Context: an optimization exercise on an open-source flow, tuned for a short achievable clock period and few clock cycles. The choices shown serve that exercise and are no tape-out recipe. At most, simulation tests tie the RTL to the original design; equivalence was not proved. Some runs may be left out. An edit can pass the tests and still lose a function that they never use. Function not checked in runs 2, 5 and 6: the RTL went through the layout flow alone. Power is estimated from default activity; no workload was simulated.

--- flow/run.sh ---
#!/bin/bash
# synth_recipe.tcl (not shown) runs the flow's synth.tcl, then flattens the netlist and writes it again
# the make line also repeats each setting of config.mk as NAME=value (left out here)
make -C /OpenROAD-flow-scripts/flow DESIGN_CONFIG=/design/flow/config.mk WORK_HOME=/design/flow/orfs CLKGATE_MAP_FILE= SYNTH_SCRIPT=/design/flow/synth_recipe.tcl finish
--- flow/config.mk ---
export PLATFORM = sky130hd
export DESIGN_NAME = open_risc_v
export DESIGN_NICKNAME = open_risc_v
export VERILOG_FILES = /design/flow/design.v
export SDC_FILE = /design/flow/constraint.sdc
export NUM_CORES = 4
export LEC_CHECK = 0
export CAP_MARGIN = 20
export CORE_MARGIN = 2
export CORE_UTILIZATION = 30
export PLACE_DENSITY = 0.45
export SLEW_MARGIN = 20
--- flow/constraint.sdc ---
create_clock -name core_clock -period 7.2 [get_ports {clk}]
set_input_delay 1.4400 -clock core_clock [delete_from_list [all_inputs] [get_ports {clk}]]
set_output_delay 1.4400 -clock core_clock [all_outputs]
set_load 0.01 [all_outputs]
--- flow/design.v ---
module ctrl(
	input wire [31:0]jump_addr_i,
	input wire    	 jump_en_i,
	input wire   	 hold_flag_ex_i,
	output reg [31:0]jump_addr_o,
	output reg    	 jump_en_o,
	output reg   	 hold_flag_o	
);
	always @(*)begin
		jump_addr_o = jump_addr_i;
		jump_en_o   = jump_en_i; 
		if( jump_en_i || hold_flag_ex_i)begin 
			hold_flag_o = 1'b1;
		end
		else begin
			hold_flag_o = 1'b0;
		end
	end
endmodule
module ifetch(
	input  wire[31:0] pc_addr_i,
	input  wire[31:0] rom_inst_i,
	output wire[31:0] if2rom_addr_o, 
	output wire[31:0] inst_addr_o, 
	output wire[31:0] inst_o
	);
	assign if2rom_addr_o = pc_addr_i;
	assign inst_addr_o  = pc_addr_i;
	assign inst_o = rom_inst_i;
endmodule
module pc_reg(
	input wire 		 clk,
	input wire 		 rst,
	input wire[31:0] jump_addr_i,
	input wire 		 jump_en,
	output reg[31:0] pc_o
);
	always @(posedge clk) begin
		if(rst == 1'b0)
			pc_o <= 32'b0;
		else if(jump_en)
			pc_o <= jump_addr_i;
		else
			pc_o <= pc_o + 3'd4;
	end
endmodule
module if_id(
	input wire clk,
	input wire rst,
	input wire hold_flag_i,
	input wire [31:0]  inst_i, 
	input wire [31:0]  inst_addr_i,
	output wire[31:0]  inst_addr_o, 
	output wire[31:0]  inst_o
);
	if_id_dff_set #(32) dff1(clk,rst,hold_flag_i,32'h00000013,inst_i,inst_o);
	if_id_dff_set #(32) dff2(clk,rst,hold_flag_i,32'b0,inst_addr_i,inst_addr_o);
endmodule
module if_id_dff_set #(
	parameter DW  = 32
)
(
	input wire clk,
	input wire rst,
	input wire hold_flag_i,
	input wire [DW-1:0]  set_data, 
	input wire [DW-1:0]  data_i, 
	output reg [DW-1:0]  data_o	
);
	always @(posedge clk)begin
		if(rst == 1'b0 || hold_flag_i == 1'b1)
			data_o <= set_data;
		else
			data_o <= data_i;
	end	
endmodule
module id(
	input wire[31:0] inst_i			,
	input wire[31:0] inst_addr_i	,
	output reg[4:0] rs1_addr_o		,
	output reg[4:0] rs2_addr_o		,
	input wire[31:0] rs1_data_i		,
	input wire[31:0] rs2_data_i		,
	output reg[31:0] inst_o			,
	output reg[31:0] inst_addr_o	,
	output reg[31:0] op1_o			,	
	output reg[31:0] op2_o			,
	output reg[4:0]  rd_addr_o		,	
	output reg 		 reg_wen		,
	output reg[31:0] base_addr_o	,
	output reg[31:0] addr_offset_o		
);
	wire[6:0] opcode; 
	wire[4:0] rd; 
	wire[2:0] func3; 
	wire[4:0] rs1;
	wire[4:0] rs2;
	wire[6:0] func7;
	wire[11:0]imm;
	wire[4:0] shamt;
	assign opcode = inst_i[6:0];
	assign rd 	  = inst_i[11:7];
	assign func3  = inst_i[14:12];
	assign rs1 	  = inst_i[19:15];
	assign rs2 	  = inst_i[24:20];
	assign func7  = inst_i[31:25];
	assign imm    = inst_i[31:20];
	assign shamt  = inst_i[24:20];
	always @(*)begin
		inst_o  	= inst_i;
		inst_addr_o = inst_addr_i;  
		case(opcode)
			7'b0010011:begin
				base_addr_o		= 32'b0;
				addr_offset_o	= 32'b0;		
				case(func3)
					3'b000,3'b010,3'b011,3'b100,3'b110,3'b111:begin
						rs1_addr_o = rs1;
						rs2_addr_o = 5'b0;
						op1_o 	   = rs1_data_i;
						op2_o      = {{20{imm[11]}},imm};
						rd_addr_o  = rd;
						reg_wen    = 1'b1;
					end
					3'b001,3'b101:begin
						rs1_addr_o = rs1;
						rs2_addr_o = 5'b0;
						op1_o 	   = rs1_data_i;
						op2_o      = {27'b0,shamt};
						rd_addr_o  = rd;
						reg_wen    = 1'b1;					
					end
					default:begin
						rs1_addr_o = 5'b0;
						rs2_addr_o = 5'b0;
						op1_o 	   = 32'b0;
						op2_o      = 32'b0;
						rd_addr_o  = 5'b0;
						reg_wen    = 1'b0;						
					end
				endcase	
			end
			7'b0110011:begin
				base_addr_o		= 32'b0;
				addr_offset_o	= 32'b0;			
				case(func3)
					3'b000,3'b010,3'b011,3'b100,3'b110,3'b111:begin
						rs1_addr_o = rs1;
						rs2_addr_o = rs2;
						op1_o 	   = rs1_data_i;
						op2_o      = rs2_data_i;
						rd_addr_o  = rd;
						reg_wen    = 1'b1;
					end
					3'b001,3'b101:begin
						rs1_addr_o = rs1;
						rs2_addr_o = rs2;
						op1_o 	   = rs1_data_i;
						op2_o      = {27'b0,rs2_data_i[4:0]};
						rd_addr_o  = rd;
						reg_wen    = 1'b1;					
					end
					default:begin
						rs1_addr_o = 5'b0;
						rs2_addr_o = 5'b0;
						op1_o 	   = 32'b0;
						op2_o      = 32'b0;
						rd_addr_o  = 5'b0;
						reg_wen    = 1'b0;						
					end
				endcase				
			end
			7'b1100011:begin
				case(func3)
					3'b001,3'b000,3'b100,3'b101,3'b110,3'b111:begin
						rs1_addr_o = rs1;
						rs2_addr_o = rs2;
						op1_o 	   = rs1_data_i;
						op2_o      = rs2_data_i;
						rd_addr_o  = 5'b0;
						reg_wen    = 1'b0;
						base_addr_o		= inst_addr_i;
						addr_offset_o	= {{19{inst_i[31]}},inst_i[31],inst_i[7],inst_i[30:25],inst_i[11:8],1'b0};						
					end	
					default:begin
						rs1_addr_o = 5'b0;
						rs2_addr_o = 5'b0;
						op1_o 	   = 32'b0;
						op2_o      = 32'b0;
						rd_addr_o  = 5'b0;
						reg_wen    = 1'b0;
						base_addr_o		= 32'b0;
						addr_offset_o	= 32'b0;						
					end
				endcase
			end
			7'b1101111:begin
				rs1_addr_o = 5'b0;
				rs2_addr_o = 5'b0;
				op1_o 	   = inst_addr_i;
				op2_o      = 32'h4;
				rd_addr_o  = rd;
				reg_wen    = 1'b1;
				base_addr_o		= inst_addr_i;
				addr_offset_o	= {{12{inst_i[31]}}, inst_i[19:12], inst_i[20], inst_i[30:21], 1'b0};				
			end
			7'b0110111:begin
				rs1_addr_o = 5'b0;
				rs2_addr_o = 5'b0;
				op1_o 	   = {inst_i[31:12],12'b0};
				op2_o      = 32'b0;
				rd_addr_o  = rd;
				reg_wen    = 1'b1;
				base_addr_o		= 32'b0;
				addr_offset_o	= 32'b0;				
			end	
			7'b1100111:begin
				rs1_addr_o = rs1;
				rs2_addr_o = 5'b0;
				op1_o 	   = inst_addr_i;
				op2_o      = 32'h4;
				rd_addr_o  = rd;
				reg_wen    = 1'b1;	
				base_addr_o		= rs1_data_i;
				addr_offset_o	= {{20{imm[11]}},imm};				
			end
			7'b0010111:begin
				rs1_addr_o = 5'b0;
				rs2_addr_o = 5'b0;
				op1_o 	   = {inst_i[31:12],12'b0};
				op2_o      = inst_addr_i;
				rd_addr_o  = rd;
				reg_wen    = 1'b1;	
				base_addr_o		= 32'b0;
				addr_offset_o	= 32'b0;				
			end
			default:begin
				rs1_addr_o = 5'b0;
				rs2_addr_o = 5'b0;
				op1_o 	   = 32'b0;
				op2_o      = 32'b0;
				rd_addr_o  = 5'b0;
				reg_wen    = 1'b0;	
				base_addr_o		= 32'b0;
				addr_offset_o	= 32'b0;				
			end
		endcase
	end
endmodule
module regs(
	input wire clk,
	input wire rst,
	input wire[4:0] reg1_raddr_i,
	input wire[4:0] reg2_raddr_i,
	output reg[31:0] reg1_rdata_o,
	output reg[31:0] reg2_rdata_o,
	input wire[4:0] reg_waddr_i,
	input wire[31:0]reg_wdata_i,
	input 			reg_wen
);
	reg[31:0] rf_mem[0:31];
	integer i;
	always @(*)begin
		if(rst == 1'b0)
			reg1_rdata_o = 32'b0;
		else if(reg1_raddr_i == 5'b0)
			reg1_rdata_o = 32'b0;
		else if(reg_wen && reg1_raddr_i == reg_waddr_i)
			reg1_rdata_o = reg_wdata_i;
		else
			reg1_rdata_o = rf_mem[reg1_raddr_i];
	end
	always @(*)begin
		if(rst == 1'b0)
			reg2_rdata_o = 32'b0;
		else if(reg2_raddr_i == 5'b0)
			reg2_rdata_o = 32'b0;
		else if(reg_wen && reg2_raddr_i == reg_waddr_i)
			reg2_rdata_o = reg_wdata_i;
		else
			reg2_rdata_o = rf_mem[reg2_raddr_i];
	end
	always @(posedge clk)begin
		if(rst == 1'b0) begin
			for(i=0;i<32;i=i+1)begin
				rf_mem[i] <= 32'b0;
			end
		end	
		else if(reg_wen && reg_waddr_i != 5'b0)begin
			rf_mem[reg_waddr_i] <= reg_wdata_i;
		end	
	end
endmodule
module id_ex(
	input wire clk					,
	input wire rst					,
	input wire hold_flag_i			,
	input wire[31:0] inst_i			,
	input wire[31:0] inst_addr_i	,
	input wire[31:0] op1_i			,	
	input wire[31:0] op2_i			,
	input wire[4:0]  rd_addr_i		,	
	input wire 		 reg_wen_i		,
	input wire[31:0] base_addr_i	,
	input wire[31:0] addr_offset_i	,	
	output wire[31:0] inst_o		,
	output wire[31:0] inst_addr_o	,
	output wire[31:0] op1_o			,	
	output wire[31:0] op2_o			,
	output wire[4:0]  rd_addr_o		,	
	output wire 	  reg_wen_o		,	
	output wire[31:0] base_addr_o	,
	output wire[31:0] addr_offset_o		
);
	id_ex_dff_set #(32) dff1(clk,rst,hold_flag_i,32'h00000013,inst_i,inst_o);
	id_ex_dff_set #(32) dff2(clk,rst,hold_flag_i,32'b0,inst_addr_i,inst_addr_o);
	id_ex_dff_set #(32) dff3(clk,rst,hold_flag_i,32'b0,op1_i,op1_o);
	id_ex_dff_set #(32) dff4(clk,rst,hold_flag_i,32'b0,op2_i,op2_o);
	id_ex_dff_set #(5) dff5(clk,rst,hold_flag_i,5'b0,rd_addr_i,rd_addr_o);
	id_ex_dff_set #(1) dff6(clk,rst,hold_flag_i,1'b0,reg_wen_i,reg_wen_o);
	id_ex_dff_set #(32) dff7(clk,rst,hold_flag_i,32'b0,base_addr_i,base_addr_o);
	id_ex_dff_set #(32) dff8(clk,rst,hold_flag_i,32'b0,addr_offset_i,addr_offset_o);
endmodule
module id_ex_dff_set #(
	parameter DW  = 32
)
(
	input wire clk,
	input wire rst,
	input wire hold_flag_i,
	input wire [DW-1:0]  set_data, 
	input wire [DW-1:0]  data_i, 
	output reg [DW-1:0]  data_o	
);
	always @(posedge clk)begin
		if(rst == 1'b0 || hold_flag_i == 1'b1)
			data_o <= set_data;
		else
			data_o <= data_i;
	end	
endmodule
module ex(
	input wire[31:0] inst_i,	
	input wire[31:0] inst_addr_i,
	input wire[31:0] op1_i,
	input wire[31:0] op2_i,
	input wire[4:0]  rd_addr_i,
	input wire 		 rd_wen_i,
	input wire[31:0] base_addr_i,
	input wire[31:0] addr_offset_i,	
	output reg[4:0] rd_addr_o,
	output reg[31:0]rd_data_o,
	output reg 	    rd_wen_o,
	output reg[31:0]jump_addr_o,
	output reg   	jump_en_o,
	output reg  	hold_flag_o
);
	wire[6:0] opcode; 
	wire[4:0] rd; 
	wire[2:0] func3; 
	wire[4:0] rs1;
	wire[4:0] rs2;
	wire[6:0] func7;
	wire[11:0]imm;
	wire[4:0] shamt;
	assign opcode = inst_i[6:0];
	assign rd 	  = inst_i[11:7];
	assign func3  = inst_i[14:12];
	assign rs1 	  = inst_i[19:15];
	assign rs2 	  = inst_i[24:20];
	assign func7  = inst_i[31:25];
	assign imm    = inst_i[31:20];
	assign shamt  = inst_i[24:20];
	wire  	   op1_i_equal_op2_i;
	wire       op1_i_less_op2_i_signed;
	wire       op1_i_less_op2_i_unsigned;
	assign	   op1_i_less_op2_i_signed = ($signed(op1_i) < $signed(op2_i))?1'b1:1'b0;
	assign	   op1_i_less_op2_i_unsigned = (op1_i < op2_i)?1'b1:1'b0;
	assign	   op1_i_equal_op2_i = (op1_i == op2_i)?1'b1:1'b0;
	wire[31:0] op1_i_add_op2_i;										
	wire[31:0] op1_i_and_op2_i;
	wire[31:0] op1_i_xor_op2_i;
	wire[31:0] op1_i_or_op2_i;
	wire[31:0] op1_i_shift_letf_op2_i;
	wire[31:0] op1_i_shift_right_op2_i;
	wire[31:0] base_addr_add_addr_offset;
	assign op1_i_add_op2_i           = op1_i + op2_i;				 
	assign op1_i_and_op2_i           = op1_i & op2_i;			     
	assign op1_i_xor_op2_i           = op1_i ^ op2_i;			     
	assign op1_i_or_op2_i 			 = op1_i | op2_i;			     
	assign op1_i_shift_letf_op2_i 	 = op1_i << op2_i;			     
	assign op1_i_shift_right_op2_i 	 = op1_i >> op2_i;			     
	assign base_addr_add_addr_offset = base_addr_i + addr_offset_i;  
	wire[31:0] SRA_mask;
	assign 	   SRA_mask = (32'hffff_ffff) >> op2_i[4:0];
	always @(*)begin
		case(opcode)		
			7'b0010011:begin
				jump_addr_o = 32'b0;
				jump_en_o	= 1'b0;
				hold_flag_o = 1'b0;			
				case(func3)				
					3'b000:begin
						rd_data_o = op1_i_add_op2_i;
						rd_addr_o = rd_addr_i;
						rd_wen_o  = 1'b1;
					end
					3'b010:begin
						rd_data_o = {31'b0,op1_i_less_op2_i_signed};
						rd_addr_o = rd_addr_i;
						rd_wen_o  = 1'b1;
					end					
					3'b011:begin
						rd_data_o = {31'b0,op1_i_less_op2_i_unsigned};
						rd_addr_o = rd_addr_i;
						rd_wen_o  = 1'b1;
					end					
					3'b100:begin
						rd_data_o = op1_i_xor_op2_i;
						rd_addr_o = rd_addr_i;
						rd_wen_o  = 1'b1;
					end					
					3'b110:begin
						rd_data_o = op1_i_or_op2_i;
						rd_addr_o = rd_addr_i;
						rd_wen_o  = 1'b1;
					end					
					3'b111:begin
						rd_data_o = op1_i_and_op2_i;
						rd_addr_o = rd_addr_i;
						rd_wen_o  = 1'b1;
					end	
					3'b001:begin
						rd_data_o = op1_i_shift_letf_op2_i;
						rd_addr_o = rd_addr_i;
						rd_wen_o  = 1'b1;					
					end
					3'b101:begin
						if(func7[5] == 1'b1) begin  
							rd_data_o = ((op1_i_shift_right_op2_i) & SRA_mask) | ({32{op1_i[31]}} & (~SRA_mask));
							rd_addr_o = rd_addr_i;
							rd_wen_o  = 1'b1;							
						end
						else begin  
							rd_data_o = op1_i_shift_right_op2_i;
							rd_addr_o = rd_addr_i;
							rd_wen_o  = 1'b1;							
						end
					end					
					default:begin
						rd_data_o = 32'b0;
						rd_addr_o = 5'b0;
						rd_wen_o  = 1'b0;
					end						
				endcase
			end	
			7'b0110011:begin
				jump_addr_o = 32'b0;
				jump_en_o	= 1'b0;
				hold_flag_o = 1'b0;			
				case(func3)				
					3'b000:begin
						if(func7[5] == 1'b0)begin 
							rd_data_o = op1_i_add_op2_i;
							rd_addr_o = rd_addr_i;
							rd_wen_o  = 1'b1;
						end
						else begin
							rd_data_o = op1_i - op2_i;
							rd_addr_o = rd_addr_i;
							rd_wen_o  = 1'b1; 								
						end
					end
					3'b001:begin
						rd_data_o = op1_i_shift_letf_op2_i;
						rd_addr_o = rd_addr_i;
						rd_wen_o  = 1'b1;	
					end
					3'b010:begin
						rd_data_o = {31'b0,op1_i_less_op2_i_signed};
						rd_addr_o = rd_addr_i;
						rd_wen_o  = 1'b1;	
					end
					3'b011:begin
						rd_data_o = {31'b0,op1_i_less_op2_i_unsigned};
						rd_addr_o = rd_addr_i;
						rd_wen_o  = 1'b1;	
					end
					3'b100:begin
						rd_data_o = op1_i_xor_op2_i;
						rd_addr_o = rd_addr_i;
						rd_wen_o  = 1'b1;	
					end	
					3'b110:begin
						rd_data_o = op1_i_or_op2_i;
						rd_addr_o = rd_addr_i;
						rd_wen_o  = 1'b1;	
					end
					3'b111:begin
						rd_data_o = op1_i_and_op2_i;
						rd_addr_o = rd_addr_i;
						rd_wen_o  = 1'b1;	
					end	
					3'b101:begin
						if(func7[5] == 1'b1) begin  
							rd_data_o = ((op1_i_shift_right_op2_i) & SRA_mask) | ({32{op1_i[31]}} & (~SRA_mask));
							rd_addr_o = rd_addr_i;
							rd_wen_o  = 1'b1;							
						end
						else begin  
							rd_data_o = op1_i_shift_right_op2_i;
							rd_addr_o = rd_addr_i;
							rd_wen_o  = 1'b1;							
						end	
					end						
					default:begin
						rd_data_o = 32'b0;
						rd_addr_o = 5'b0;
						rd_wen_o  = 1'b0;					
					end
				endcase
			end	
			7'b1100011:begin
				rd_data_o = 32'b0; 
				rd_addr_o = 5'b0;
				rd_wen_o  = 1'b0;			
				case(func3)
					3'b000:begin
						jump_addr_o = base_addr_add_addr_offset ; 
						jump_en_o	= op1_i_equal_op2_i;
						hold_flag_o = 1'b0;					
					end					
					3'b001:begin
						jump_addr_o = base_addr_add_addr_offset;
						jump_en_o	= ~op1_i_equal_op2_i;
						hold_flag_o = 1'b0;					
					end	
					3'b100:begin
						jump_addr_o = base_addr_add_addr_offset;
						jump_en_o	= op1_i_less_op2_i_signed;
						hold_flag_o = 1'b0;					
					end	
					3'b101:begin
						jump_addr_o = base_addr_add_addr_offset;
						jump_en_o	= ~op1_i_less_op2_i_signed;
						hold_flag_o = 1'b0;					
					end
					3'b110:begin
						jump_addr_o = base_addr_add_addr_offset;
						jump_en_o	= op1_i_less_op2_i_unsigned;
						hold_flag_o = 1'b0;					
					end
					3'b111:begin
						jump_addr_o = base_addr_add_addr_offset;
						jump_en_o	= ~op1_i_less_op2_i_unsigned;
						hold_flag_o = 1'b0;					
					end					
					default:begin
						jump_addr_o = 32'b0;
						jump_en_o	= 1'b0;
						hold_flag_o = 1'b0;					
					end
				endcase
			end
			7'b1101111:begin
				rd_data_o = op1_i_add_op2_i;
				rd_addr_o = rd_addr_i;
				rd_wen_o  = 1'b1;
				jump_addr_o = base_addr_add_addr_offset;
				jump_en_o	= 1'b1;
				hold_flag_o = 1'b0;				
			end
			7'b1100111:begin
				rd_data_o = op1_i_add_op2_i;
				rd_addr_o = rd_addr_i;
				rd_wen_o  = 1'b1;
				jump_addr_o = base_addr_add_addr_offset;
				jump_en_o	= 1'b1;
				hold_flag_o = 1'b0;				
			end				
			7'b0110111:begin
				rd_data_o = op1_i;
				rd_addr_o = rd_addr_i;
				rd_wen_o  = 1'b1;
				jump_addr_o = 32'b0;
				jump_en_o	= 1'b0;
				hold_flag_o = 1'b0;			
			end	
			7'b0010111:begin
				rd_data_o = op1_i_add_op2_i;
				rd_addr_o = rd_addr_i;
				rd_wen_o  = 1'b1;
				jump_addr_o = 32'b0;
				jump_en_o	= 1'b0;
				hold_flag_o = 1'b0;				
			end
			default:begin
				rd_data_o = 32'b0;
				rd_addr_o = 5'b0;
				rd_wen_o  = 1'b0;
				jump_addr_o = 32'b0;
				jump_en_o	= 1'b0;
				hold_flag_o = 1'b0;				
			end
		endcase
	end
endmodule
module open_risc_v(
	input  wire 		  clk   		,
	input  wire 		  rst		    , 
	input  wire [31:0]    inst_i		,
	output wire [31:0]    inst_addr_o	,
	output wire 		  rd_wen_o		,
	output wire [4:0]     rd_addr_o		,
	output wire [31:0]    rd_data_o
);
	wire[31:0] pc_reg_pc_o;
	wire[31:0] if_inst_addr_o;
	wire[31:0] if_inst_o;	
	wire[31:0] if_id_inst_addr_o;
	wire[31:0] if_id_inst_o;	
	wire[4:0]  ex_rd_addr_o;
	wire[31:0] ex_rd_data_o;
	wire       ex_reg_wen_o;
	wire[4:0] id_rs1_addr_o;
	wire[4:0] id_rs2_addr_o;
	wire[31:0] id_inst_o;
	wire[31:0] id_inst_addr_o;
	wire[31:0] id_op1_o;
	wire[31:0] id_op2_o;
	wire[4:0]  id_rd_addr_o;
	wire       id_reg_wen;
	wire[31:0] id_base_addr_o;	
	wire[31:0] id_addr_offset_o;	
	wire[31:0] regs_reg1_rdata_o;
	wire[31:0] regs_reg2_rdata_o;
	wire[31:0] id_ex_inst_o;
	wire[31:0] id_ex_inst_addr_o;
	wire[31:0] id_ex_op1_o;
	wire[31:0] id_ex_op2_o;
	wire[4:0]  id_ex_rd_addr_o;
	wire       id_ex_reg_wen;
	wire[31:0] id_ex_base_addr_o;	
	wire[31:0] id_ex_addr_offset_o;
	wire[31:0] ex_jump_addr_o;
	wire  	   ex_jump_en_o;
	wire 	   ex_hold_flag_o;
	wire[31:0] ctrl_jump_addr_o;
	wire  	   ctrl_jump_en_o;
	wire 	   ctrl_hold_flag_o;		
	pc_reg pc_reg_inst(
		.clk			(clk),
		.rst			(rst),
		.jump_addr_i	(ctrl_jump_addr_o),  
		.jump_en		(ctrl_jump_en_o),		
		.pc_o   		(pc_reg_pc_o)
	);
	ifetch ifetch_inst(
		.pc_addr_i		(pc_reg_pc_o),
		.rom_inst_i		(inst_i),
		.if2rom_addr_o	(inst_addr_o), 
		.inst_addr_o	(if_inst_addr_o), 
		.inst_o         (if_inst_o)
	);
	if_id if_id_inst(
		.clk			(clk		      ),
		.rst			(rst		      ),
		.hold_flag_i	(ctrl_hold_flag_o ),
		.inst_i			(if_inst_o        ),  
		.inst_addr_i	(if_inst_addr_o   ),  
		.inst_addr_o	(if_id_inst_addr_o), 
		.inst_o         (if_id_inst_o	  )
	);
	id id_inst(
		.inst_i			(if_id_inst_o		),
		.inst_addr_i	(if_id_inst_addr_o	),
		.rs1_addr_o		(id_rs1_addr_o		),
		.rs2_addr_o		(id_rs2_addr_o		),
		.rs1_data_i		(regs_reg1_rdata_o	),
		.rs2_data_i		(regs_reg2_rdata_o	),
		.inst_o			(id_inst_o			),
		.inst_addr_o	(id_inst_addr_o		),	
		.op1_o			(id_op1_o			),	
		.op2_o			(id_op2_o			),
		.rd_addr_o		(id_rd_addr_o		),	
		.reg_wen        (id_reg_wen			),
		.base_addr_o	(id_base_addr_o		),
		.addr_offset_o	(id_addr_offset_o	)	
		);
	regs regs_inst(
		.clk			(clk					),
		.rst			(rst					),
		.reg1_raddr_i	(id_rs1_addr_o			),
		.reg2_raddr_i	(id_rs2_addr_o			), 
		.reg1_rdata_o	(regs_reg1_rdata_o		),
		.reg2_rdata_o	(regs_reg2_rdata_o		),
		.reg_waddr_i	(ex_rd_addr_o			),
		.reg_wdata_i	(ex_rd_data_o			),
		.reg_wen        (ex_reg_wen_o			)
	);
	id_ex id_ex_inst(
		.clk			(clk					),
		.rst			(rst					),
		.hold_flag_i	(ctrl_hold_flag_o 		),
		.inst_i			(id_inst_o				),
		.inst_addr_i	(id_inst_addr_o			),
		.op1_i			(id_op1_o				),
		.op2_i			(id_op2_o				),
		.rd_addr_i		(id_rd_addr_o			),
		.reg_wen_i		(id_reg_wen				),
		.base_addr_i	(id_base_addr_o			),
		.addr_offset_i	(id_addr_offset_o		),		
		.inst_o			(id_ex_inst_o			),
		.inst_addr_o    (id_ex_inst_addr_o		),
		.op1_o			(id_ex_op1_o			),
		.op2_o			(id_ex_op2_o			),
		.rd_addr_o		(id_ex_rd_addr_o		),
		.reg_wen_o		(id_ex_reg_wen			),
		.base_addr_o	(id_ex_base_addr_o		),
		.addr_offset_o	(id_ex_addr_offset_o	)		
		);
	ex ex_inst(
		.inst_i			(id_ex_inst_o			),	
		.inst_addr_i	(id_ex_inst_addr_o		),
		.op1_i			(id_ex_op1_o			),
		.op2_i			(id_ex_op2_o			),
		.rd_addr_i		(id_ex_rd_addr_o		),
		.rd_wen_i		(id_ex_reg_wen			),
		.base_addr_i	(id_ex_base_addr_o		),
		.addr_offset_i	(id_ex_addr_offset_o	),		
		.rd_addr_o		(ex_rd_addr_o			),
		.rd_data_o		(ex_rd_data_o			),	
		.rd_wen_o       (ex_reg_wen_o			),
		.jump_addr_o	(ex_jump_addr_o			),		
		.jump_en_o		(ex_jump_en_o			),		
		.hold_flag_o	(ex_hold_flag_o			)		
	);
	assign rd_wen_o  = ex_reg_wen_o && (ex_rd_addr_o != 5'b0) && rst;
	assign rd_addr_o = ex_rd_addr_o;
	assign rd_data_o = ex_rd_data_o;
	ctrl ctrl_inst(
		.jump_addr_i	(ex_jump_addr_o),
		.jump_en_i		(ex_jump_en_o),
		.hold_flag_ex_i	(ex_hold_flag_o),
		.jump_addr_o	(ctrl_jump_addr_o),
		.jump_en_o		(ctrl_jump_en_o),
		.hold_flag_o	(ctrl_hold_flag_o)	
	);
endmodule
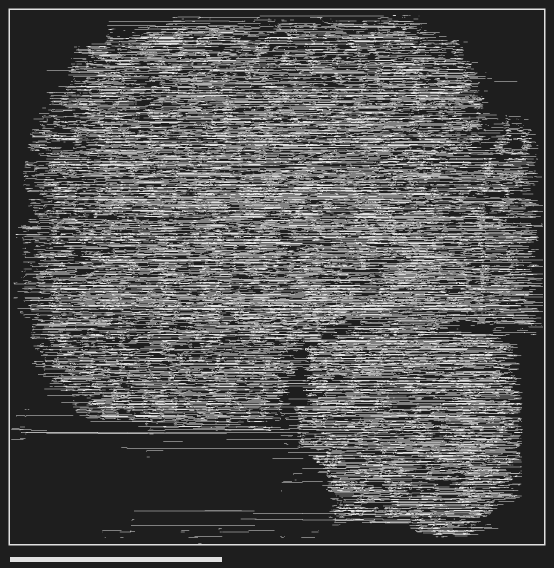
*Signal wires on met1, run 1*
Bar = 200 um.
nets with wire on the layer: 7,570
wire length on this layer: 172 mm
longest straight run: 162 um
share of all routed wire: 40%
met1 Use GR: 44.3%
vias: 71,894
routed wire length: 436,000 um

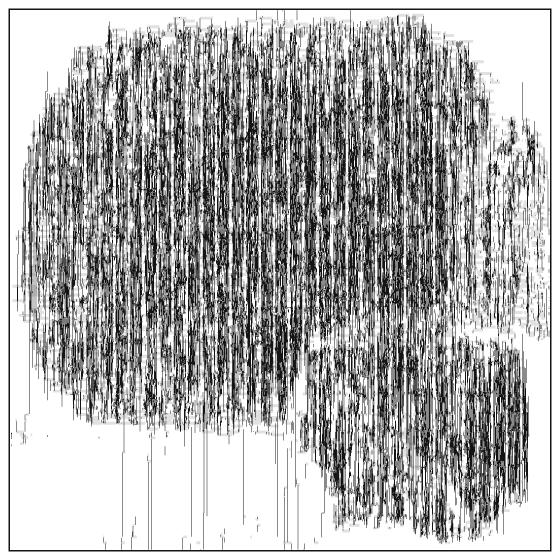
*The metal 2 layer, run 1*
Cells faint in the background.
longest straight run: 198 um
main direction: vertical
nets with wire on the layer: 6,387

==> summary.md, run 1 <==
| Metric | Value |
|---|---|
| Post-Synthesis Cell Area | `75,000 um^2` |
| Total Neg Setup Slack | `0 ns` |
| Count leader, synth | `nor2_1` |
| Number of flops mapped to enable cells by yosys | `1,024` |
| Post-synth top area share | `41.0%` |
| Yosys cell types | `101` |
| Die area | `254,000 um^2` |
| Power Total | `18.5 mW` |
| RSZ-0062 raised after global routing | `no` |
| Share of flip-flops with an asynchronous set or reset | `0%` |
| DR WL met2 | `178,000 um` |
| Drt first-iter violations | `12,121` |
| P_clk | `8.11 mW` |
| Setup Buffers After CTS | `1` |
| Worst Hold Path EP | `if_id_inst.dff2.data_o[3]$_SDFF_PP0_` |
| R2r setup slk | `1.18 ns` |
| Largest register FFs | `1,024` |
| RD Place Congestion | `0.983` |
| Synth warn | `9` |
| Worst slew pin tran | `1.24 ns` |
| RR Startpoint | `if_id_inst.dff1.data_o[5]$_SDFF_PP0_` |
| Vias in the first global route | `66,752` |
| Clock buffers | `200` |
| Worst setup path end | `rd_data_o[30]` |
| Top reg by flops | `regs_inst.rf_mem` |
| Clock share of power | `43.8%` |
| Nets | `7,969` |
| Initial Utilization | `30.2%` |
| Largest family of logic cells by synthesized area | `simple AND/OR/NAND/NOR gates` |
| Proportion of layout cells with a drive suffix above 1 | `13.4%` |
| Ports | `104` |
| All-Layer GR Usage | `33.0%` |
| Critical-path cell list | `inv_1, ha_1, o211ai_1, o21ai_1, o31a_1, a21o_1, a22oi_2, a31oi_1, mux2_2, a211o_1, a22oi_2, inv_1, clkdlybuf4s50_1` |
| Post-synthesis register bit count | `1,253` |
| Buf+Inv Stages, Crit Path | `3` |
| Met1 wire length | `172,000 um` |
| PwrDens | `214 nW/um^2` |
| Syn Inst Count | `7,887` |
| CP peak stage delay | `0.66 ns` |
| Period utilization | `96.9%` |
| Final setup fails | `0` |
| Crit Path Max Fanout | `11` |
| I/O Buffers | `103` |
| Finished Core Util | `34.8%` |
| Multi-input gates | `5,734` |
| Antenna diodes | `12` |
| R2R depth | `13` |
| Final instance count without filler cells | `11,270` |
| Top sig layer | `met5` |
| Non-clk invs | `154` |
| Outcome | `no timing/DRC/antenna violations` |
| Area leader, netlist | `edfxtp_1` |
| Inst Count DP | `10,973` |
| Critical Path Source | `id_ex_inst.dff4.data_o[5]$_SDFF_PP0_` |
| Multi-input combinational area share | `42.4%` |
| Die width | `504 um` |
| Seq/Total Area, Yosys | `47.1%` |
| Hold Crit Class | `reg2reg` |
| Crit Reg-Reg Endpoint | `id_ex_inst.dff3.data_o[5]$_SDFF_PP0_` |
| Area Growth Syn to Fin | `15.3%` |
| Crit path depth | `13` |
| Combinational power share | `11.8%` |
| Synth Area in Adders | `2.22%` |
| Tmin final | `6.97 ns` |
| Most common cell after layout, fill and taps aside | `nor2_1` |
| Post-synthesis compound-gate area fraction | `17.3%` |
| Die Ht | `504 um` |
| Vias per cell | `6.38` |
| N_taps | `3,330` |
| Reg area | `35,400 um^2` |
| Worst EP required | `5.76 ns` |
| Hold-fix buffers, CTS | `0` |
| Net switching power | `5.29 mW` |
| Setup crit start kind | `flop` |
| Initial antenna violation count | `31` |
| P_int | `13.2 mW` |
| Post-place instance area | `81,200 um^2` |
Testbench counts for the RTL of run 1, summed over its fixed seeds: cycles 83,077.
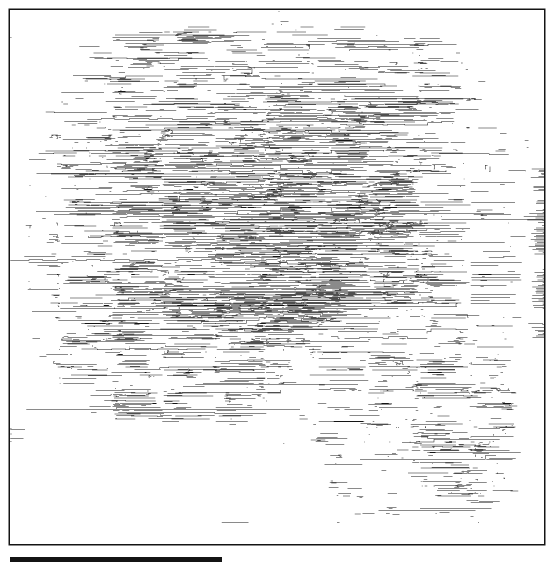
*M3 wires, run 1*
Bar = 200 um.
main direction: horizontal
wire length on this layer: 55.8 mm
met3 Use GR: 10.1%

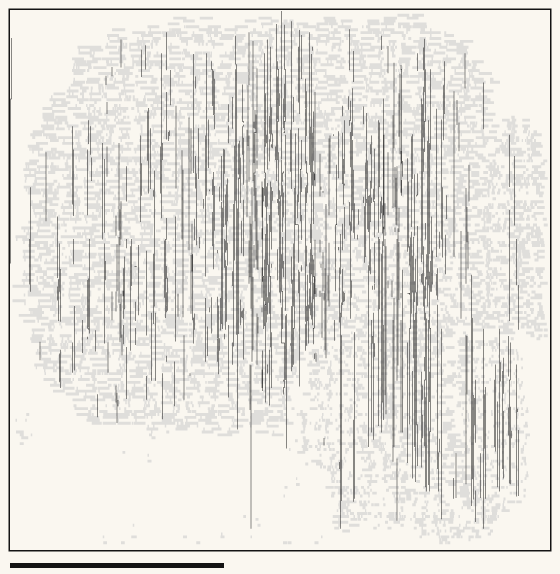
*M4 wires, run 1*
Bar = 200 um. Cells faint in the background.
nets with wire on the layer: 345
longest straight run: 252 um

==> run 2: a larger rewrite; changed files in full <==
==> flow/design.v <==
module open_risc_v(
	input  wire 		  clk   		,
	input  wire 		  rst		    ,
	input  wire [31:0]    inst_i		,
	output wire [31:0]    inst_addr_o	,
	output wire 		  rd_wen_o		,
	output wire [4:0]     rd_addr_o		,
	output wire [31:0]    rd_data_o
);
	reg [31:0] pc_q;
	reg [31:0] ras_q;
	reg        e_valid;
	reg [31:0] e_op1, e_op2;
	reg        e_fwd1, e_fwd2;
	reg [4:0]  e_rd;
	reg        e_wen;
	reg        e_add, e_sub, e_slt, e_sltu, e_xor, e_or, e_and;
	reg        e_sll, e_srl, e_sra, e_link;
	reg [31:0] e_linkv;
	reg        e_br;
	reg [2:0]  e_f3;
	reg        e_pred;
	reg [31:0] e_alt;
	reg        e_jalr;
	reg        e_jpred;
	reg [31:0] e_ptgt;
	reg        w_wen;
	reg [4:0]  w_rd;
	reg [31:0] w_data;
	reg [31:0] rf [1:31];
	wire [31:0] ins = inst_i;
	wire [4:0]  opc = ins[6:2];
	wire [2:0]  f3  = ins[14:12];
	wire [4:0]  rd  = ins[11:7];
	wire [4:0]  rs1 = ins[19:15];
	wire [4:0]  rs2 = ins[24:20];
	wire is_op    = (opc == 5'b01100);
	wire is_opimm = (opc == 5'b00100);
	wire is_lui   = (opc == 5'b01101);
	wire is_auipc = (opc == 5'b00101);
	wire is_jal   = (opc == 5'b11011);
	wire is_jalr  = (opc == 5'b11001);
	wire is_br    = (opc == 5'b11000);
	wire [31:0] imm_i = {{20{ins[31]}}, ins[31:20]};
	wire [31:0] imm_u = {ins[31:12], 12'b0};
	wire [31:0] imm_b = {{19{ins[31]}}, ins[31], ins[7], ins[30:25], ins[11:8], 1'b0};
	wire [31:0] imm_j = {{11{ins[31]}}, ins[31], ins[19:12], ins[20], ins[30:21], 1'b0};
	wire [31:0] rf1 = (rs1 == 5'd0) ? 32'b0 : rf[rs1];
	wire [31:0] rf2 = (rs2 == 5'd0) ? 32'b0 : rf[rs2];
	wire [31:0] pc4   = pc_q + 32'd4;
	wire [31:0] f_tgt = pc_q + (ins[3] ? imm_j : imm_b);
	wire f_bpred = is_br & (ins[31] | ins[12]);
	wire f_take  = is_jal | f_bpred;
	wire f_jpred = is_jalr & (ins[31:20] == 12'b0);
	wire uses1 = is_op | is_opimm | is_br | is_jalr;
	wire uses2 = is_op | is_br;
	wire e_wr  = e_valid & e_wen;
	wire [31:0] op1_d = is_auipc ? pc_q : (is_lui ? 32'b0 : rf1);
	wire [31:0] op2_d = uses2 ? rf2 : ((is_lui | is_auipc) ? imm_u : imm_i);
	wire alu_rr = is_op;
	wire alu_ri = is_opimm;
	wire alu_any = alu_rr | alu_ri;
	wire [31:0] a = e_fwd1 ? w_data : e_op1;
	wire [31:0] b = e_fwd2 ? w_data : e_op2;
	wire [31:0] sum  = a + b;
	wire [31:0] diff = a - b;
	wire        eq   = (a == b);
	wire        lt   = ($signed(a) < $signed(b));
	wire        ltu  = (a < b);
	wire [31:0] sll  = a << b[4:0];
	wire [31:0] srl  = a >> b[4:0];
	wire [31:0] sra  = $signed(a) >>> b[4:0];
	wire [31:0] result =
		({32{e_add }} & sum ) |
		({32{e_sub }} & diff) |
		({32{e_slt }} & {31'b0, lt }) |
		({32{e_sltu}} & {31'b0, ltu}) |
		({32{e_xor }} & (a ^ b)) |
		({32{e_or  }} & (a | b)) |
		({32{e_and }} & (a & b)) |
		({32{e_sll }} & sll) |
		({32{e_srl }} & srl) |
		({32{e_sra }} & sra) |
		({32{e_link}} & e_linkv);
	reg cond;
	always @(*) begin
		case (e_f3)
			3'b000:  cond = eq;
			3'b001:  cond = ~eq;
			3'b100:  cond = lt;
			3'b101:  cond = ~lt;
			3'b110: cond = ltu;
			3'b111: cond = ~ltu;
			default:    cond = 1'b0;
		endcase
	end
	wire br_mis   = e_valid & e_br & (cond != e_pred);
	wire jalr_mis = e_valid & e_jalr & ~(e_jpred & (a == e_ptgt));
	wire redirect = br_mis | jalr_mis;
	wire [31:0] redirect_tgt = e_jalr ? {sum[31:1], 1'b0} : e_alt;
	integer i;
	always @(posedge clk) begin
		if (rst == 1'b0) begin
			pc_q    <= 32'b0;
			ras_q   <= 32'b0;
			e_valid <= 1'b0;
			w_wen   <= 1'b0;
			for (i = 1; i < 32; i = i + 1)
				rf[i] <= 32'b0;
		end else begin
			if (redirect)
				pc_q <= redirect_tgt;
			else if (f_take)
				pc_q <= f_tgt;
			else if (f_jpred)
				pc_q <= ras_q;
			else
				pc_q <= pc4;
			if (~redirect & (is_jal | is_jalr) & (rd == 5'd1))
				ras_q <= pc4;
			e_valid <= ~redirect;
			w_wen <= e_wr;
			if (e_wr)
				rf[e_rd] <= result;
		end
	end
	always @(posedge clk) begin
		e_op1   <= op1_d;
		e_op2   <= op2_d;
		e_fwd1  <= uses1 & e_wr & (rs1 == e_rd);
		e_fwd2  <= uses2 & e_wr & (rs2 == e_rd);
		e_rd    <= rd;
		e_wen   <= (alu_any | is_lui | is_auipc | is_jal | is_jalr) & (rd != 5'd0);
		e_add   <= (alu_ri & f3 == 3'b000) | (alu_rr & f3 == 3'b000 & ~ins[30]) |
		           is_lui | is_auipc;
		e_sub   <= alu_rr & f3 == 3'b000 & ins[30];
		e_slt   <= alu_any & f3 == 3'b010;
		e_sltu  <= alu_any & f3 == 3'b011;
		e_xor   <= alu_any & f3 == 3'b100;
		e_or    <= alu_any & f3 == 3'b110;
		e_and   <= alu_any & f3 == 3'b111;
		e_sll   <= alu_any & f3 == 3'b001;
		e_srl   <= alu_any & f3 == 3'b101 & ~ins[30];
		e_sra   <= alu_any & f3 == 3'b101 & ins[30];
		e_link  <= is_jal | is_jalr;
		e_linkv <= pc4;
		e_br    <= is_br;
		e_f3    <= f3;
		e_pred  <= f_bpred;
		e_alt   <= f_bpred ? pc4 : f_tgt;
		e_jalr  <= is_jalr;
		e_jpred <= f_jpred;
		e_ptgt  <= ras_q;
		w_rd    <= e_rd;
		w_data  <= result;
	end
	assign inst_addr_o = pc_q;
	assign rd_wen_o    = w_wen & rst;
	assign rd_addr_o   = w_rd;
	assign rd_data_o   = w_data;
endmodule
==> run 2 against run 1 <==
Net effect:
- critical endpoint is now ras_q[25]$_SDFFE_PN0P_
- sequential cell count rose by 59
- critical path depth fell by 1
- largest power group unchanged
- core utilization fell by 0.35 points
- still clean
==> summary.md, run 2 <==
| Metric | Value |
|---|---|
| Outcome | `no timing/DRC/antenna violations` |
| Arr. time, crit path | `6.96 ns` |
| DR WL met2 | `152,000 um` |
| Commonest cells after routing, fill and taps aside | `nor2_1, edfxtp_1, mux4_2, nand2_1, dfxtp_1` |
| Count leader, synth | `nor2_1` |
| Worst-path clk slew | `0.06 ns` |
| Clock latency (worst-skew pair) | `0.82 ns` |
| Drt first-iter violations | `6,393` |
| Setup crit start kind | `flop` |
| Switching fraction of total power | `30.9%` |
| Setup WS pre-CTS | `1.14 ns` |
| Synth Area in Adders | `2.33%` |
| All-Layer GR Usage | `25.3%` |
| Initial antenna violation count | `22` |
| HPWL Detailed | `207,000 um` |
| Maximum vdd drop | `149 uV` |
| R2R depth | `12` |
| Syn Inst Count | `5,949` |
| Nets | `6,039` |
| Post-route setup slack | `0.970 ns` |
| Post-CTS Resized | `0` |
| N_taps | `3,185` |
| WS Path Type | `reg2reg` |
| I/O Buffers | `101` |
| Tmin final | `6.23 ns` |
| Final setup fails | `0` |
| Worst Setup End Kind | `flop` |
| Relative slew slack | `20.4%` |
| Yosys cell types | `98` |
| Reg area | `36,500 um^2` |
| RD Place Congestion | `0.960` |
| CP peak stage delay | `0.92 ns` |
| CTS tree | `yes` |
| Clock sink total | `1,312` |
| Buf+Inv Stages, Crit Path | `2` |
| Multi-input gates | `3,951` |
| Seq cells | `1,312` |
| Clock buffers | `212` |
| Synth warn | `1` |
| RR Startpoint | `e_fwd1$_DFF_P_` |
| Top Consumer | `sequential cells` |
| Dominant kind of cell | `flip-flops and latches` |
| Hold-fix buffers, CTS | `0` |
| Clock Skew | `0.0709 ns` |
| Comb power | `4.09 mW` |
| Vias per cell | `5.80` |
| Die area | `247,000 um^2` |
| Synth Area in Simple Gates | `10.7%` |
| Flop pwr share | `41.9%` |
| Total Neg Setup Slack | `0 ns` |
| Signal buffers | `303` |
| Setup Buffers After CTS | `0` |
| Fillers | `23,759` |
| Crit path max-delay family | `compound AO/OA/AOI/OAI gates` |
| Post-synth top area share | `42.2%` |
| Pleak | `28.6 nW` |
| Routed WL per cell | `34.8 um` |
| Multi-input logic area | `34,100 um^2` |
| Hold Crit Class | `reg2reg` |
| Crit Reg-Reg Endpoint | `ras_q[25]$_SDFFE_PN0P_` |
| Top sig layer | `met5` |
| Crit Path Max Fanout | `23` |
| Number of flops mapped to enable cells by yosys | `1,024` |
| Largest net degree at the start of global routing | `100` |
| GR Util met2 | `41.5%` |
| DRC violation count after routing | `0` |
| Max Buffers Root-to-Sink | `3` |
| Peak Freq | `161 MHz` |
| Finished Core Util | `34.4%` |
| Non-clk invs | `148` |
| Die Ht | `497 um` |
| Worst Hold Path EP | `e_ptgt[12]$_DFF_P_` |
| Drt pass-1 iters | `6` |
| Proportion of layout cells with a drive suffix above 1 | `22.0%` |
| Syn Area/Cell | `12.3 um^2` |
| R2r setup slk | `0.97 ns` |
| Aggregate global routing overflow | `0` |
| Ports | `104` |
| Vias in the first global route | `52,863` |
| Post-Synthesis Cell Area | `72,900 um^2` |
| Worst setup path end | `ras_q[25]$_SDFFE_PN0P_` |
| CP max-delay cell | `mux2i_1` |
| Seq/Total Area, Yosys | `50.1%` |
| WL met3 | `22,700 um` |
| Number of buffers created by CTS | `155` |
| Combinational power share | `19.6%` |
| Largest family of logic cells by synthesized area | `multiplexers` |
| Met1 Use GR | `33.6%` |
| Share of flip-flops with an asynchronous set or reset | `0%` |
| Final hold violation count | `0` |
| Met3 Use GR | `3.97%` |
| Core area | `241,000 um^2` |
| Post-route cell area | `83,000 um^2` |
| Worst slew pin tran | `1.16 ns` |
| Most common cell after layout, fill and taps aside | `nor2_1` |
| Seq/total area | `44.0%` |
| P_clk | `8.04 mW` |
| WHS | `0.365 ns` |
| Synth cell count leaders | `nor2_1, edfxtp_1, mux4_2, nand2_1, clkbuf_1` |
| CP most frequent cell | `mux2i_1` |
| Met1 wire length | `132,000 um` |
| ANT nets after route | `0` |
| Period utilization | `86.5%` |
| Slew Viols, Final | `0` |
| Inst Count DP | `8,899` |
| Max-Cap Viols | `0` |
| Area Growth Syn to Fin | `13.8%` |
| Final instance count without filler cells | `9,194` |
| Critical Path Source | `e_fwd1$_DFF_P_` |
| Die width | `497 um` |
| Multi-input combinational area share | `41.1%` |
| Clock Root Buffer | `clkbuf_16` |
| Area leader, netlist | `edfxtp_1` |
| Row count | `180` |
| Largest register FFs | `1,024` |
| Hold path start | `ras_q[12]$_SDFFE_PN0P_` |
| Top reg by flops | `rf` |
| Initial Utilization | `30.2%` |
| Non-clock buffer share | `3.20%` |
| H-tree levels | `4` |
| Post-place instance area | `77,800 um^2` |
| Mux contribution to synthesized area | `23.3%` |
| Post-synthesis compound-gate area fraction | `8.06%` |
| Hold path depth | `0` |
| Worst EP required | `7.93 ns` |
| GRT Max-Usage Layer | `met2` |
| Clock share of power | `38.5%` |
| XOR/XNOR Fraction of Synth Area | `1.65%` |
| Antenna diodes | `7` |
| PwrDens | `251 nW/um^2` |
| Area contributors post-synth | `edfxtp_1, mux4_2, dfxtp_1` |
| Critical-path cell list | `buf_4, mux2i_1, ha_1, nor4_1, nand2_1, o21ai_0, o41a_1, a211o_1, o221a_2, and4_2, buf_12, mux2i_1` |
| Seq pwr | `8.74 mW` |
| Crit path depth | `12` |
| Top FF cell, synth | `edfxtp_1` |
| Clock buf/inv share | `6.22%` |
| RSZ-0062 raised after global routing | `no` |
| First-pass GRT wire length | `439,000 um` |
| Post-synthesis register bit count | `1,312` |
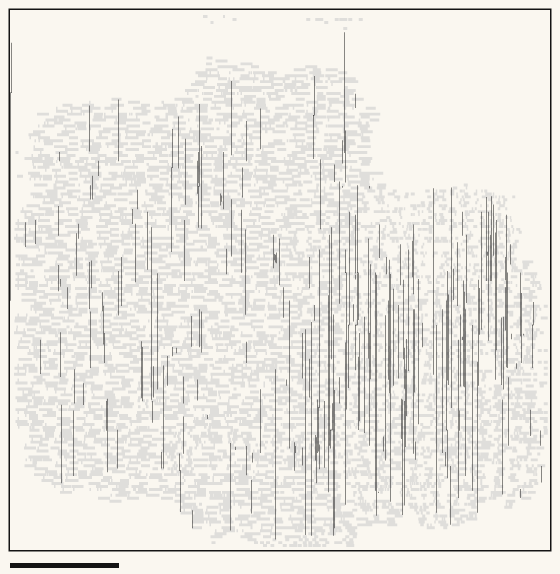
*M4 wires, run 2*
Bar = 100 um. Cells faint in the background.
routed wire length: 320,000 um
vias: 53,364

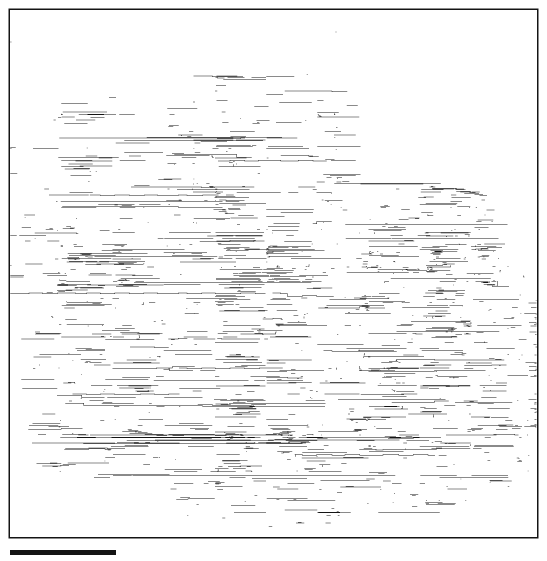
*M3 wires, run 2*
Bar = 100 um.
wire length on this layer: 22.7 mm
nets with wire on the layer: 664
main direction: horizontal

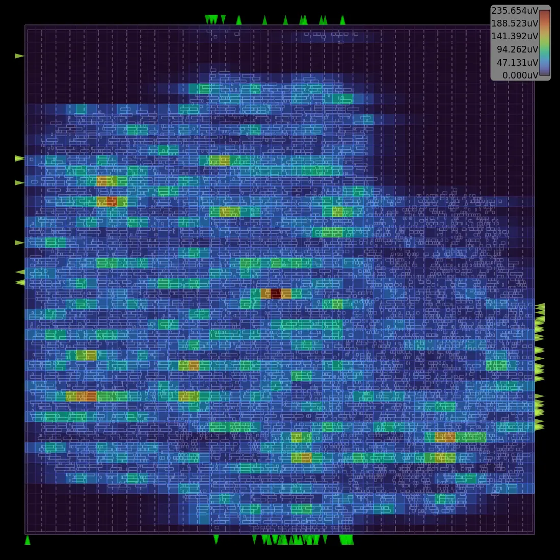
*Static IR drop, run 2*
P_int: 14.4 mW
Power Total: 20.9 mW
net switching power: 6.45 mW

## Run 3: files that changed since run 2, shown whole
==> flow/design.v <==
module open_risc_v(
	input  wire 		  clk   		,
	input  wire 		  rst		    ,
	input  wire [31:0]    inst_i		,
	output wire [31:0]    inst_addr_o	,
	output wire 		  rd_wen_o		,
	output wire [4:0]     rd_addr_o		,
	output wire [31:0]    rd_data_o
);
	function [32:0] ks_add;
		input [31:0] x;
		input [31:0] y;
		input        cin;
		reg   [31:0] g, p, gg, pp;
		integer      i, d;
		begin
			g  = x & y;
			p  = x ^ y;
			gg = g;
			gg[0] = g[0] | (p[0] & cin);
			pp = p;
			for (d = 1; d < 32; d = d * 2)
				for (i = 31; i >= d; i = i - 1) begin
					gg[i] = gg[i] | (pp[i] & gg[i-d]);
					pp[i] = pp[i] & pp[i-d];
				end
			ks_add[0] = p[0] ^ cin;
			for (i = 1; i < 32; i = i + 1)
				ks_add[i] = p[i] ^ gg[i-1];
			ks_add[32] = gg[31];
		end
	endfunction
	localparam BB = 7;               
	reg [31:0] pc_q;
	reg [31:0] ras_q;                
	reg [31:0] jt_q;                 
	reg [2:0]  bt [0:(1<<BB)-1];     
	reg        e_valid;
	reg [31:0] e_op1, e_op2;
	reg [4:0]  e_rd;
	reg        e_wen;
	reg        e_add, e_sub, e_slt, e_sltu, e_xor, e_or, e_and;
	reg        e_sll, e_srl, e_sra, e_link;
	reg [31:0] e_pc4;
	reg [31:0] e_tgt;
	reg        e_br;
	reg        e_ceq, e_clt, e_cltu;
	reg        e_x;                  
	reg        e_pred;
	reg        e_jalr;
	reg        e_jpred;
	reg [31:0] e_ptgt;
	reg [BB-1:0] e_bidx;
	reg [2:0]  e_bctr;
	reg        u_bvalid;
	reg        u_taken;
	reg [BB-1:0] u_bidx;
	reg [2:0]  u_bctr;
	reg        u_jvalid;
	reg [31:0] u_jtgt;
	reg        w_wen;
	reg [4:0]  w_rd;
	reg [31:0] w_data;
	reg [31:0] rf [1:31];
	wire [31:0] ins = inst_i;
	wire [4:0]  opc = ins[6:2];
	wire [2:0]  f3  = ins[14:12];
	wire [4:0]  rd  = ins[11:7];
	wire [4:0]  rs1 = ins[19:15];
	wire [4:0]  rs2 = ins[24:20];
	wire is_op    = (opc == 5'b01100);
	wire is_opimm = (opc == 5'b00100);
	wire is_lui   = (opc == 5'b01101);
	wire is_auipc = (opc == 5'b00101);
	wire is_jal   = (opc == 5'b11011);
	wire is_jalr  = (opc == 5'b11001);
	wire is_br    = (opc == 5'b11000);
	wire [31:0] imm_i = {{20{ins[31]}}, ins[31:20]};
	wire [31:0] imm_u = {ins[31:12], 12'b0};
	wire [31:0] imm_b = {{19{ins[31]}}, ins[31], ins[7], ins[30:25], ins[11:8], 1'b0};
	wire [31:0] imm_j = {{11{ins[31]}}, ins[31], ins[19:12], ins[20], ins[30:21], 1'b0};
	wire [31:0] rf1 = (rs1 == 5'd0) ? 32'b0 : ((w_wen & (rs1 == w_rd)) ? w_data : rf[rs1]);
	wire [31:0] rf2 = (rs2 == 5'd0) ? 32'b0 : ((w_wen & (rs2 == w_rd)) ? w_data : rf[rs2]);
	wire [32:0] pc4_c = ks_add(pc_q, 32'd4, 1'b0);
	wire [31:0] pc4   = pc4_c[31:0];
	wire [32:0] tgt_c = ks_add(pc_q, ins[3] ? imm_j : imm_b, 1'b0);
	wire [31:0] f_tgt = tgt_c[31:0];
	wire [BB-1:0] f_bidx = pc_q[BB+1:2];
	wire [2:0]    f_bctr = bt[f_bidx];
	wire f_bdir  = f_bctr[2] ? f_bctr[1] : (ins[31] | ins[12]);
	wire f_bpred = is_br & f_bdir;
	wire f_take  = is_jal | f_bpred;
	wire f_jpred = is_jalr & (ins[31:20] == 12'b0);
	wire [31:0] f_jtgt = (rd == 5'd0) ? ras_q : jt_q;
	wire uses1 = is_op | is_opimm | is_br | is_jalr;
	wire uses2 = is_op | is_br;
	wire e_wr  = e_valid & e_wen;
	wire [31:0] op1_d = is_auipc ? pc_q : (is_lui ? 32'b0 : rf1);
	wire [31:0] op2_d = uses2 ? rf2 : ((is_lui | is_auipc) ? imm_u : imm_i);
	wire alu_rr  = is_op;
	wire alu_ri  = is_opimm;
	wire alu_any = alu_rr | alu_ri;
	wire [31:0] a = e_op1;
	wire [31:0] b = e_op2;
	wire [32:0] sum_c  = ks_add(a, b, 1'b0);
	wire [32:0] diff_c = ks_add(a, ~b, 1'b1);
	wire [31:0] sum  = sum_c[31:0];
	wire [31:0] diff = diff_c[31:0];
	wire        eq   = (a == b);
	wire        ltu  = (a < b);
	wire        lt   = ($signed(a) < $signed(b));
	wire [31:0] sll  = a << b[4:0];
	wire [31:0] srl  = a >> b[4:0];
	wire [31:0] sra  = $signed(a) >>> b[4:0];
	wire [31:0] result =
		({32{e_add }} & sum ) |
		({32{e_sub }} & diff) |
		({32{e_slt }} & {31'b0, lt }) |
		({32{e_sltu}} & {31'b0, ltu}) |
		({32{e_xor }} & (a ^ b)) |
		({32{e_or  }} & (a | b)) |
		({32{e_and }} & (a & b)) |
		({32{e_sll }} & sll) |
		({32{e_srl }} & srl) |
		({32{e_sra }} & sra) |
		({32{e_link}} & e_pc4);
	wire cmp      = (e_ceq & eq) | (e_clt & lt) | (e_cltu & ltu);
	wire br_mis   = e_valid & e_br & (cmp ^ e_x);
	wire jalr_mis = e_valid & e_jalr & ~(e_jpred & (a == e_ptgt));
	wire redirect = br_mis | jalr_mis;
	wire [31:0] redirect_tgt = e_jalr ? {sum[31:1], 1'b0} : (e_pred ? e_pc4 : e_tgt);
	wire taken    = cmp ^ e_x ^ e_pred;
	integer i;
	always @(posedge clk) begin
		if (rst == 1'b0) begin
			pc_q     <= 32'b0;
			ras_q    <= 32'b0;
			jt_q     <= 32'b0;
			e_valid  <= 1'b0;
			u_bvalid <= 1'b0;
			u_jvalid <= 1'b0;
			w_wen    <= 1'b0;
			for (i = 0; i < (1<<BB); i = i + 1)
				bt[i] <= 3'b0;
			for (i = 1; i < 32; i = i + 1)
				rf[i] <= 32'b0;
		end else begin
			if (redirect)
				pc_q <= redirect_tgt;
			else if (f_take)
				pc_q <= f_tgt;
			else if (f_jpred)
				pc_q <= f_jtgt;
			else
				pc_q <= pc4;
			if (~redirect & (is_jal | is_jalr) & (rd == 5'd1))
				ras_q <= pc4;
			e_valid <= ~redirect;
			u_bvalid <= e_valid & e_br;
			u_jvalid <= e_valid & e_jalr & (e_rd != 5'd0);
			if (u_bvalid)
				bt[u_bidx] <= {1'b1, u_bctr[2] ? (u_taken ? ((u_bctr[1:0] == 2'b11) ? 2'b11 : u_bctr[1:0] + 2'b01)
				                                          : ((u_bctr[1:0] == 2'b00) ? 2'b00 : u_bctr[1:0] - 2'b01))
				                               : (u_taken ? 2'b11 : 2'b00)};
			if (u_jvalid)
				jt_q <= u_jtgt;
			w_wen <= e_wr;
			if (w_wen)
				rf[w_rd] <= w_data;
		end
	end
	always @(posedge clk) begin
		e_op1   <= (uses1 & e_wr & (rs1 == e_rd)) ? result : op1_d;
		e_op2   <= (uses2 & e_wr & (rs2 == e_rd)) ? result : op2_d;
		e_rd    <= rd;
		e_wen   <= (alu_any | is_lui | is_auipc | is_jal | is_jalr) & (rd != 5'd0);
		e_add   <= (alu_ri & f3 == 3'b000) | (alu_rr & f3 == 3'b000 & ~ins[30]) |
		           is_lui | is_auipc;
		e_sub   <= alu_rr & f3 == 3'b000 & ins[30];
		e_slt   <= alu_any & f3 == 3'b010;
		e_sltu  <= alu_any & f3 == 3'b011;
		e_xor   <= alu_any & f3 == 3'b100;
		e_or    <= alu_any & f3 == 3'b110;
		e_and   <= alu_any & f3 == 3'b111;
		e_sll   <= alu_any & f3 == 3'b001;
		e_srl   <= alu_any & f3 == 3'b101 & ~ins[30];
		e_sra   <= alu_any & f3 == 3'b101 & ins[30];
		e_link  <= is_jal | is_jalr;
		e_pc4   <= pc4;
		e_tgt   <= f_tgt;
		e_br    <= is_br;
		e_ceq   <= (f3[2:1] == 2'b00);
		e_clt   <= (f3[2:1] == 2'b10);
		e_cltu  <= (f3[2:1] == 2'b11);
		e_x     <= f3[0] ^ f_bpred;
		e_pred  <= f_bpred;
		e_jalr  <= is_jalr;
		e_jpred <= f_jpred;
		e_ptgt  <= f_jtgt;
		e_bidx  <= f_bidx;
		e_bctr  <= f_bctr;
		u_taken <= taken;
		u_bidx  <= e_bidx;
		u_bctr  <= e_bctr;
		u_jtgt  <= {sum[31:1], 1'b0};
		w_rd    <= e_rd;
		w_data  <= result;
	end
	assign inst_addr_o = pc_q;
	assign rd_wen_o    = w_wen & rst;
	assign rd_addr_o   = w_rd;
	assign rd_data_o   = w_data;
endmodule
==> flow/config.mk <==
export PLATFORM = sky130hd
export DESIGN_NAME = open_risc_v
export DESIGN_NICKNAME = open_risc_v
export VERILOG_FILES = /design/flow/design.v
export SDC_FILE = /design/flow/constraint.sdc
export NUM_CORES = 4
export LEC_CHECK = 0
export ABC_CLOCK_PERIOD_IN_PS = 2500
export CAP_MARGIN = 20
export CORE_MARGIN = 2
export CORE_UTILIZATION = 40
export PLACE_DENSITY = 0.6
export SETUP_SLACK_MARGIN = 4.0
export SLEW_MARGIN = 20
export TNS_END_PERCENT = 100
==> run 3 against run 2 <==
Net effect:
- final area up 41%
- die area down 2.1%
- final cell count up 23%
- combinational power up 43%
- clock power up 21%
- sequential cell count up 468
- hold slack worse by 0.049 ns
- critical path type unchanged
- count of clock-buffer cells in the layout up 49
- synthesized area up 31%
==> summary.md, run 3 <==
| Metric | Value |
|---|---|
| Ports | `104` |
| Vias per cell | `6.24` |
| Mux contribution to synthesized area | `21.4%` |
| Synth Area in Simple Gates | `14.5%` |
| Synth warn | `1` |
| Clock Skew | `0.0560 ns` |
| Post-CTS Resized | `942` |
| WS Path Type | `reg2reg` |
| Met1 wire length | `139,000 um` |
| GRT Max-Usage Layer | `met2` |
| Peak Freq | `262 MHz` |
| Non-clock buffer share | `8.19%` |
| Worst EP required | `7.90 ns` |
| Clock sink total | `1,780` |
| Die Ht | `492 um` |
| Post-route setup slack | `3.38 ns` |
| Routed WL per cell | `32.0 um` |
| Hold Crit Class | `reg2reg` |
| Final setup fails | `0` |
| Post-synth top area share | `40.4%` |
| Count leader, synth | `edfxtp_1` |
| Slew Viols, Final | `0` |
| Antenna diodes | `17` |
| HPWL Detailed | `213,000 um` |
| Clock buf/inv share | `5.21%` |
| Met1 Use GR | `39.0%` |
| N_taps | `3,167` |
| Top Consumer | `sequential cells` |
| R2r setup slk | `3.38 ns` |
| Multi-input combinational area share | `40.8%` |
| Post-Synthesis Cell Area | `95,200 um^2` |
| Fillers | `20,236` |
| DR WL met2 | `168,000 um` |
| Area leader, netlist | `edfxtp_1` |
| Initial Utilization | `40.1%` |
| Crit Path Max Fanout | `14` |
| Max-Cap Viols | `0` |
| Crit path depth | `16` |
| XOR/XNOR Fraction of Synth Area | `1.33%` |
| First-pass GRT wire length | `504,000 um` |
| Outcome | `no timing/DRC/antenna violations` |
| Initial antenna violation count | `33` |
| Combinational power share | `21.3%` |
| Crit path max-delay family | `compound AO/OA/AOI/OAI gates` |
| Seq/total area | `41.8%` |
| Synth cell count leaders | `edfxtp_1, and2_1, mux4_2, nand2_1, nor2_1` |
| Number of buffers created by CTS | `190` |
| Hold path start | `e_bidx[3]$_DFF_P_` |
| RR Startpoint | `e_op1[31]$_DFF_P_` |
| Arr. time, crit path | `4.51 ns` |
| Yosys cell types | `91` |
| Syn Area/Cell | `12.3 um^2` |
| WHS | `0.316 ns` |
| Clock buffers | `261` |
| Reg area | `48,700 um^2` |
| RSZ-0062 raised after global routing | `yes` |
| Post-place instance area | `101,000 um^2` |
| CP max-delay cell | `o31a_4` |
| Top sig layer | `met5` |
| Top reg by flops | `rf` |
| Buf+Inv Stages, Crit Path | `5` |
| R2R depth | `16` |
| Setup WS pre-CTS | `1.62 ns` |
| Most common cell after layout, fill and taps aside | `edfxtp_1` |
| Total Neg Setup Slack | `0 ns` |
Testbench counts for the RTL of run 3, summed over its fixed seeds: cycles 63,656.
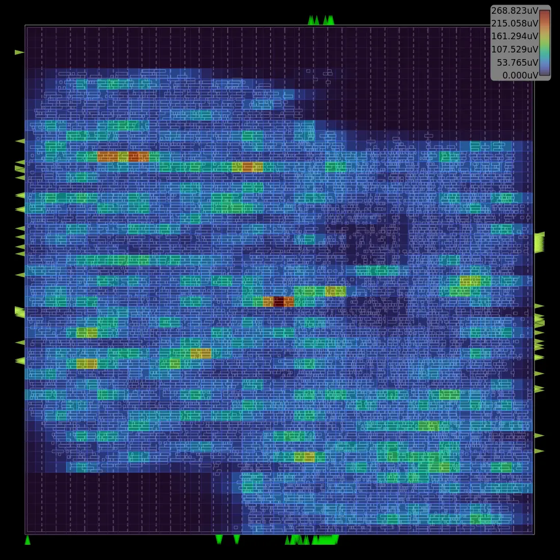
*Static IR drop, run 3*
P_int: 19.3 mW
PwrDens: 235 nW/um^2
Power Total: 27.4 mW
net switching power: 8.09 mW

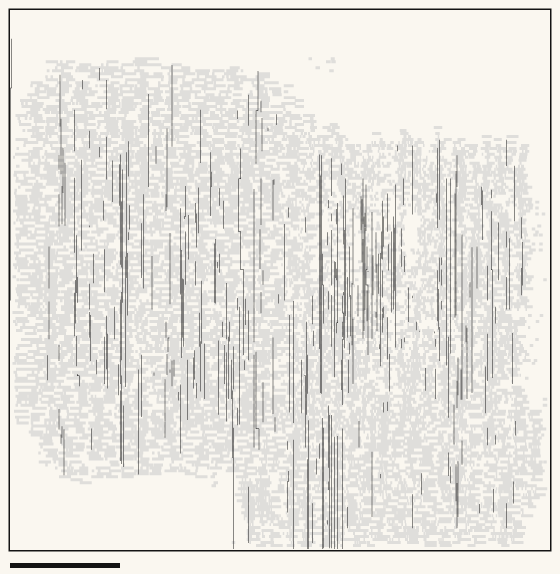
*M4 wires, run 3*
Bar = 100 um. Cells faint in the background.
share of all routed wire: 4.1%
nets with wire on the layer: 219
wire length on this layer: 14,700 um

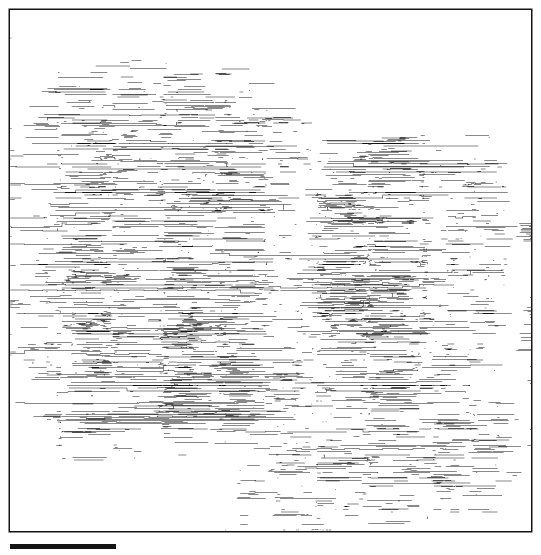
*M3 wires, run 3*
Bar = 100 um.
wire length on this layer: 41.0 mm
main direction: horizontal
share of all routed wire: 11%
met3 Use GR: 6.54%
vias: 70,625

--- run 4 (diff from run 3) ---
--- a/flow/design.v
+++ b/flow/design.v
@@ -37,6 +37,8 @@
 	reg [2:0]  bt [0:(1<<BB)-1];     
 	reg        e_valid;
 	reg [31:0] e_op1, e_op2;
+	reg [31:0] e_sha;                
+	reg [4:0]  e_shb;
 	reg [4:0]  e_rd;
 	reg        e_wen;
 	reg        e_add, e_sub, e_slt, e_sltu, e_xor, e_or, e_and;
@@ -83,8 +85,9 @@
 	wire [31:0] rf2 = (rs2 == 5'd0) ? 32'b0 : ((w_wen & (rs2 == w_rd)) ? w_data : rf[rs2]);
 	wire [32:0] pc4_c = ks_add(pc_q, 32'd4, 1'b0);
 	wire [31:0] pc4   = pc4_c[31:0];
-	wire [32:0] tgt_c = ks_add(pc_q, ins[3] ? imm_j : imm_b, 1'b0);
-	wire [31:0] f_tgt = tgt_c[31:0];
+	wire [32:0] tgtj_c = ks_add(pc_q, imm_j, 1'b0);
+	wire [32:0] tgtb_c = ks_add(pc_q, imm_b, 1'b0);
+	wire [31:0] f_tgt  = ins[3] ? tgtj_c[31:0] : tgtb_c[31:0];
 	wire [BB-1:0] f_bidx = pc_q[BB+1:2];
 	wire [2:0]    f_bctr = bt[f_bidx];
 	wire f_bdir  = f_bctr[2] ? f_bctr[1] : (ins[31] | ins[12]);
@@ -100,6 +103,9 @@
 	wire alu_rr  = is_op;
 	wire alu_ri  = is_opimm;
 	wire alu_any = alu_rr | alu_ri;
+	wire is_shift = alu_any & ((f3 == 3'b001) | (f3 == 3'b101));
+	wire fwd1    = uses1 & e_wr & (rs1 == e_rd);
+	wire fwd2    = uses2 & e_wr & (rs2 == e_rd);
 	wire [31:0] a = e_op1;
 	wire [31:0] b = e_op2;
 	wire [32:0] sum_c  = ks_add(a, b, 1'b0);
@@ -109,9 +115,9 @@
 	wire        eq   = (a == b);
 	wire        ltu  = (a < b);
 	wire        lt   = ($signed(a) < $signed(b));
-	wire [31:0] sll  = a << b[4:0];
-	wire [31:0] srl  = a >> b[4:0];
-	wire [31:0] sra  = $signed(a) >>> b[4:0];
+	wire [31:0] sll  = e_sha << e_shb;
+	wire [31:0] srl  = e_sha >> e_shb;
+	wire [31:0] sra  = $signed(e_sha) >>> e_shb;
 	wire [31:0] result =
 		({32{e_add }} & sum ) |
 		({32{e_sub }} & diff) |
@@ -153,7 +159,7 @@
 				pc_q <= f_jtgt;
 			else
 				pc_q <= pc4;
-			if (~redirect & (is_jal | is_jalr) & (rd == 5'd1))
+			if ((is_jal | is_jalr) & (rd == 5'd1))
 				ras_q <= pc4;
 			e_valid <= ~redirect;
 			u_bvalid <= e_valid & e_br;
@@ -170,8 +176,12 @@
 		end
 	end
 	always @(posedge clk) begin
-		e_op1   <= (uses1 & e_wr & (rs1 == e_rd)) ? result : op1_d;
-		e_op2   <= (uses2 & e_wr & (rs2 == e_rd)) ? result : op2_d;
+		e_op1   <= fwd1 ? result : op1_d;
+		e_op2   <= fwd2 ? result : op2_d;
+		if (is_shift) begin
+			e_sha <= fwd1 ? result : op1_d;
+			e_shb <= fwd2 ? result[4:0] : op2_d[4:0];
+		end
 		e_rd    <= rd;
 		e_wen   <= (alu_any | is_lui | is_auipc | is_jal | is_jalr) & (rd != 5'd0);
 		e_add   <= (alu_ri & f3 == 3'b000) | (alu_rr & f3 == 3'b000 & ~ins[30]) |
==> run 4 against run 3 <==
Net effect:
- register-to-register slack better by 0.06 ns
- synthesized cell count up 3.2%
- hold slack better by 0.0099 ns
- global-route usage up 1.1 points
- sequential share of layout area about the same
- final cell count up 2.8%
- core utilization up 0.34 points
- clock skew up 0.011 ns
- critical endpoint is now e_op2[30]$_DFF_P_
==> summary.md, run 4 <==
| Metric | Value |
|---|---|
| Critical Path Source | `e_op1[0]$_DFF_P_` |
| Nets | `8,447` |
| Worst-path clk slew | `0.07 ns` |
| Met1 Use GR | `39.1%` |
| Crit path max-delay family | `compound AO/OA/AOI/OAI gates` |
| Arr. time, crit path | `4.49 ns` |
| Drt pass-1 iters | `10` |
| Total Neg Setup Slack | `0 ns` |
| CP peak stage delay | `0.35 ns` |
| Top sig layer | `met5` |
| Clock latency (worst-skew pair) | `0.89 ns` |
| Setup Buffers After CTS | `230` |
| Area contributors post-synth | `edfxtp_1, mux4_2, dfxtp_1` |
| Met1 wire length | `142,000 um` |
| Ports | `104` |
| Final setup fails | `0` |
| ANT nets after route | `0` |
| Largest family of logic cells by synthesized area | `multiplexers` |
| Post-Synthesis Cell Area | `97,100 um^2` |
| Crit Reg-Reg Endpoint | `e_op2[30]$_DFF_P_` |
| WL met3 | `40,500 um` |
| Count leader, synth | `edfxtp_1` |
| CP max-delay cell | `dfxtp_4` |
| I/O Buffers | `101` |
| Synth cell count leaders | `edfxtp_1, and2_1, nand2_1, mux4_2, nor2_1` |
| Dominant kind of cell | `flip-flops and latches` |
| Vias per cell | `6.29` |
| Worst Hold Path EP | `u_bidx[0]$_DFF_P_` |
| Die width | `497 um` |
| Seq cells | `1,817` |
| Final instance count without filler cells | `11,632` |
| Number of flops mapped to enable cells by yosys | `1,317` |
| Initial antenna violation count | `27` |
| Largest net degree at the start of global routing | `94` |
| Worst Setup End Kind | `flop` |
| All-Layer GR Usage | `30.0%` |
| RSZ-0062 raised after global routing | `yes` |
| Area leader, netlist | `edfxtp_1` |
| Die Ht | `497 um` |
| GRT Max-Usage Layer | `met2` |
| Proportion of layout cells with a drive suffix above 1 | `30.7%` |
| Power Total | `27.1 mW` |
| WS Path Type | `reg2reg` |
| Hold-fix buffers, CTS | `0` |
| Outcome | `no timing/DRC/antenna violations` |
| Yosys cell types | `93` |
| CP most frequent cell | `buf_4` |
| DR WL met2 | `176,000 um` |
| Worst EP required | `7.94 ns` |
| Signal buffers | `788` |
| HPWL Detailed | `228,000 um` |
| Crit Path Max Fanout | `3` |
| Hold Crit Class | `reg2reg` |
| Finished Core Util | `49.5%` |
| Tmin final | `3.76 ns` |
| Max-Cap Viols | `0` |
| Hold path depth | `0` |
| Setup crit start kind | `flop` |
| H-tree levels | `4` |
| P_clk | `9.94 mW` |
| Initial Utilization | `40.3%` |
| RD Place Congestion | `1.03` |
| Post-synthesis register bit count | `1,817` |
| Non-clock buffer share | `8.08%` |
| First-pass GRT wire length | `526,000 um` |
| Post-CTS Resized | `1,069` |
| Largest register FFs | `1,024` |
| Clock share of power | `36.7%` |
| Non-clk invs | `190` |
| RR Startpoint | `e_op1[0]$_DFF_P_` |
| Synth Area in Simple Gates | `14.1%` |
| Syn Area/Cell | `12.2 um^2` |
| Fillers | `20,726` |
| Pleak | `44.7 nW` |
| Clock sink total | `1,817` |
| Buf+Inv Stages, Crit Path | `4` |
| Switching fraction of total power | `29.0%` |
| Vias in the first global route | `70,773` |
| R2R depth | `16` |
| Clock buf/inv share | `5.21%` |
| Reg area | `49,800 um^2` |
| Row count | `180` |
| Top Consumer | `sequential cells` |
| Max Buffers Root-to-Sink | `3` |
| Critical-path cell list | `inv_4, ha_4, inv_2, fa_2, nor2b_4, o311a_4, buf_4, o31ai_4, a31oi_2, o31a_1, a211oi_4, or4b_4, a31oi_4, a2111oi_4, buf_4, a21oi_2` |
| Aggregate global routing overflow | `0` |
| PwrDens | `227 nW/um^2` |
| Period utilization | `52.2%` |
| Clock buffers | `258` |
| CTS tree | `yes` |
| Core area | `241,000 um^2` |
| DRC violation count after routing | `0` |
| Multi-input combinational area share | `41.0%` |
| Area Growth Syn to Fin | `23.0%` |
| P_int | `19.2 mW` |
| Post-synth top area share | `40.7%` |
| Seq/total area | `41.8%` |
| Share of flip-flops with an asynchronous set or reset | `0%` |
| Top FF cell, synth | `edfxtp_1` |
| Flop pwr share | `44.2%` |
| Top reg by flops | `rf` |
| Relative slew slack | `5.19%` |
| WHS | `0.326 ns` |
| Clock Root Buffer | `clkbuf_16` |
| Commonest cells after routing, fill and taps aside | `edfxtp_1, and2_1, nand2_1, mux4_2, nor2_1` |
| Worst setup path end | `e_op2[30]$_DFF_P_` |
| Worst slew pin tran | `1.42 ns` |
| Post-route cell area | `119,000 um^2` |
Testbench counts for the RTL of run 4, summed over its fixed seeds: cycles 63,656.
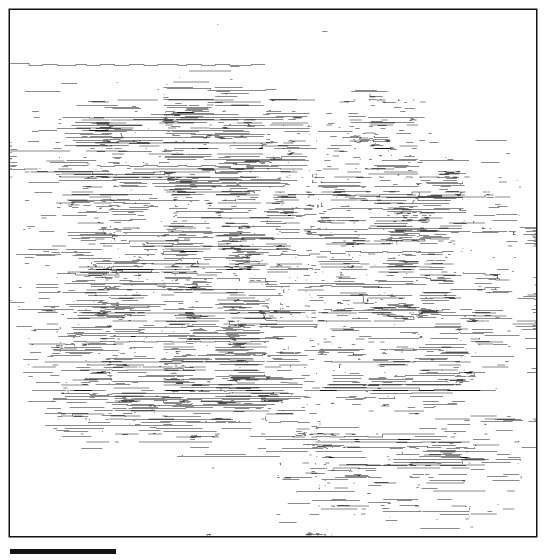
*M3 wires, run 4*
Bar = 100 um.
main direction: horizontal
wire length on this layer: 40.5 mm
longest straight run: 192 um
nets with wire on the layer: 1,238
share of all routed wire: 11%
routed wire length: 382,000 um
vias: 73,164
met3 Use GR: 5.98%

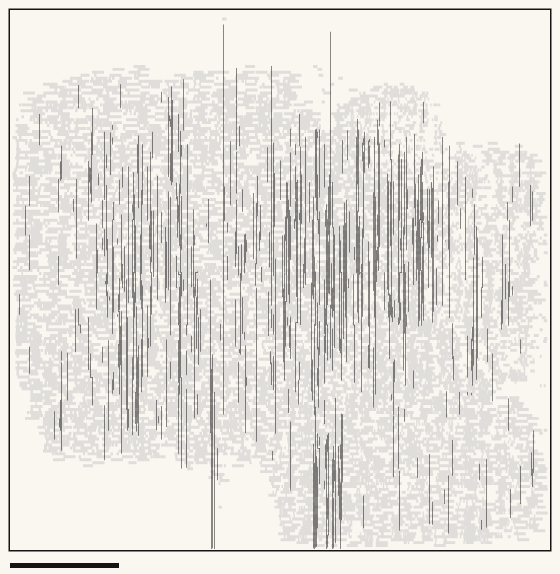
*M4 wires, run 4*
Bar = 100 um. Cells faint in the background.

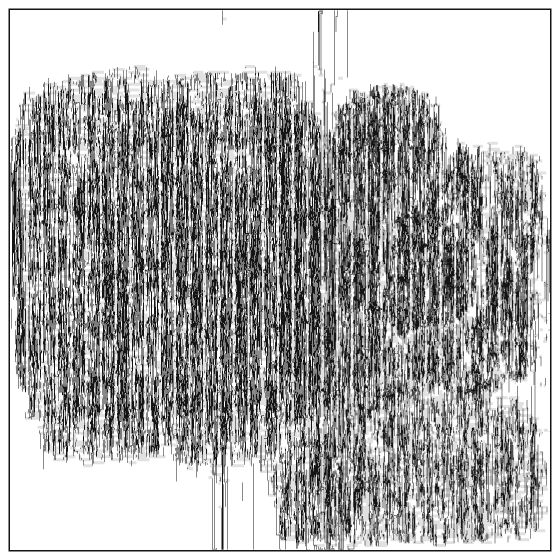
*The metal 2 layer, run 4*
Cells faint in the background.
nets with wire on the layer: 7,329
main direction: vertical
GR Util met2: 47.3%

--- run 5 (diff from run 4) ---
--- a/flow/design.v
+++ b/flow/design.v
@@ -60,6 +60,8 @@
 	reg [2:0]  u_bctr;
 	reg        u_jvalid;
 	reg [31:0] u_jtgt;
+	reg        slow_q;
+	reg [31:0] rtgt_q;
 	reg        w_wen;
 	reg [4:0]  w_rd;
 	reg [31:0] w_data;
@@ -132,14 +134,16 @@
 		({32{e_link}} & e_pc4);
 	wire cmp      = (e_ceq & eq) | (e_clt & lt) | (e_cltu & ltu);
 	wire br_mis   = e_valid & e_br & (cmp ^ e_x);
-	wire jalr_mis = e_valid & e_jalr & ~(e_jpred & (a == e_ptgt));
+	wire jalr_mis = e_valid & e_jalr & e_jpred & (a != e_ptgt);
+	wire jalr_slow = e_valid & e_jalr & ~e_jpred;
 	wire redirect = br_mis | jalr_mis;
-	wire [31:0] redirect_tgt = e_jalr ? {sum[31:1], 1'b0} : (e_pred ? e_pc4 : e_tgt);
+	wire [31:0] redirect_tgt = e_jalr ? {a[31:1], 1'b0} : (e_pred ? e_pc4 : e_tgt);
 	wire taken    = cmp ^ e_x ^ e_pred;
 	integer i;
 	always @(posedge clk) begin
 		if (rst == 1'b0) begin
 			pc_q     <= 32'b0;
+			slow_q   <= 1'b0;
 			ras_q    <= 32'b0;
 			jt_q     <= 32'b0;
 			e_valid  <= 1'b0;
@@ -151,7 +155,10 @@
 			for (i = 1; i < 32; i = i + 1)
 				rf[i] <= 32'b0;
 		end else begin
-			if (redirect)
+			slow_q <= jalr_slow;
+			if (slow_q)
+				pc_q <= rtgt_q;
+			else if (redirect)
 				pc_q <= redirect_tgt;
 			else if (f_take)
 				pc_q <= f_tgt;
@@ -161,7 +168,7 @@
 				pc_q <= pc4;
 			if ((is_jal | is_jalr) & (rd == 5'd1))
 				ras_q <= pc4;
-			e_valid <= ~redirect;
+			e_valid <= ~(redirect | jalr_slow | slow_q);
 			u_bvalid <= e_valid & e_br;
 			u_jvalid <= e_valid & e_jalr & (e_rd != 5'd0);
 			if (u_bvalid)
@@ -213,6 +220,7 @@
 		u_bidx  <= e_bidx;
 		u_bctr  <= e_bctr;
 		u_jtgt  <= {sum[31:1], 1'b0};
+		rtgt_q  <= {sum[31:1], 1'b0};
 		w_rd    <= e_rd;
 		w_data  <= result;
 	end
==> run 5 against run 4 <==
Net effect:
- still clean on timing, DRC and antenna
- maximum frequency decreased by 2.7%
- critical path depth unchanged
- clock skew increased by 0.014 ns
- clock power increased by 6%
- power increased by 3.9%
- die area unchanged
- sequential power about the same
- synthesized cell count decreased by 0.43%
- combinational power increased by 8.3%
- synthesized area unchanged
- count of clock-buffer cells in the layout increased by 17
- highest routed layer unchanged
==> summary.md, run 5 <==
| Metric | Value |
|---|---|
| Hold path depth | `0` |
| Synth Area in Simple Gates | `14.3%` |
| First-pass GRT wire length | `534,000 um` |
| Clock sink total | `1,818` |
| Synth Area in Adders | `1.89%` |
| DR WL met2 | `178,000 um` |
| Nets | `8,456` |
| Post-route cell area | `121,000 um^2` |
| Critical Path Source | `pc_q[2]$_SDFF_PN0_` |
| Switching fraction of total power | `29.5%` |
| Initial antenna violation count | `24` |
| Pleak | `45.2 nW` |
| Clock Skew | `0.0811 ns` |
| Finished Core Util | `50.1%` |
| HPWL Detailed | `229,000 um` |
| Comb power | `5.63 mW` |
| Top Consumer | `sequential cells` |
| Final setup fails | `0` |
| RR Startpoint | `pc_q[2]$_SDFF_PN0_` |
| Post-synth top area share | `40.7%` |
| Biggest registers after layout | `rf (1024), bt (384)` |
| Setup crit start kind | `flop` |
| Yosys cell types | `86` |
| N_taps | `3,185` |
| DRC violation count after routing | `0` |
| Hold path start | `e_bidx[0]$_DFF_P_` |
| Area leader, netlist | `edfxtp_1` |
| CTS tree | `yes` |
| Hold Crit Class | `reg2reg` |
| Seq/Total Area, Yosys | `51.1%` |
| P_int | `19.9 mW` |
| Clock buffers | `275` |
| Synth warn | `1` |
| Syn Inst Count | `7,930` |
| Dominant kind of cell | `flip-flops and latches` |
| Vias per cell | `6.29` |
| Worst-path clk slew | `0.06 ns` |
| Maximum vdd drop | `229 uV` |
| Mux contribution to synthesized area | `20.6%` |
| Antenna diodes | `4` |
| R2R depth | `16` |
| Clock share of power | `37.2%` |
| Multi-input logic area | `49,600 um^2` |
| Post-route setup slack | `3.34 ns` |
| Most common cell after layout, fill and taps aside | `edfxtp_1` |
| Clock buf/inv share | `5.45%` |
| Flop pwr share | `42.8%` |
| Outcome | `no timing/DRC/antenna violations` |
| Total Neg Setup Slack | `0 ns` |
| Arr. time, crit path | `4.62 ns` |
| Inst Count DP | `10,762` |
| ANT nets after route | `0` |
| All-Layer GR Usage | `30.5%` |
| Drt pass-1 iters | `7` |
| Hold-fix buffers, CTS | `0` |
| Crit Path Max Fanout | `6` |
| Multi-input combinational area share | `41.1%` |
| Fillers | `20,634` |
| Area Growth Syn to Fin | `24.4%` |
| Combinational power share | `20.0%` |
| Met3 Use GR | `7.58%` |
| RD Place Congestion | `0.963` |
| Peak Freq | `259 MHz` |
| Worst EP required | `7.96 ns` |
| Number of flops mapped to enable cells by yosys | `1,317` |
| WHS | `0.325 ns` |
| P_clk | `10.5 mW` |
| Period utilization | `53.6%` |
| PwrDens | `233 nW/um^2` |
| Setup Buffers After CTS | `268` |
| Synth cell count leaders | `edfxtp_1, and2_1, nand2_1, mux4_2, nor2_1` |
| Proportion of layout cells with a drive suffix above 1 | `30.8%` |
| CP max-delay cell | `mux4_2` |
| Crit Reg-Reg Endpoint | `pc_q[22]$_SDFF_PN0_` |
| CP most frequent cell | `buf_12` |
| Routed WL per cell | `33.5 um` |
| Number of buffers created by CTS | `198` |
| Worst setup path end | `pc_q[22]$_SDFF_PN0_` |
| Multi-input gates | `5,272` |
| Power Total | `28.2 mW` |
| Row count | `180` |
| Share of flip-flops with an asynchronous set or reset | `0%` |
| Post-synthesis compound-gate area fraction | `7.27%` |
| Crit path depth | `16` |
| XOR/XNOR Fraction of Synth Area | `1.40%` |
| Vias in the first global route | `70,871` |
| Count leader, synth | `edfxtp_1` |
| Met1 wire length | `145,000 um` |
| Seq/total area | `41.3%` |
| Slew Viols, Final | `0` |
| Final instance count without filler cells | `11,638` |
| Non-clk invs | `171` |
| Die area | `247,000 um^2` |
| Commonest cells after routing, fill and taps aside | `edfxtp_1, and2_1, nand2_1, mux4_2, nor2_1` |
| Clock latency (worst-skew pair) | `0.90 ns` |
| Max Buffers Root-to-Sink | `3` |
| Top reg by flops | `rf` |
| Signal buffers | `817` |
| RSZ-0062 raised after global routing | `yes` |
| Worst Hold Path EP | `u_bidx[0]$_DFF_P_` |
| GR Util met2 | `47.6%` |
| Setup WS pre-CTS | `1.64 ns` |
| Initial Utilization | `40.3%` |
| Tmin final | `3.86 ns` |
| WL met3 | `43,100 um` |
| Core area | `241,000 um^2` |
| Buf+Inv Stages, Crit Path | `6` |
| Aggregate global routing overflow | `0` |
| Max-Cap Viols | `0` |
| Post-place instance area | `103,000 um^2` |
| Non-clock buffer share | `8.26%` |
| Top sig layer | `met5` |
| Clock Root Buffer | `clkbuf_16` |
| Crit path max-delay family | `multiplexers` |
| Top FF cell, synth | `edfxtp_1` |
| Seq cells | `1,818` |
| Relative slew slack | `18.3%` |
| Ports | `104` |
| Worst slew pin tran | `1.22 ns` |
| Seq pwr | `12.1 mW` |
| Post-CTS Resized | `1,205` |
| Net switching power | `8.32 mW` |
| Largest net degree at the start of global routing | `99` |
| Worst Setup End Kind | `flop` |
| Post-synthesis register bit count | `1,818` |
| R2r setup slk | `3.34 ns` |
| Area contributors post-synth | `edfxtp_1, mux4_2, dfxtp_1` |
| Drt first-iter violations | `10,048` |
| Largest family of logic cells by synthesized area | `multiplexers` |
| H-tree levels | `4` |
| Die Ht | `497 um` |
| GRT Max-Usage Layer | `met2` |
| CP peak stage delay | `0.53 ns` |
| Reg area | `49,900 um^2` |
| WS Path Type | `reg2reg` |
| Syn Area/Cell | `12.2 um^2` |
| I/O Buffers | `101` |
| Die width | `497 um` |
| Post-Synthesis Cell Area | `97,100 um^2` |
| Largest register FFs | `1,024` |
| Critical-path cell list | `buf_8, buf_12, mux4_2, mux2i_2, mux4_2, o211ai_1, a221o_1, buf_6, buf_6, a21boi_4, a21oi_4, buf_12, buf_12, mux2_4, a22oi_2, nand2_1` |
| Final hold violation count | `0` |
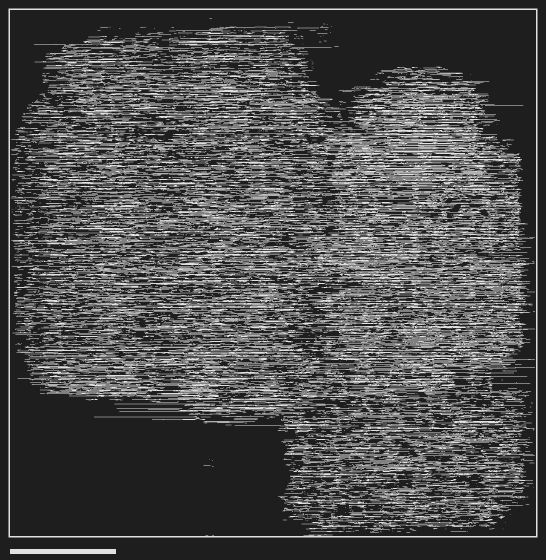
*Signal wires on met1, run 5*
Bar = 100 um.
vias: 73,157
met1 Use GR: 39.3%
routed wire length: 390,000 um

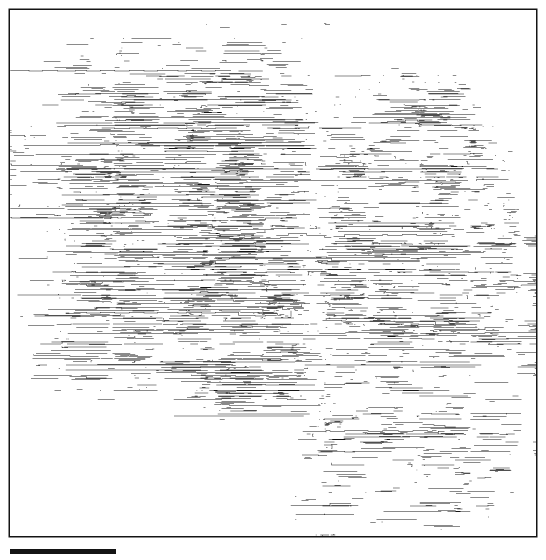
*M3 wires, run 5*
Bar = 100 um.
main direction: horizontal
longest straight run: 212 um
share of all routed wire: 11%

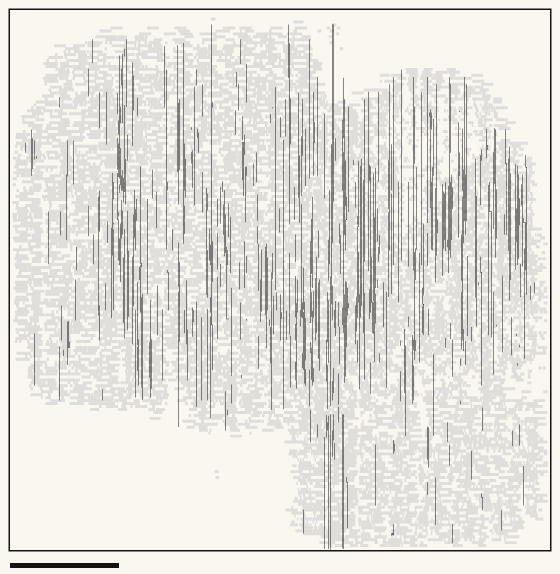
*M4 wires, run 5*
Bar = 100 um. Cells faint in the background.
nets with wire on the layer: 301
longest straight run: 276 um
share of all routed wire: 6.0%

--- run 6 (diff from run 5) ---
--- a/flow/design.v
+++ b/flow/design.v
@@ -31,7 +31,9 @@
 		end
 	endfunction
 	localparam BB = 7;               
-	reg [31:0] pc_q;
+	reg [31:0] pc_q;                 
+	reg        redir_q;              
+	reg [31:0] rtgt_q;               
 	reg [31:0] ras_q;                
 	reg [31:0] jt_q;                 
 	reg [2:0]  bt [0:(1<<BB)-1];     
@@ -60,12 +62,11 @@
 	reg [2:0]  u_bctr;
 	reg        u_jvalid;
 	reg [31:0] u_jtgt;
-	reg        slow_q;
-	reg [31:0] rtgt_q;
 	reg        w_wen;
 	reg [4:0]  w_rd;
 	reg [31:0] w_data;
 	reg [31:0] rf [1:31];
+	wire [31:0] pc  = redir_q ? rtgt_q : pc_q;
 	wire [31:0] ins = inst_i;
 	wire [4:0]  opc = ins[6:2];
 	wire [2:0]  f3  = ins[14:12];
@@ -85,12 +86,12 @@
 	wire [31:0] imm_j = {{11{ins[31]}}, ins[31], ins[19:12], ins[20], ins[30:21], 1'b0};
 	wire [31:0] rf1 = (rs1 == 5'd0) ? 32'b0 : ((w_wen & (rs1 == w_rd)) ? w_data : rf[rs1]);
 	wire [31:0] rf2 = (rs2 == 5'd0) ? 32'b0 : ((w_wen & (rs2 == w_rd)) ? w_data : rf[rs2]);
-	wire [32:0] pc4_c = ks_add(pc_q, 32'd4, 1'b0);
+	wire [32:0] pc4_c = ks_add(pc, 32'd4, 1'b0);
 	wire [31:0] pc4   = pc4_c[31:0];
-	wire [32:0] tgtj_c = ks_add(pc_q, imm_j, 1'b0);
-	wire [32:0] tgtb_c = ks_add(pc_q, imm_b, 1'b0);
+	wire [32:0] tgtj_c = ks_add(pc, imm_j, 1'b0);
+	wire [32:0] tgtb_c = ks_add(pc, imm_b, 1'b0);
 	wire [31:0] f_tgt  = ins[3] ? tgtj_c[31:0] : tgtb_c[31:0];
-	wire [BB-1:0] f_bidx = pc_q[BB+1:2];
+	wire [BB-1:0] f_bidx = pc[BB+1:2];
 	wire [2:0]    f_bctr = bt[f_bidx];
 	wire f_bdir  = f_bctr[2] ? f_bctr[1] : (ins[31] | ins[12]);
 	wire f_bpred = is_br & f_bdir;
@@ -100,7 +101,7 @@
 	wire uses1 = is_op | is_opimm | is_br | is_jalr;
 	wire uses2 = is_op | is_br;
 	wire e_wr  = e_valid & e_wen;
-	wire [31:0] op1_d = is_auipc ? pc_q : (is_lui ? 32'b0 : rf1);
+	wire [31:0] op1_d = is_auipc ? pc : (is_lui ? 32'b0 : rf1);
 	wire [31:0] op2_d = uses2 ? rf2 : ((is_lui | is_auipc) ? imm_u : imm_i);
 	wire alu_rr  = is_op;
 	wire alu_ri  = is_opimm;
@@ -134,16 +135,15 @@
 		({32{e_link}} & e_pc4);
 	wire cmp      = (e_ceq & eq) | (e_clt & lt) | (e_cltu & ltu);
 	wire br_mis   = e_valid & e_br & (cmp ^ e_x);
-	wire jalr_mis = e_valid & e_jalr & e_jpred & (a != e_ptgt);
-	wire jalr_slow = e_valid & e_jalr & ~e_jpred;
+	wire jalr_mis = e_valid & e_jalr & ~(e_jpred & (a == e_ptgt));
 	wire redirect = br_mis | jalr_mis;
-	wire [31:0] redirect_tgt = e_jalr ? {a[31:1], 1'b0} : (e_pred ? e_pc4 : e_tgt);
+	wire [31:0] redirect_tgt = e_jalr ? {sum[31:1], 1'b0} : (e_pred ? e_pc4 : e_tgt);
 	wire taken    = cmp ^ e_x ^ e_pred;
 	integer i;
 	always @(posedge clk) begin
 		if (rst == 1'b0) begin
 			pc_q     <= 32'b0;
-			slow_q   <= 1'b0;
+			redir_q  <= 1'b0;
 			ras_q    <= 32'b0;
 			jt_q     <= 32'b0;
 			e_valid  <= 1'b0;
@@ -155,12 +155,8 @@
 			for (i = 1; i < 32; i = i + 1)
 				rf[i] <= 32'b0;
 		end else begin
-			slow_q <= jalr_slow;
-			if (slow_q)
-				pc_q <= rtgt_q;
-			else if (redirect)
-				pc_q <= redirect_tgt;
-			else if (f_take)
+			redir_q <= redirect;
+			if (f_take)
 				pc_q <= f_tgt;
 			else if (f_jpred)
 				pc_q <= f_jtgt;
@@ -168,7 +164,7 @@
 				pc_q <= pc4;
 			if ((is_jal | is_jalr) & (rd == 5'd1))
 				ras_q <= pc4;
-			e_valid <= ~(redirect | jalr_slow | slow_q);
+			e_valid <= ~redirect;
 			u_bvalid <= e_valid & e_br;
 			u_jvalid <= e_valid & e_jalr & (e_rd != 5'd0);
 			if (u_bvalid)
@@ -189,6 +185,7 @@
 			e_sha <= fwd1 ? result : op1_d;
 			e_shb <= fwd2 ? result[4:0] : op2_d[4:0];
 		end
+		rtgt_q  <= redirect_tgt;
 		e_rd    <= rd;
 		e_wen   <= (alu_any | is_lui | is_auipc | is_jal | is_jalr) & (rd != 5'd0);
 		e_add   <= (alu_ri & f3 == 3'b000) | (alu_rr & f3 == 3'b000 & ~ins[30]) |
@@ -220,11 +217,10 @@
 		u_bidx  <= e_bidx;
 		u_bctr  <= e_bctr;
 		u_jtgt  <= {sum[31:1], 1'b0};
-		rtgt_q  <= {sum[31:1], 1'b0};
 		w_rd    <= e_rd;
 		w_data  <= result;
 	end
-	assign inst_addr_o = pc_q;
+	assign inst_addr_o = pc;
 	assign rd_wen_o    = w_wen & rst;
 	assign rd_addr_o   = w_rd;
 	assign rd_data_o   = w_data;
==> run 6 against run 5 <==
Net effect:
- maximum frequency fell by 2.7%
- power rose by 5.4%
- largest cell class is now multi-input gates
- final area rose by 5.6%
- wire length rose by 13%
- critical path depth fell by 3
- synthesized area rose by 3.2%
- non-clock buffer count rose by 236
- critical endpoint is now pc_q[24]$_SDFF_PN0_
==> summary.md, run 6 <==
| Metric | Value |
|---|---|
| Inst Count DP | `11,893` |
| I/O Buffers | `101` |
| Crit Path Max Fanout | `4` |
| Top reg by flops | `rf` |
| RSZ-0062 raised after global routing | `yes` |
| Syn Inst Count | `8,984` |
| RD Place Congestion | `0.987` |
| Clock share of power | `37.1%` |
| N_taps | `3,330` |
| Max Buffers Root-to-Sink | `3` |
| Seq/total area | `39.5%` |
| Comb power | `6.38 mW` |
| Initial Utilization | `40.2%` |
| Crit path depth | `13` |
| DR WL met2 | `195,000 um` |
| Total Neg Setup Slack | `0 ns` |
| Post-place instance area | `106,000 um^2` |
| Ports | `104` |
| Reg area | `50,400 um^2` |
| Hold path start | `e_bidx[3]$_DFF_P_` |
| WS Path Type | `in2reg` |
| Pleak | `48.3 nW` |
| R2R depth | `14` |
| Clock Skew | `0.121 ns` |
| Final setup fails | `0` |
| Drt first-iter violations | `12,156` |
| Net switching power | `9.03 mW` |
| Vias in the first global route | `79,038` |
| Critical Path Source | `inst_i[25]` |
| Multi-input logic area | `52,000 um^2` |
| DRC violation count after routing | `0` |
| Aggregate global routing overflow | `0` |
| Outcome | `no timing/DRC/antenna violations` |
| Routed WL per cell | `33.7 um` |
| ANT nets after route | `0` |
| Number of flops mapped to enable cells by yosys | `1,317` |
| XOR/XNOR Fraction of Synth Area | `1.36%` |
| Seq pwr | `12.3 mW` |
| Seq/Total Area, Yosys | `50.1%` |
| Clock sink total | `1,850` |
| Clock latency (worst-skew pair) | `0.93 ns` |
| Worst-path clk slew | `0.06 ns` |
| All-Layer GR Usage | `33.1%` |
| Synth Area in Adders | `1.83%` |
| Vias per cell | `6.33` |
| Hold-fix buffers, CTS | `0` |
| R2r setup slk | `3.25 ns` |
| Mux contribution to synthesized area | `16.7%` |
| Worst slew pin tran | `1.24 ns` |
| Non-clock buffer share | `10.1%` |
| Worst setup path end | `pc_q[24]$_SDFF_PN0_` |
| H-tree levels | `4` |
| Row count | `183` |
| Area leader, netlist | `edfxtp_1` |
| Proportion of layout cells with a drive suffix above 1 | `29.5%` |
| Post-CTS Resized | `1,324` |
| Drt pass-1 iters | `6` |
| Multi-input combinational area share | `40.8%` |
| Yosys cell types | `102` |
| Hold Crit Class | `reg2reg` |
| Setup Buffers After CTS | `440` |
| Worst Setup End Kind | `flop` |
| Post-route cell area | `128,000 um^2` |
| Synth cell count leaders | `edfxtp_1, and2_1, nand2_1, nor2_1, clkbuf_1` |
| Critical-path cell list | `dlygate4sd2_1, ha_4, nor2_2, nor2_4, a21oi_2, o211ai_1, buf_4, a211oi_4, nor4b_4, or2_4, or3_4, a31oi_4, mux2_4` |
| Switching fraction of total power | `30.4%` |
| Hold path depth | `0` |
| Crit Reg-Reg Endpoint | `pc_q[24]$_SDFF_PN0_` |
| Top sig layer | `met5` |
| Most common cell after layout, fill and taps aside | `edfxtp_1` |
| Met1 wire length | `158,000 um` |
| Die area | `254,000 um^2` |
| Buf+Inv Stages, Crit Path | `2` |
| CTS tree | `yes` |
| WHS | `0.317 ns` |
| Antenna diodes | `24` |
| GRT Max-Usage Layer | `met2` |
| Final hold violation count | `0` |
| Flop pwr share | `41.4%` |
| Area contributors post-synth | `edfxtp_1, dfxtp_1, mux4_2` |
| Post-synthesis register bit count | `1,850` |
| Seq cells | `1,850` |
| Relative slew slack | `17.2%` |
| Dominant kind of cell | `multi-input gates` |
| Post-synth top area share | `39.5%` |
| Die width | `504 um` |
| Finished Core Util | `51.2%` |
| Die Ht | `504 um` |
| CP max-delay cell | `dlygate4sd2_1` |
| Power Total | `29.7 mW` |
| Slew Viols, Final | `0` |
| Nets | `9,661` |
| Core area | `249,000 um^2` |
| Signal buffers | `1,053` |
| Tmin final | `3.97 ns` |
| Post-route setup slack | `3.23 ns` |
| Max-Cap Viols | `0` |
| Setup crit start kind | `primary input` |
| Biggest registers after layout | `rf (1024), bt (384)` |
| P_clk | `11.0 mW` |
| Number of buffers created by CTS | `200` |
| Synth warn | `1` |
| RR Startpoint | `redir_q$_SDFF_PN0_` |
| First-pass GRT wire length | `603,000 um` |
| Synth Area in Simple Gates | `15.0%` |
| Clock buf/inv share | `5.52%` |
| WL met3 | `52,000 um` |
| Clock Root Buffer | `clkbuf_16` |
| Top FF cell, synth | `edfxtp_1` |
| Clock buffers | `262` |
| Non-clk invs | `209` |
| Multi-input gates | `6,169` |
| Area Growth Syn to Fin | `27.3%` |
| Setup WS pre-CTS | `1.63 ns` |
| Period utilization | `55.1%` |
| Largest family of logic cells by synthesized area | `multiplexers` |
| Peak Freq | `252 MHz` |
| Initial antenna violation count | `44` |
| Syn Area/Cell | `11.1 um^2` |
| HPWL Detailed | `254,000 um` |
| Arr. time, crit path | `4.76 ns` |
| Worst Hold Path EP | `u_bidx[3]$_DFF_P_` |
| Share of flip-flops with an asynchronous set or reset | `0%` |
| Commonest cells after routing, fill and taps aside | `edfxtp_1, and2_1, nand2_1, buf_4, nor2_1` |
| Fillers | `21,282` |
| Combinational power share | `21.5%` |
| Post-synthesis compound-gate area fraction | `11.1%` |
| Post-Synthesis Cell Area | `100,000 um^2` |
| Largest register FFs | `1,024` |
| Worst EP required | `7.99 ns` |
| Maximum vdd drop | `268 uV` |
| Crit path max-delay family | `buffers and inverters` |
| GR Util met2 | `50.9%` |
| Top Consumer | `sequential cells` |
| Count leader, synth | `edfxtp_1` |
| Largest net degree at the start of global routing | `91` |
| CP peak stage delay | `0.79 ns` |
| Final instance count without filler cells | `13,007` |
| Met1 Use GR | `41.2%` |
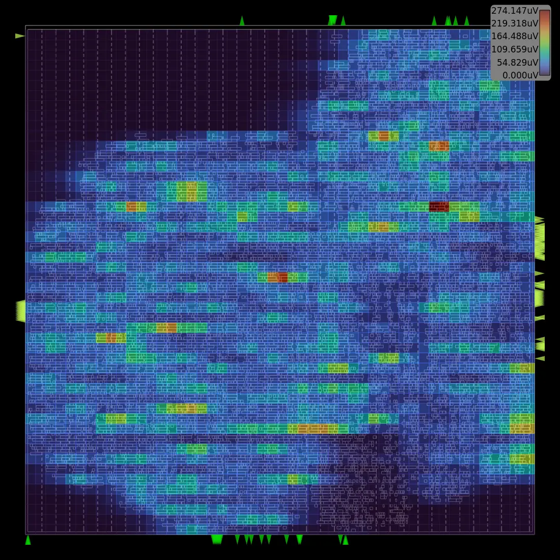
*Static IR drop, run 6*
PwrDens: 233 nW/um^2
P_int: 20.7 mW

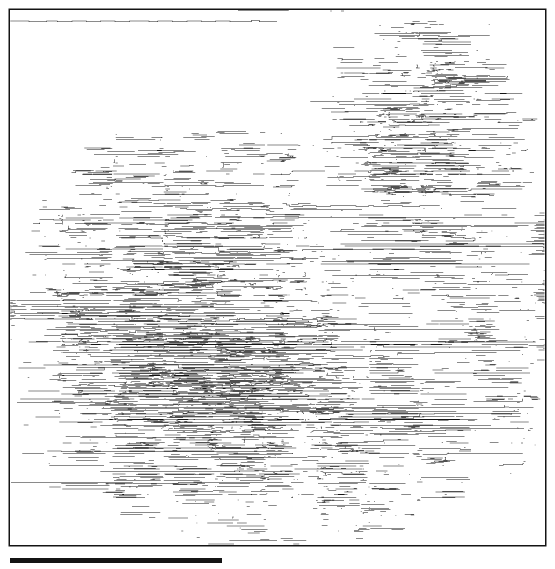
*M3 wires, run 6*
Bar = 200 um.
vias: 82,288
met3 Use GR: 9.65%
routed wire length: 439,000 um

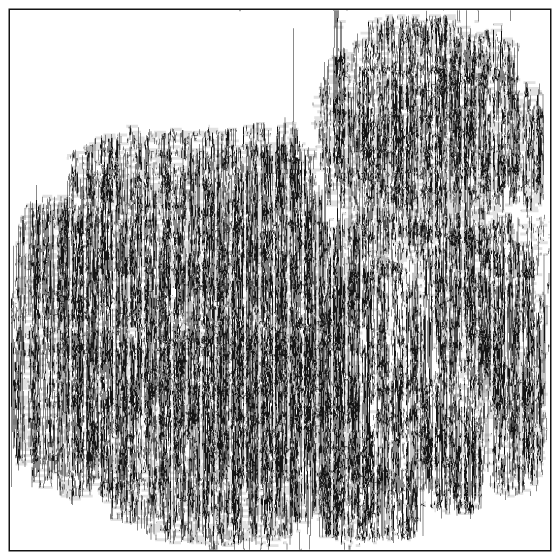
*The metal 2 layer, run 6*
Cells faint in the background.
nets with wire on the layer: 8,224
longest straight run: 204 um
wire length on this layer: 195 mm
main direction: vertical
share of all routed wire: 44%

## Run 7: files that changed since run 6, shown whole
==> flow/design.v <==
module open_risc_v(
	input  wire 		  clk   		,
	input  wire 		  rst		    ,
	input  wire [31:0]    inst_i		,
	output wire [31:0]    inst_addr_o	,
	output wire 		  rd_wen_o		,
	output wire [4:0]     rd_addr_o		,
	output wire [31:0]    rd_data_o
);
	function [32:0] ks_add;
		input [31:0] x;
		input [31:0] y;
		input        cin;
		reg   [31:0] g, p, gg, pp;
		integer      i, d;
		begin
			g  = x & y;
			p  = x ^ y;
			gg = g;
			gg[0] = g[0] | (p[0] & cin);
			pp = p;
			for (d = 1; d < 32; d = d * 2)
				for (i = 31; i >= d; i = i - 1) begin
					gg[i] = gg[i] | (pp[i] & gg[i-d]);
					pp[i] = pp[i] & pp[i-d];
				end
			ks_add[0] = p[0] ^ cin;
			for (i = 1; i < 32; i = i + 1)
				ks_add[i] = p[i] ^ gg[i-1];
			ks_add[32] = gg[31];
		end
	endfunction
	localparam BB = 7;               
	reg [31:0] pc_q;
	reg [31:0] ras_q;                
	reg [31:0] jt_q;                 
	reg [2:0]  bt [0:(1<<BB)-1];     
	reg        e_valid;
	reg [31:0] e_op1, e_op2;
	reg [31:0] e_sha;                
	reg [4:0]  e_shb;
	reg [31:0] e_ca, e_cb;           
	reg [4:0]  e_rd;
	reg        e_wen;
	reg        e_add, e_sub, e_slt, e_sltu, e_xor, e_or, e_and;
	reg        e_sll, e_srl, e_sra, e_link;
	reg [31:0] e_pc4;
	reg [31:0] e_tgt;
	reg        e_br;
	reg        e_ceq, e_clt, e_cltu;
	reg        e_x;                  
	reg        e_pred;
	reg        e_jalr;
	reg        e_jpred;
	reg [31:0] e_ptgt;
	reg [BB-1:0] e_bidx;
	reg [2:0]  e_bctr;
	reg        u_bvalid;
	reg        u_taken;
	reg [BB-1:0] u_bidx;
	reg [2:0]  u_bctr;
	reg        u_jvalid;
	reg [31:0] u_jtgt;
	reg        slow_q;
	reg [31:0] rtgt_q;
	reg        w_wen;
	reg [4:0]  w_rd;
	reg [31:0] w_data;
	reg [31:0] rf [1:31];
	wire [31:0] ins = inst_i;
	wire [4:0]  opc = ins[6:2];
	wire [2:0]  f3  = ins[14:12];
	wire [4:0]  rd  = ins[11:7];
	wire [4:0]  rs1 = ins[19:15];
	wire [4:0]  rs2 = ins[24:20];
	wire is_op    = (opc == 5'b01100);
	wire is_opimm = (opc == 5'b00100);
	wire is_lui   = (opc == 5'b01101);
	wire is_auipc = (opc == 5'b00101);
	wire is_jal   = (opc == 5'b11011);
	wire is_jalr  = (opc == 5'b11001);
	wire is_br    = (opc == 5'b11000);
	wire [31:0] imm_i = {{20{ins[31]}}, ins[31:20]};
	wire [31:0] imm_u = {ins[31:12], 12'b0};
	wire [31:0] imm_b = {{19{ins[31]}}, ins[31], ins[7], ins[30:25], ins[11:8], 1'b0};
	wire [31:0] imm_j = {{11{ins[31]}}, ins[31], ins[19:12], ins[20], ins[30:21], 1'b0};
	wire [31:0] rf1 = (rs1 == 5'd0) ? 32'b0 : ((w_wen & (rs1 == w_rd)) ? w_data : rf[rs1]);
	wire [31:0] rf2 = (rs2 == 5'd0) ? 32'b0 : ((w_wen & (rs2 == w_rd)) ? w_data : rf[rs2]);
	wire [32:0] pc4_c = ks_add(pc_q, 32'd4, 1'b0);
	wire [31:0] pc4   = pc4_c[31:0];
	wire [32:0] tgtj_c = ks_add(pc_q, imm_j, 1'b0);
	wire [32:0] tgtb_c = ks_add(pc_q, imm_b, 1'b0);
	wire [31:0] f_tgt  = ins[3] ? tgtj_c[31:0] : tgtb_c[31:0];
	wire [BB-1:0] f_bidx = pc_q[BB+1:2];
	wire [2:0]    f_bctr = bt[f_bidx];
	wire f_bdir  = f_bctr[2] ? f_bctr[1] : (ins[31] | ins[12]);
	wire f_bpred = is_br & f_bdir;
	wire f_take  = is_jal | f_bpred;
	wire f_jpred = is_jalr & (ins[31:20] == 12'b0);
	wire [31:0] f_jtgt = (rd == 5'd0) ? ras_q : jt_q;
	wire uses1 = is_op | is_opimm | is_br | is_jalr;
	wire uses2 = is_op | is_br;
	wire e_wr  = e_valid & e_wen;
	wire [31:0] op1_d = is_auipc ? pc_q : (is_lui ? 32'b0 : rf1);
	wire [31:0] op2_d = uses2 ? rf2 : ((is_lui | is_auipc) ? imm_u : imm_i);
	wire alu_rr  = is_op;
	wire alu_ri  = is_opimm;
	wire alu_any = alu_rr | alu_ri;
	wire is_shift = alu_any & ((f3 == 3'b001) | (f3 == 3'b101));
	wire is_cmp   = is_br | is_jalr | (alu_any & ((f3 == 3'b010) | (f3 == 3'b011)));
	wire fwd1    = uses1 & e_wr & (rs1 == e_rd);
	wire fwd2    = uses2 & e_wr & (rs2 == e_rd);
	wire [31:0] a = e_op1;
	wire [31:0] b = e_op2;
	wire [32:0] sum_c  = ks_add(a, b, 1'b0);
	wire [32:0] diff_c = ks_add(a, ~b, 1'b1);
	wire [31:0] sum  = sum_c[31:0];
	wire [31:0] diff = diff_c[31:0];
	wire        eq   = (e_ca == e_cb);
	wire        ltu  = (e_ca < e_cb);
	wire        lt   = ($signed(e_ca) < $signed(e_cb));
	wire [31:0] sll  = e_sha << e_shb;
	wire [31:0] srl  = e_sha >> e_shb;
	wire [31:0] sra  = $signed(e_sha) >>> e_shb;
	wire [31:0] res_other =
		({32{e_slt }} & {31'b0, lt }) |
		({32{e_sltu}} & {31'b0, ltu}) |
		({32{e_xor }} & (a ^ b)) |
		({32{e_or  }} & (a | b)) |
		({32{e_and }} & (a & b)) |
		({32{e_sll }} & sll) |
		({32{e_srl }} & srl) |
		({32{e_sra }} & sra) |
		({32{e_link}} & e_pc4);
	wire [31:0] result = ({32{e_add}} & sum) | ({32{e_sub}} & diff) | res_other;
	wire cmp      = (e_ceq & eq) | (e_clt & lt) | (e_cltu & ltu);
	wire br_mis   = e_valid & e_br & (cmp ^ e_x);
	wire jalr_mis = e_valid & e_jalr & e_jpred & (e_ca != e_ptgt);
	wire jalr_slow = e_valid & e_jalr & ~e_jpred;
	wire redirect = br_mis | jalr_mis;
	wire [31:0] redirect_tgt = e_jalr ? {e_ca[31:1], 1'b0} : (e_pred ? e_pc4 : e_tgt);
	wire taken    = cmp ^ e_x ^ e_pred;
	integer i;
	always @(posedge clk) begin
		if (rst == 1'b0) begin
			pc_q     <= 32'b0;
			slow_q   <= 1'b0;
			ras_q    <= 32'b0;
			jt_q     <= 32'b0;
			e_valid  <= 1'b0;
			u_bvalid <= 1'b0;
			u_jvalid <= 1'b0;
			w_wen    <= 1'b0;
			for (i = 0; i < (1<<BB); i = i + 1)
				bt[i] <= 3'b0;
			for (i = 1; i < 32; i = i + 1)
				rf[i] <= 32'b0;
		end else begin
			slow_q <= jalr_slow;
			if (slow_q)
				pc_q <= rtgt_q;
			else if (redirect)
				pc_q <= redirect_tgt;
			else if (f_take)
				pc_q <= f_tgt;
			else if (f_jpred)
				pc_q <= f_jtgt;
			else
				pc_q <= pc4;
			if ((is_jal | is_jalr) & (rd == 5'd1))
				ras_q <= pc4;
			e_valid <= ~(redirect | jalr_slow | slow_q);
			u_bvalid <= e_valid & e_br;
			u_jvalid <= e_valid & e_jalr & (e_rd != 5'd0);
			if (u_bvalid)
				bt[u_bidx] <= {1'b1, u_bctr[2] ? (u_taken ? ((u_bctr[1:0] == 2'b11) ? 2'b11 : u_bctr[1:0] + 2'b01)
				                                          : ((u_bctr[1:0] == 2'b00) ? 2'b00 : u_bctr[1:0] - 2'b01))
				                               : (u_taken ? 2'b11 : 2'b00)};
			if (u_jvalid)
				jt_q <= u_jtgt;
			w_wen <= e_wr;
			if (w_wen)
				rf[w_rd] <= w_data;
		end
	end
	always @(posedge clk) begin
		e_op1   <= ({32{fwd1 & e_add}} & sum) | ({32{fwd1 & e_sub}} & diff) |
		           ({32{fwd1}} & res_other) | ({32{~fwd1}} & op1_d);
		e_op2   <= ({32{fwd2 & e_add}} & sum) | ({32{fwd2 & e_sub}} & diff) |
		           ({32{fwd2}} & res_other) | ({32{~fwd2}} & op2_d);
		if (is_cmp) begin
			e_ca <= fwd1 ? result : op1_d;
			e_cb <= fwd2 ? result : op2_d;
		end
		if (is_shift) begin
			e_sha <= fwd1 ? result : op1_d;
			e_shb <= fwd2 ? result[4:0] : op2_d[4:0];
		end
		e_rd    <= rd;
		e_wen   <= (alu_any | is_lui | is_auipc | is_jal | is_jalr) & (rd != 5'd0);
		e_add   <= (alu_ri & f3 == 3'b000) | (alu_rr & f3 == 3'b000 & ~ins[30]) |
		           is_lui | is_auipc;
		e_sub   <= alu_rr & f3 == 3'b000 & ins[30];
		e_slt   <= alu_any & f3 == 3'b010;
		e_sltu  <= alu_any & f3 == 3'b011;
		e_xor   <= alu_any & f3 == 3'b100;
		e_or    <= alu_any & f3 == 3'b110;
		e_and   <= alu_any & f3 == 3'b111;
		e_sll   <= alu_any & f3 == 3'b001;
		e_srl   <= alu_any & f3 == 3'b101 & ~ins[30];
		e_sra   <= alu_any & f3 == 3'b101 & ins[30];
		e_link  <= is_jal | is_jalr;
		e_pc4   <= pc4;
		e_tgt   <= f_tgt;
		e_br    <= is_br;
		e_ceq   <= (f3[2:1] == 2'b00);
		e_clt   <= (f3[2:1] == 2'b10);
		e_cltu  <= (f3[2:1] == 2'b11);
		e_x     <= f3[0] ^ f_bpred;
		e_pred  <= f_bpred;
		e_jalr  <= is_jalr;
		e_jpred <= f_jpred;
		e_ptgt  <= f_jtgt;
		e_bidx  <= f_bidx;
		e_bctr  <= f_bctr;
		u_taken <= taken;
		u_bidx  <= e_bidx;
		u_bctr  <= e_bctr;
		u_jtgt  <= {sum[31:1], 1'b0};
		rtgt_q  <= {sum[31:1], 1'b0};
		w_rd    <= e_rd;
		w_data  <= result;
	end
	assign inst_addr_o = pc_q;
	assign rd_wen_o    = w_wen & rst;
	assign rd_addr_o   = w_rd;
	assign rd_data_o   = w_data;
endmodule
==> flow/config.mk <==
export PLATFORM = sky130hd
export DESIGN_NAME = open_risc_v
export DESIGN_NICKNAME = open_risc_v
export VERILOG_FILES = /design/flow/design.v
export SDC_FILE = /design/flow/constraint.sdc
export NUM_CORES = 4
export LEC_CHECK = 0
export ABC_CLOCK_PERIOD_IN_PS = 2500
export CAP_MARGIN = 20
export CORE_MARGIN = 2
export CORE_UTILIZATION = 40
export PLACE_DENSITY = 0.7
export SETUP_SLACK_MARGIN = 4.0
export SLEW_MARGIN = 20
export TNS_END_PERCENT = 100
==> run 7 against run 6 <==
Net effect:
- still clean
- maximum frequency increased by 8.5%
- clock power is 4% lower
- hold slack lost 0.014 ns
- largest cell class is now flip-flops and latches
- largest power group unchanged
==> summary.md, run 7 <==
| Metric | Value |
|---|---|
| Commonest cells after routing, fill and taps aside | `edfxtp_1, and2_1, nand2_1, mux4_2, buf_4` |
| Hold path start | `e_bctr[0]$_DFF_P_` |
| Reg area | `51,700 um^2` |
| Met1 wire length | `133,000 um` |
| Critical Path Source | `e_ca[7]$_DFFE_PP_` |
| Worst Hold Path EP | `u_bctr[0]$_DFF_P_` |
| Post-synthesis register bit count | `1,882` |
| Die Ht | `504 um` |
| Pleak | `46.6 nW` |
| Final hold violation count | `0` |
| Post-route setup slack | `3.54 ns` |
| Outcome | `no timing/DRC/antenna violations` |
| Clock share of power | `38.0%` |
| Seq/Total Area, Yosys | `51.4%` |
| Largest net degree at the start of global routing | `132` |
| Post-synthesis compound-gate area fraction | `8.08%` |
| Routed WL per cell | `32.6 um` |
| Syn Inst Count | `8,119` |
| Row count | `183` |
| Largest register FFs | `1,024` |
| Clock buffers | `258` |
| Yosys cell types | `89` |
| Final setup fails | `0` |
| Peak Freq | `273 MHz` |
| XOR/XNOR Fraction of Synth Area | `1.51%` |
| Post-place instance area | `106,000 um^2` |
| Multi-input logic area | `50,100 um^2` |
| Tmin final | `3.66 ns` |
| RSZ-0062 raised after global routing | `yes` |
| Area Growth Syn to Fin | `24.1%` |
| HPWL Detailed | `223,000 um` |
| P_int | `20.1 mW` |
| Post-Synthesis Cell Area | `100,000 um^2` |
| Max-Cap Viols | `0` |
| Die width | `504 um` |
| Switching fraction of total power | `28.0%` |
| P_clk | `10.6 mW` |
| Largest family of logic cells by synthesized area | `multiplexers` |
| Relative slew slack | `17.4%` |
| Area leader, netlist | `edfxtp_1` |
| Antenna diodes | `5` |
| Clock buf/inv share | `5.33%` |
| Signal buffers | `895` |
| I/O Buffers | `101` |
| Final instance count without filler cells | `12,012` |
| Share of flip-flops with an asynchronous set or reset | `0%` |
| Seq/total area | `41.6%` |
| Post-synth top area share | `41.4%` |
| Post-CTS Resized | `1,067` |
| H-tree levels | `4` |
| Crit path max-delay family | `simple AND/OR/NAND/NOR gates` |
| Non-clk invs | `201` |
| RD Place Congestion | `1.00` |
| Period utilization | `50.8%` |
| Aggregate global routing overflow | `0` |
| Top sig layer | `met5` |
| Crit Reg-Reg Endpoint | `pc_q[6]$_SDFF_PN0_` |
| Seq pwr | `12.4 mW` |
| N_taps | `3,330` |
| Synth warn | `1` |
| Initial Utilization | `40.2%` |
| Seq cells | `1,882` |
| Worst setup path end | `pc_q[6]$_SDFF_PN0_` |
| Hold Crit Class | `reg2reg` |
| Synth cell count leaders | `edfxtp_1, and2_1, nand2_1, mux4_2, clkbuf_1` |
| Clock Skew | `0.109 ns` |
| Flop pwr share | `44.6%` |
| Proportion of layout cells with a drive suffix above 1 | `31.1%` |
| Setup Buffers After CTS | `261` |
| Number of flops mapped to enable cells by yosys | `1,381` |
| Mux contribution to synthesized area | `19.8%` |
| Clock sink total | `1,882` |
| GR Util met2 | `46.1%` |
| Synth Area in Adders | `2.22%` |
| CTS tree | `yes` |
| Arr. time, crit path | `4.39 ns` |
| Worst slew pin tran | `1.24 ns` |
| Most common cell after layout, fill and taps aside | `edfxtp_1` |
| PwrDens | `224 nW/um^2` |
| Comb power | `4.86 mW` |
| Clock latency (worst-skew pair) | `0.90 ns` |
| Drt pass-1 iters | `7` |
| Die area | `254,000 um^2` |
| Setup WS pre-CTS | `1.79 ns` |
Testbench counts for the RTL of run 7, summed over its fixed seeds: cycles 63,656.
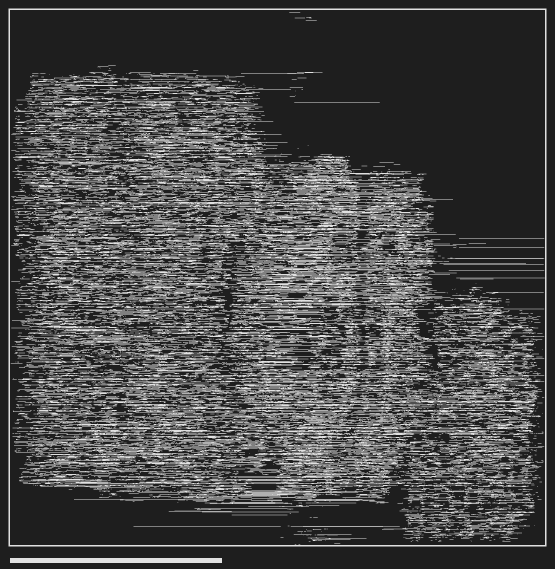
*Signal wires on met1, run 7*
Bar = 200 um.
share of all routed wire: 34%
longest straight run: 142 um
main direction: horizontal
wire length on this layer: 133 mm
vias: 76,568
routed wire length: 391,000 um
met1 Use GR: 35.6%

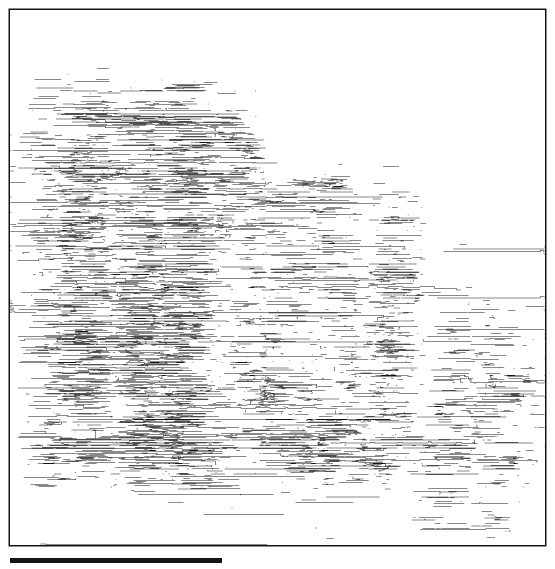
*M3 wires, run 7*
Bar = 200 um.
met3 Use GR: 7.53%

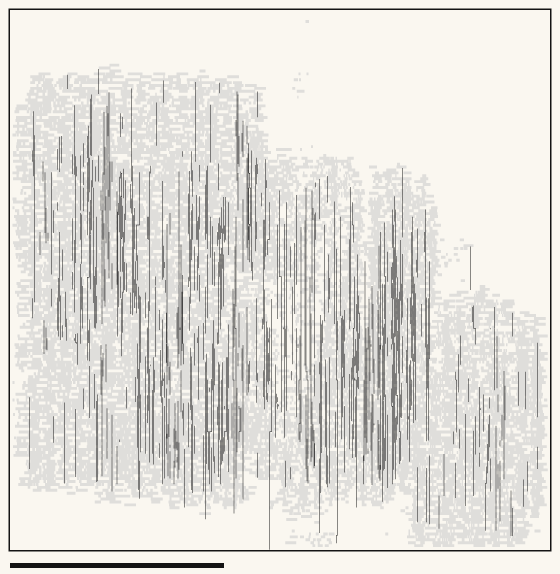
*M4 wires, run 7*
Bar = 200 um. Cells faint in the background.
nets with wire on the layer: 374
longest straight run: 199 um
main direction: vertical
wire length on this layer: 28.4 mm
share of all routed wire: 7.3%


==> notes/layouts.md <==
Pictures saved along the way, in no particular order.

The metal 2 layer.
Cells faint in the background.
shot_01.png
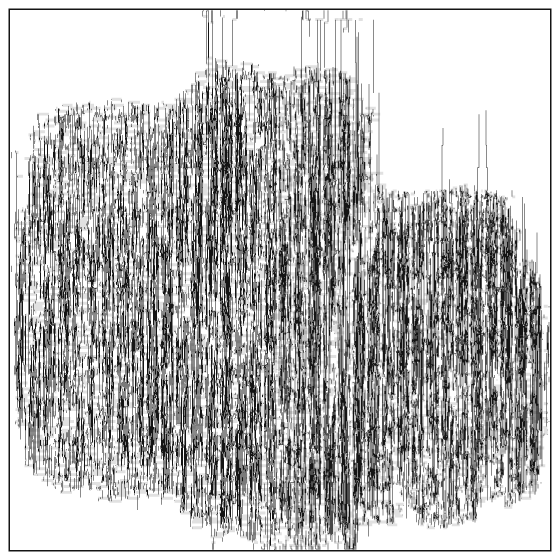
shot_02.png
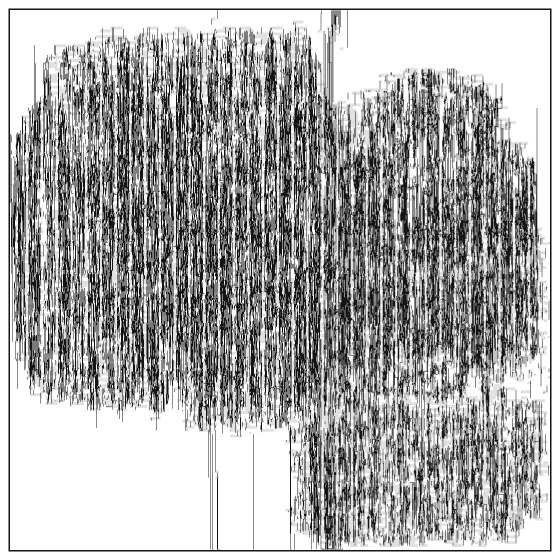
shot_03.png
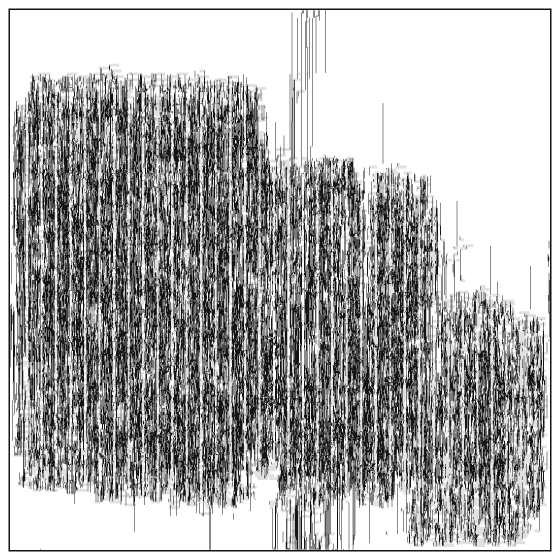
- shot_02.png = run 5
- shot_01.png = run 2
- shot_03.png = run 7

Key to shot_02.png:
main direction: vertical
longest straight run: 151 um
share of all routed wire: 46%
nets with wire on the layer: 7,330
wire length on this layer: 178 mm

port drivers added, routing unchanged:
How much do the figures lean on ideal ports? The routed layouts below were timed once more, with nothing changed but the port constraints.
Step 1, drivers: a clkbuf_16 drives clk and a buf_2 each remaining input, both assumed.
Step 2 moves the port delays by t, midway between the first and last clock arrival at a register: inputs arrive t later, outputs are due t later. That takes back most of the time a late clock gives input paths.
Slacks: no drivers / after step 1 / after step 2; pairs: no drivers / after step 1.
run | shift t [ns] | setup slack, ns | hold slack, ns | worst setup path at the end | cell pins on the clock port's net
run 1 | 0.920 | 0.226 / 0.134 / 1.055 | 0.524 / 0.524 / 0.524 | register to output | 1
run 2 | 0.877 | 0.970 / 0.970 / 0.970 | 0.365 / 0.365 / 0.365 | register to register | 1
run 3 | 0.937 | 3.384 / 3.335 / 2.398 | 0.316 / 0.316 / 0.316 | input to register | 1
run 4 | 0.946 | 3.444 / 3.153 / 2.207 | 0.326 / 0.326 / 0.326 | input to register | 1
run 5 | 0.965 | 3.339 / 3.269 / 2.305 | 0.325 / 0.325 / 0.325 | input to register | 1
run 6 | 0.970 | 3.230 / 3.253 / 2.339 | 0.317 / 0.317 / 0.317 | input to register | 1
run 7 | 0.931 | 3.541 / 3.240 / 2.309 | 0.302 / 0.302 / 0.302 | input to register | 1
After both steps setup and hold are still met in every run listed. The setup slack of run 4, which loses most, moves by -0.291 ns with the drivers and by -1.237 ns with both steps.
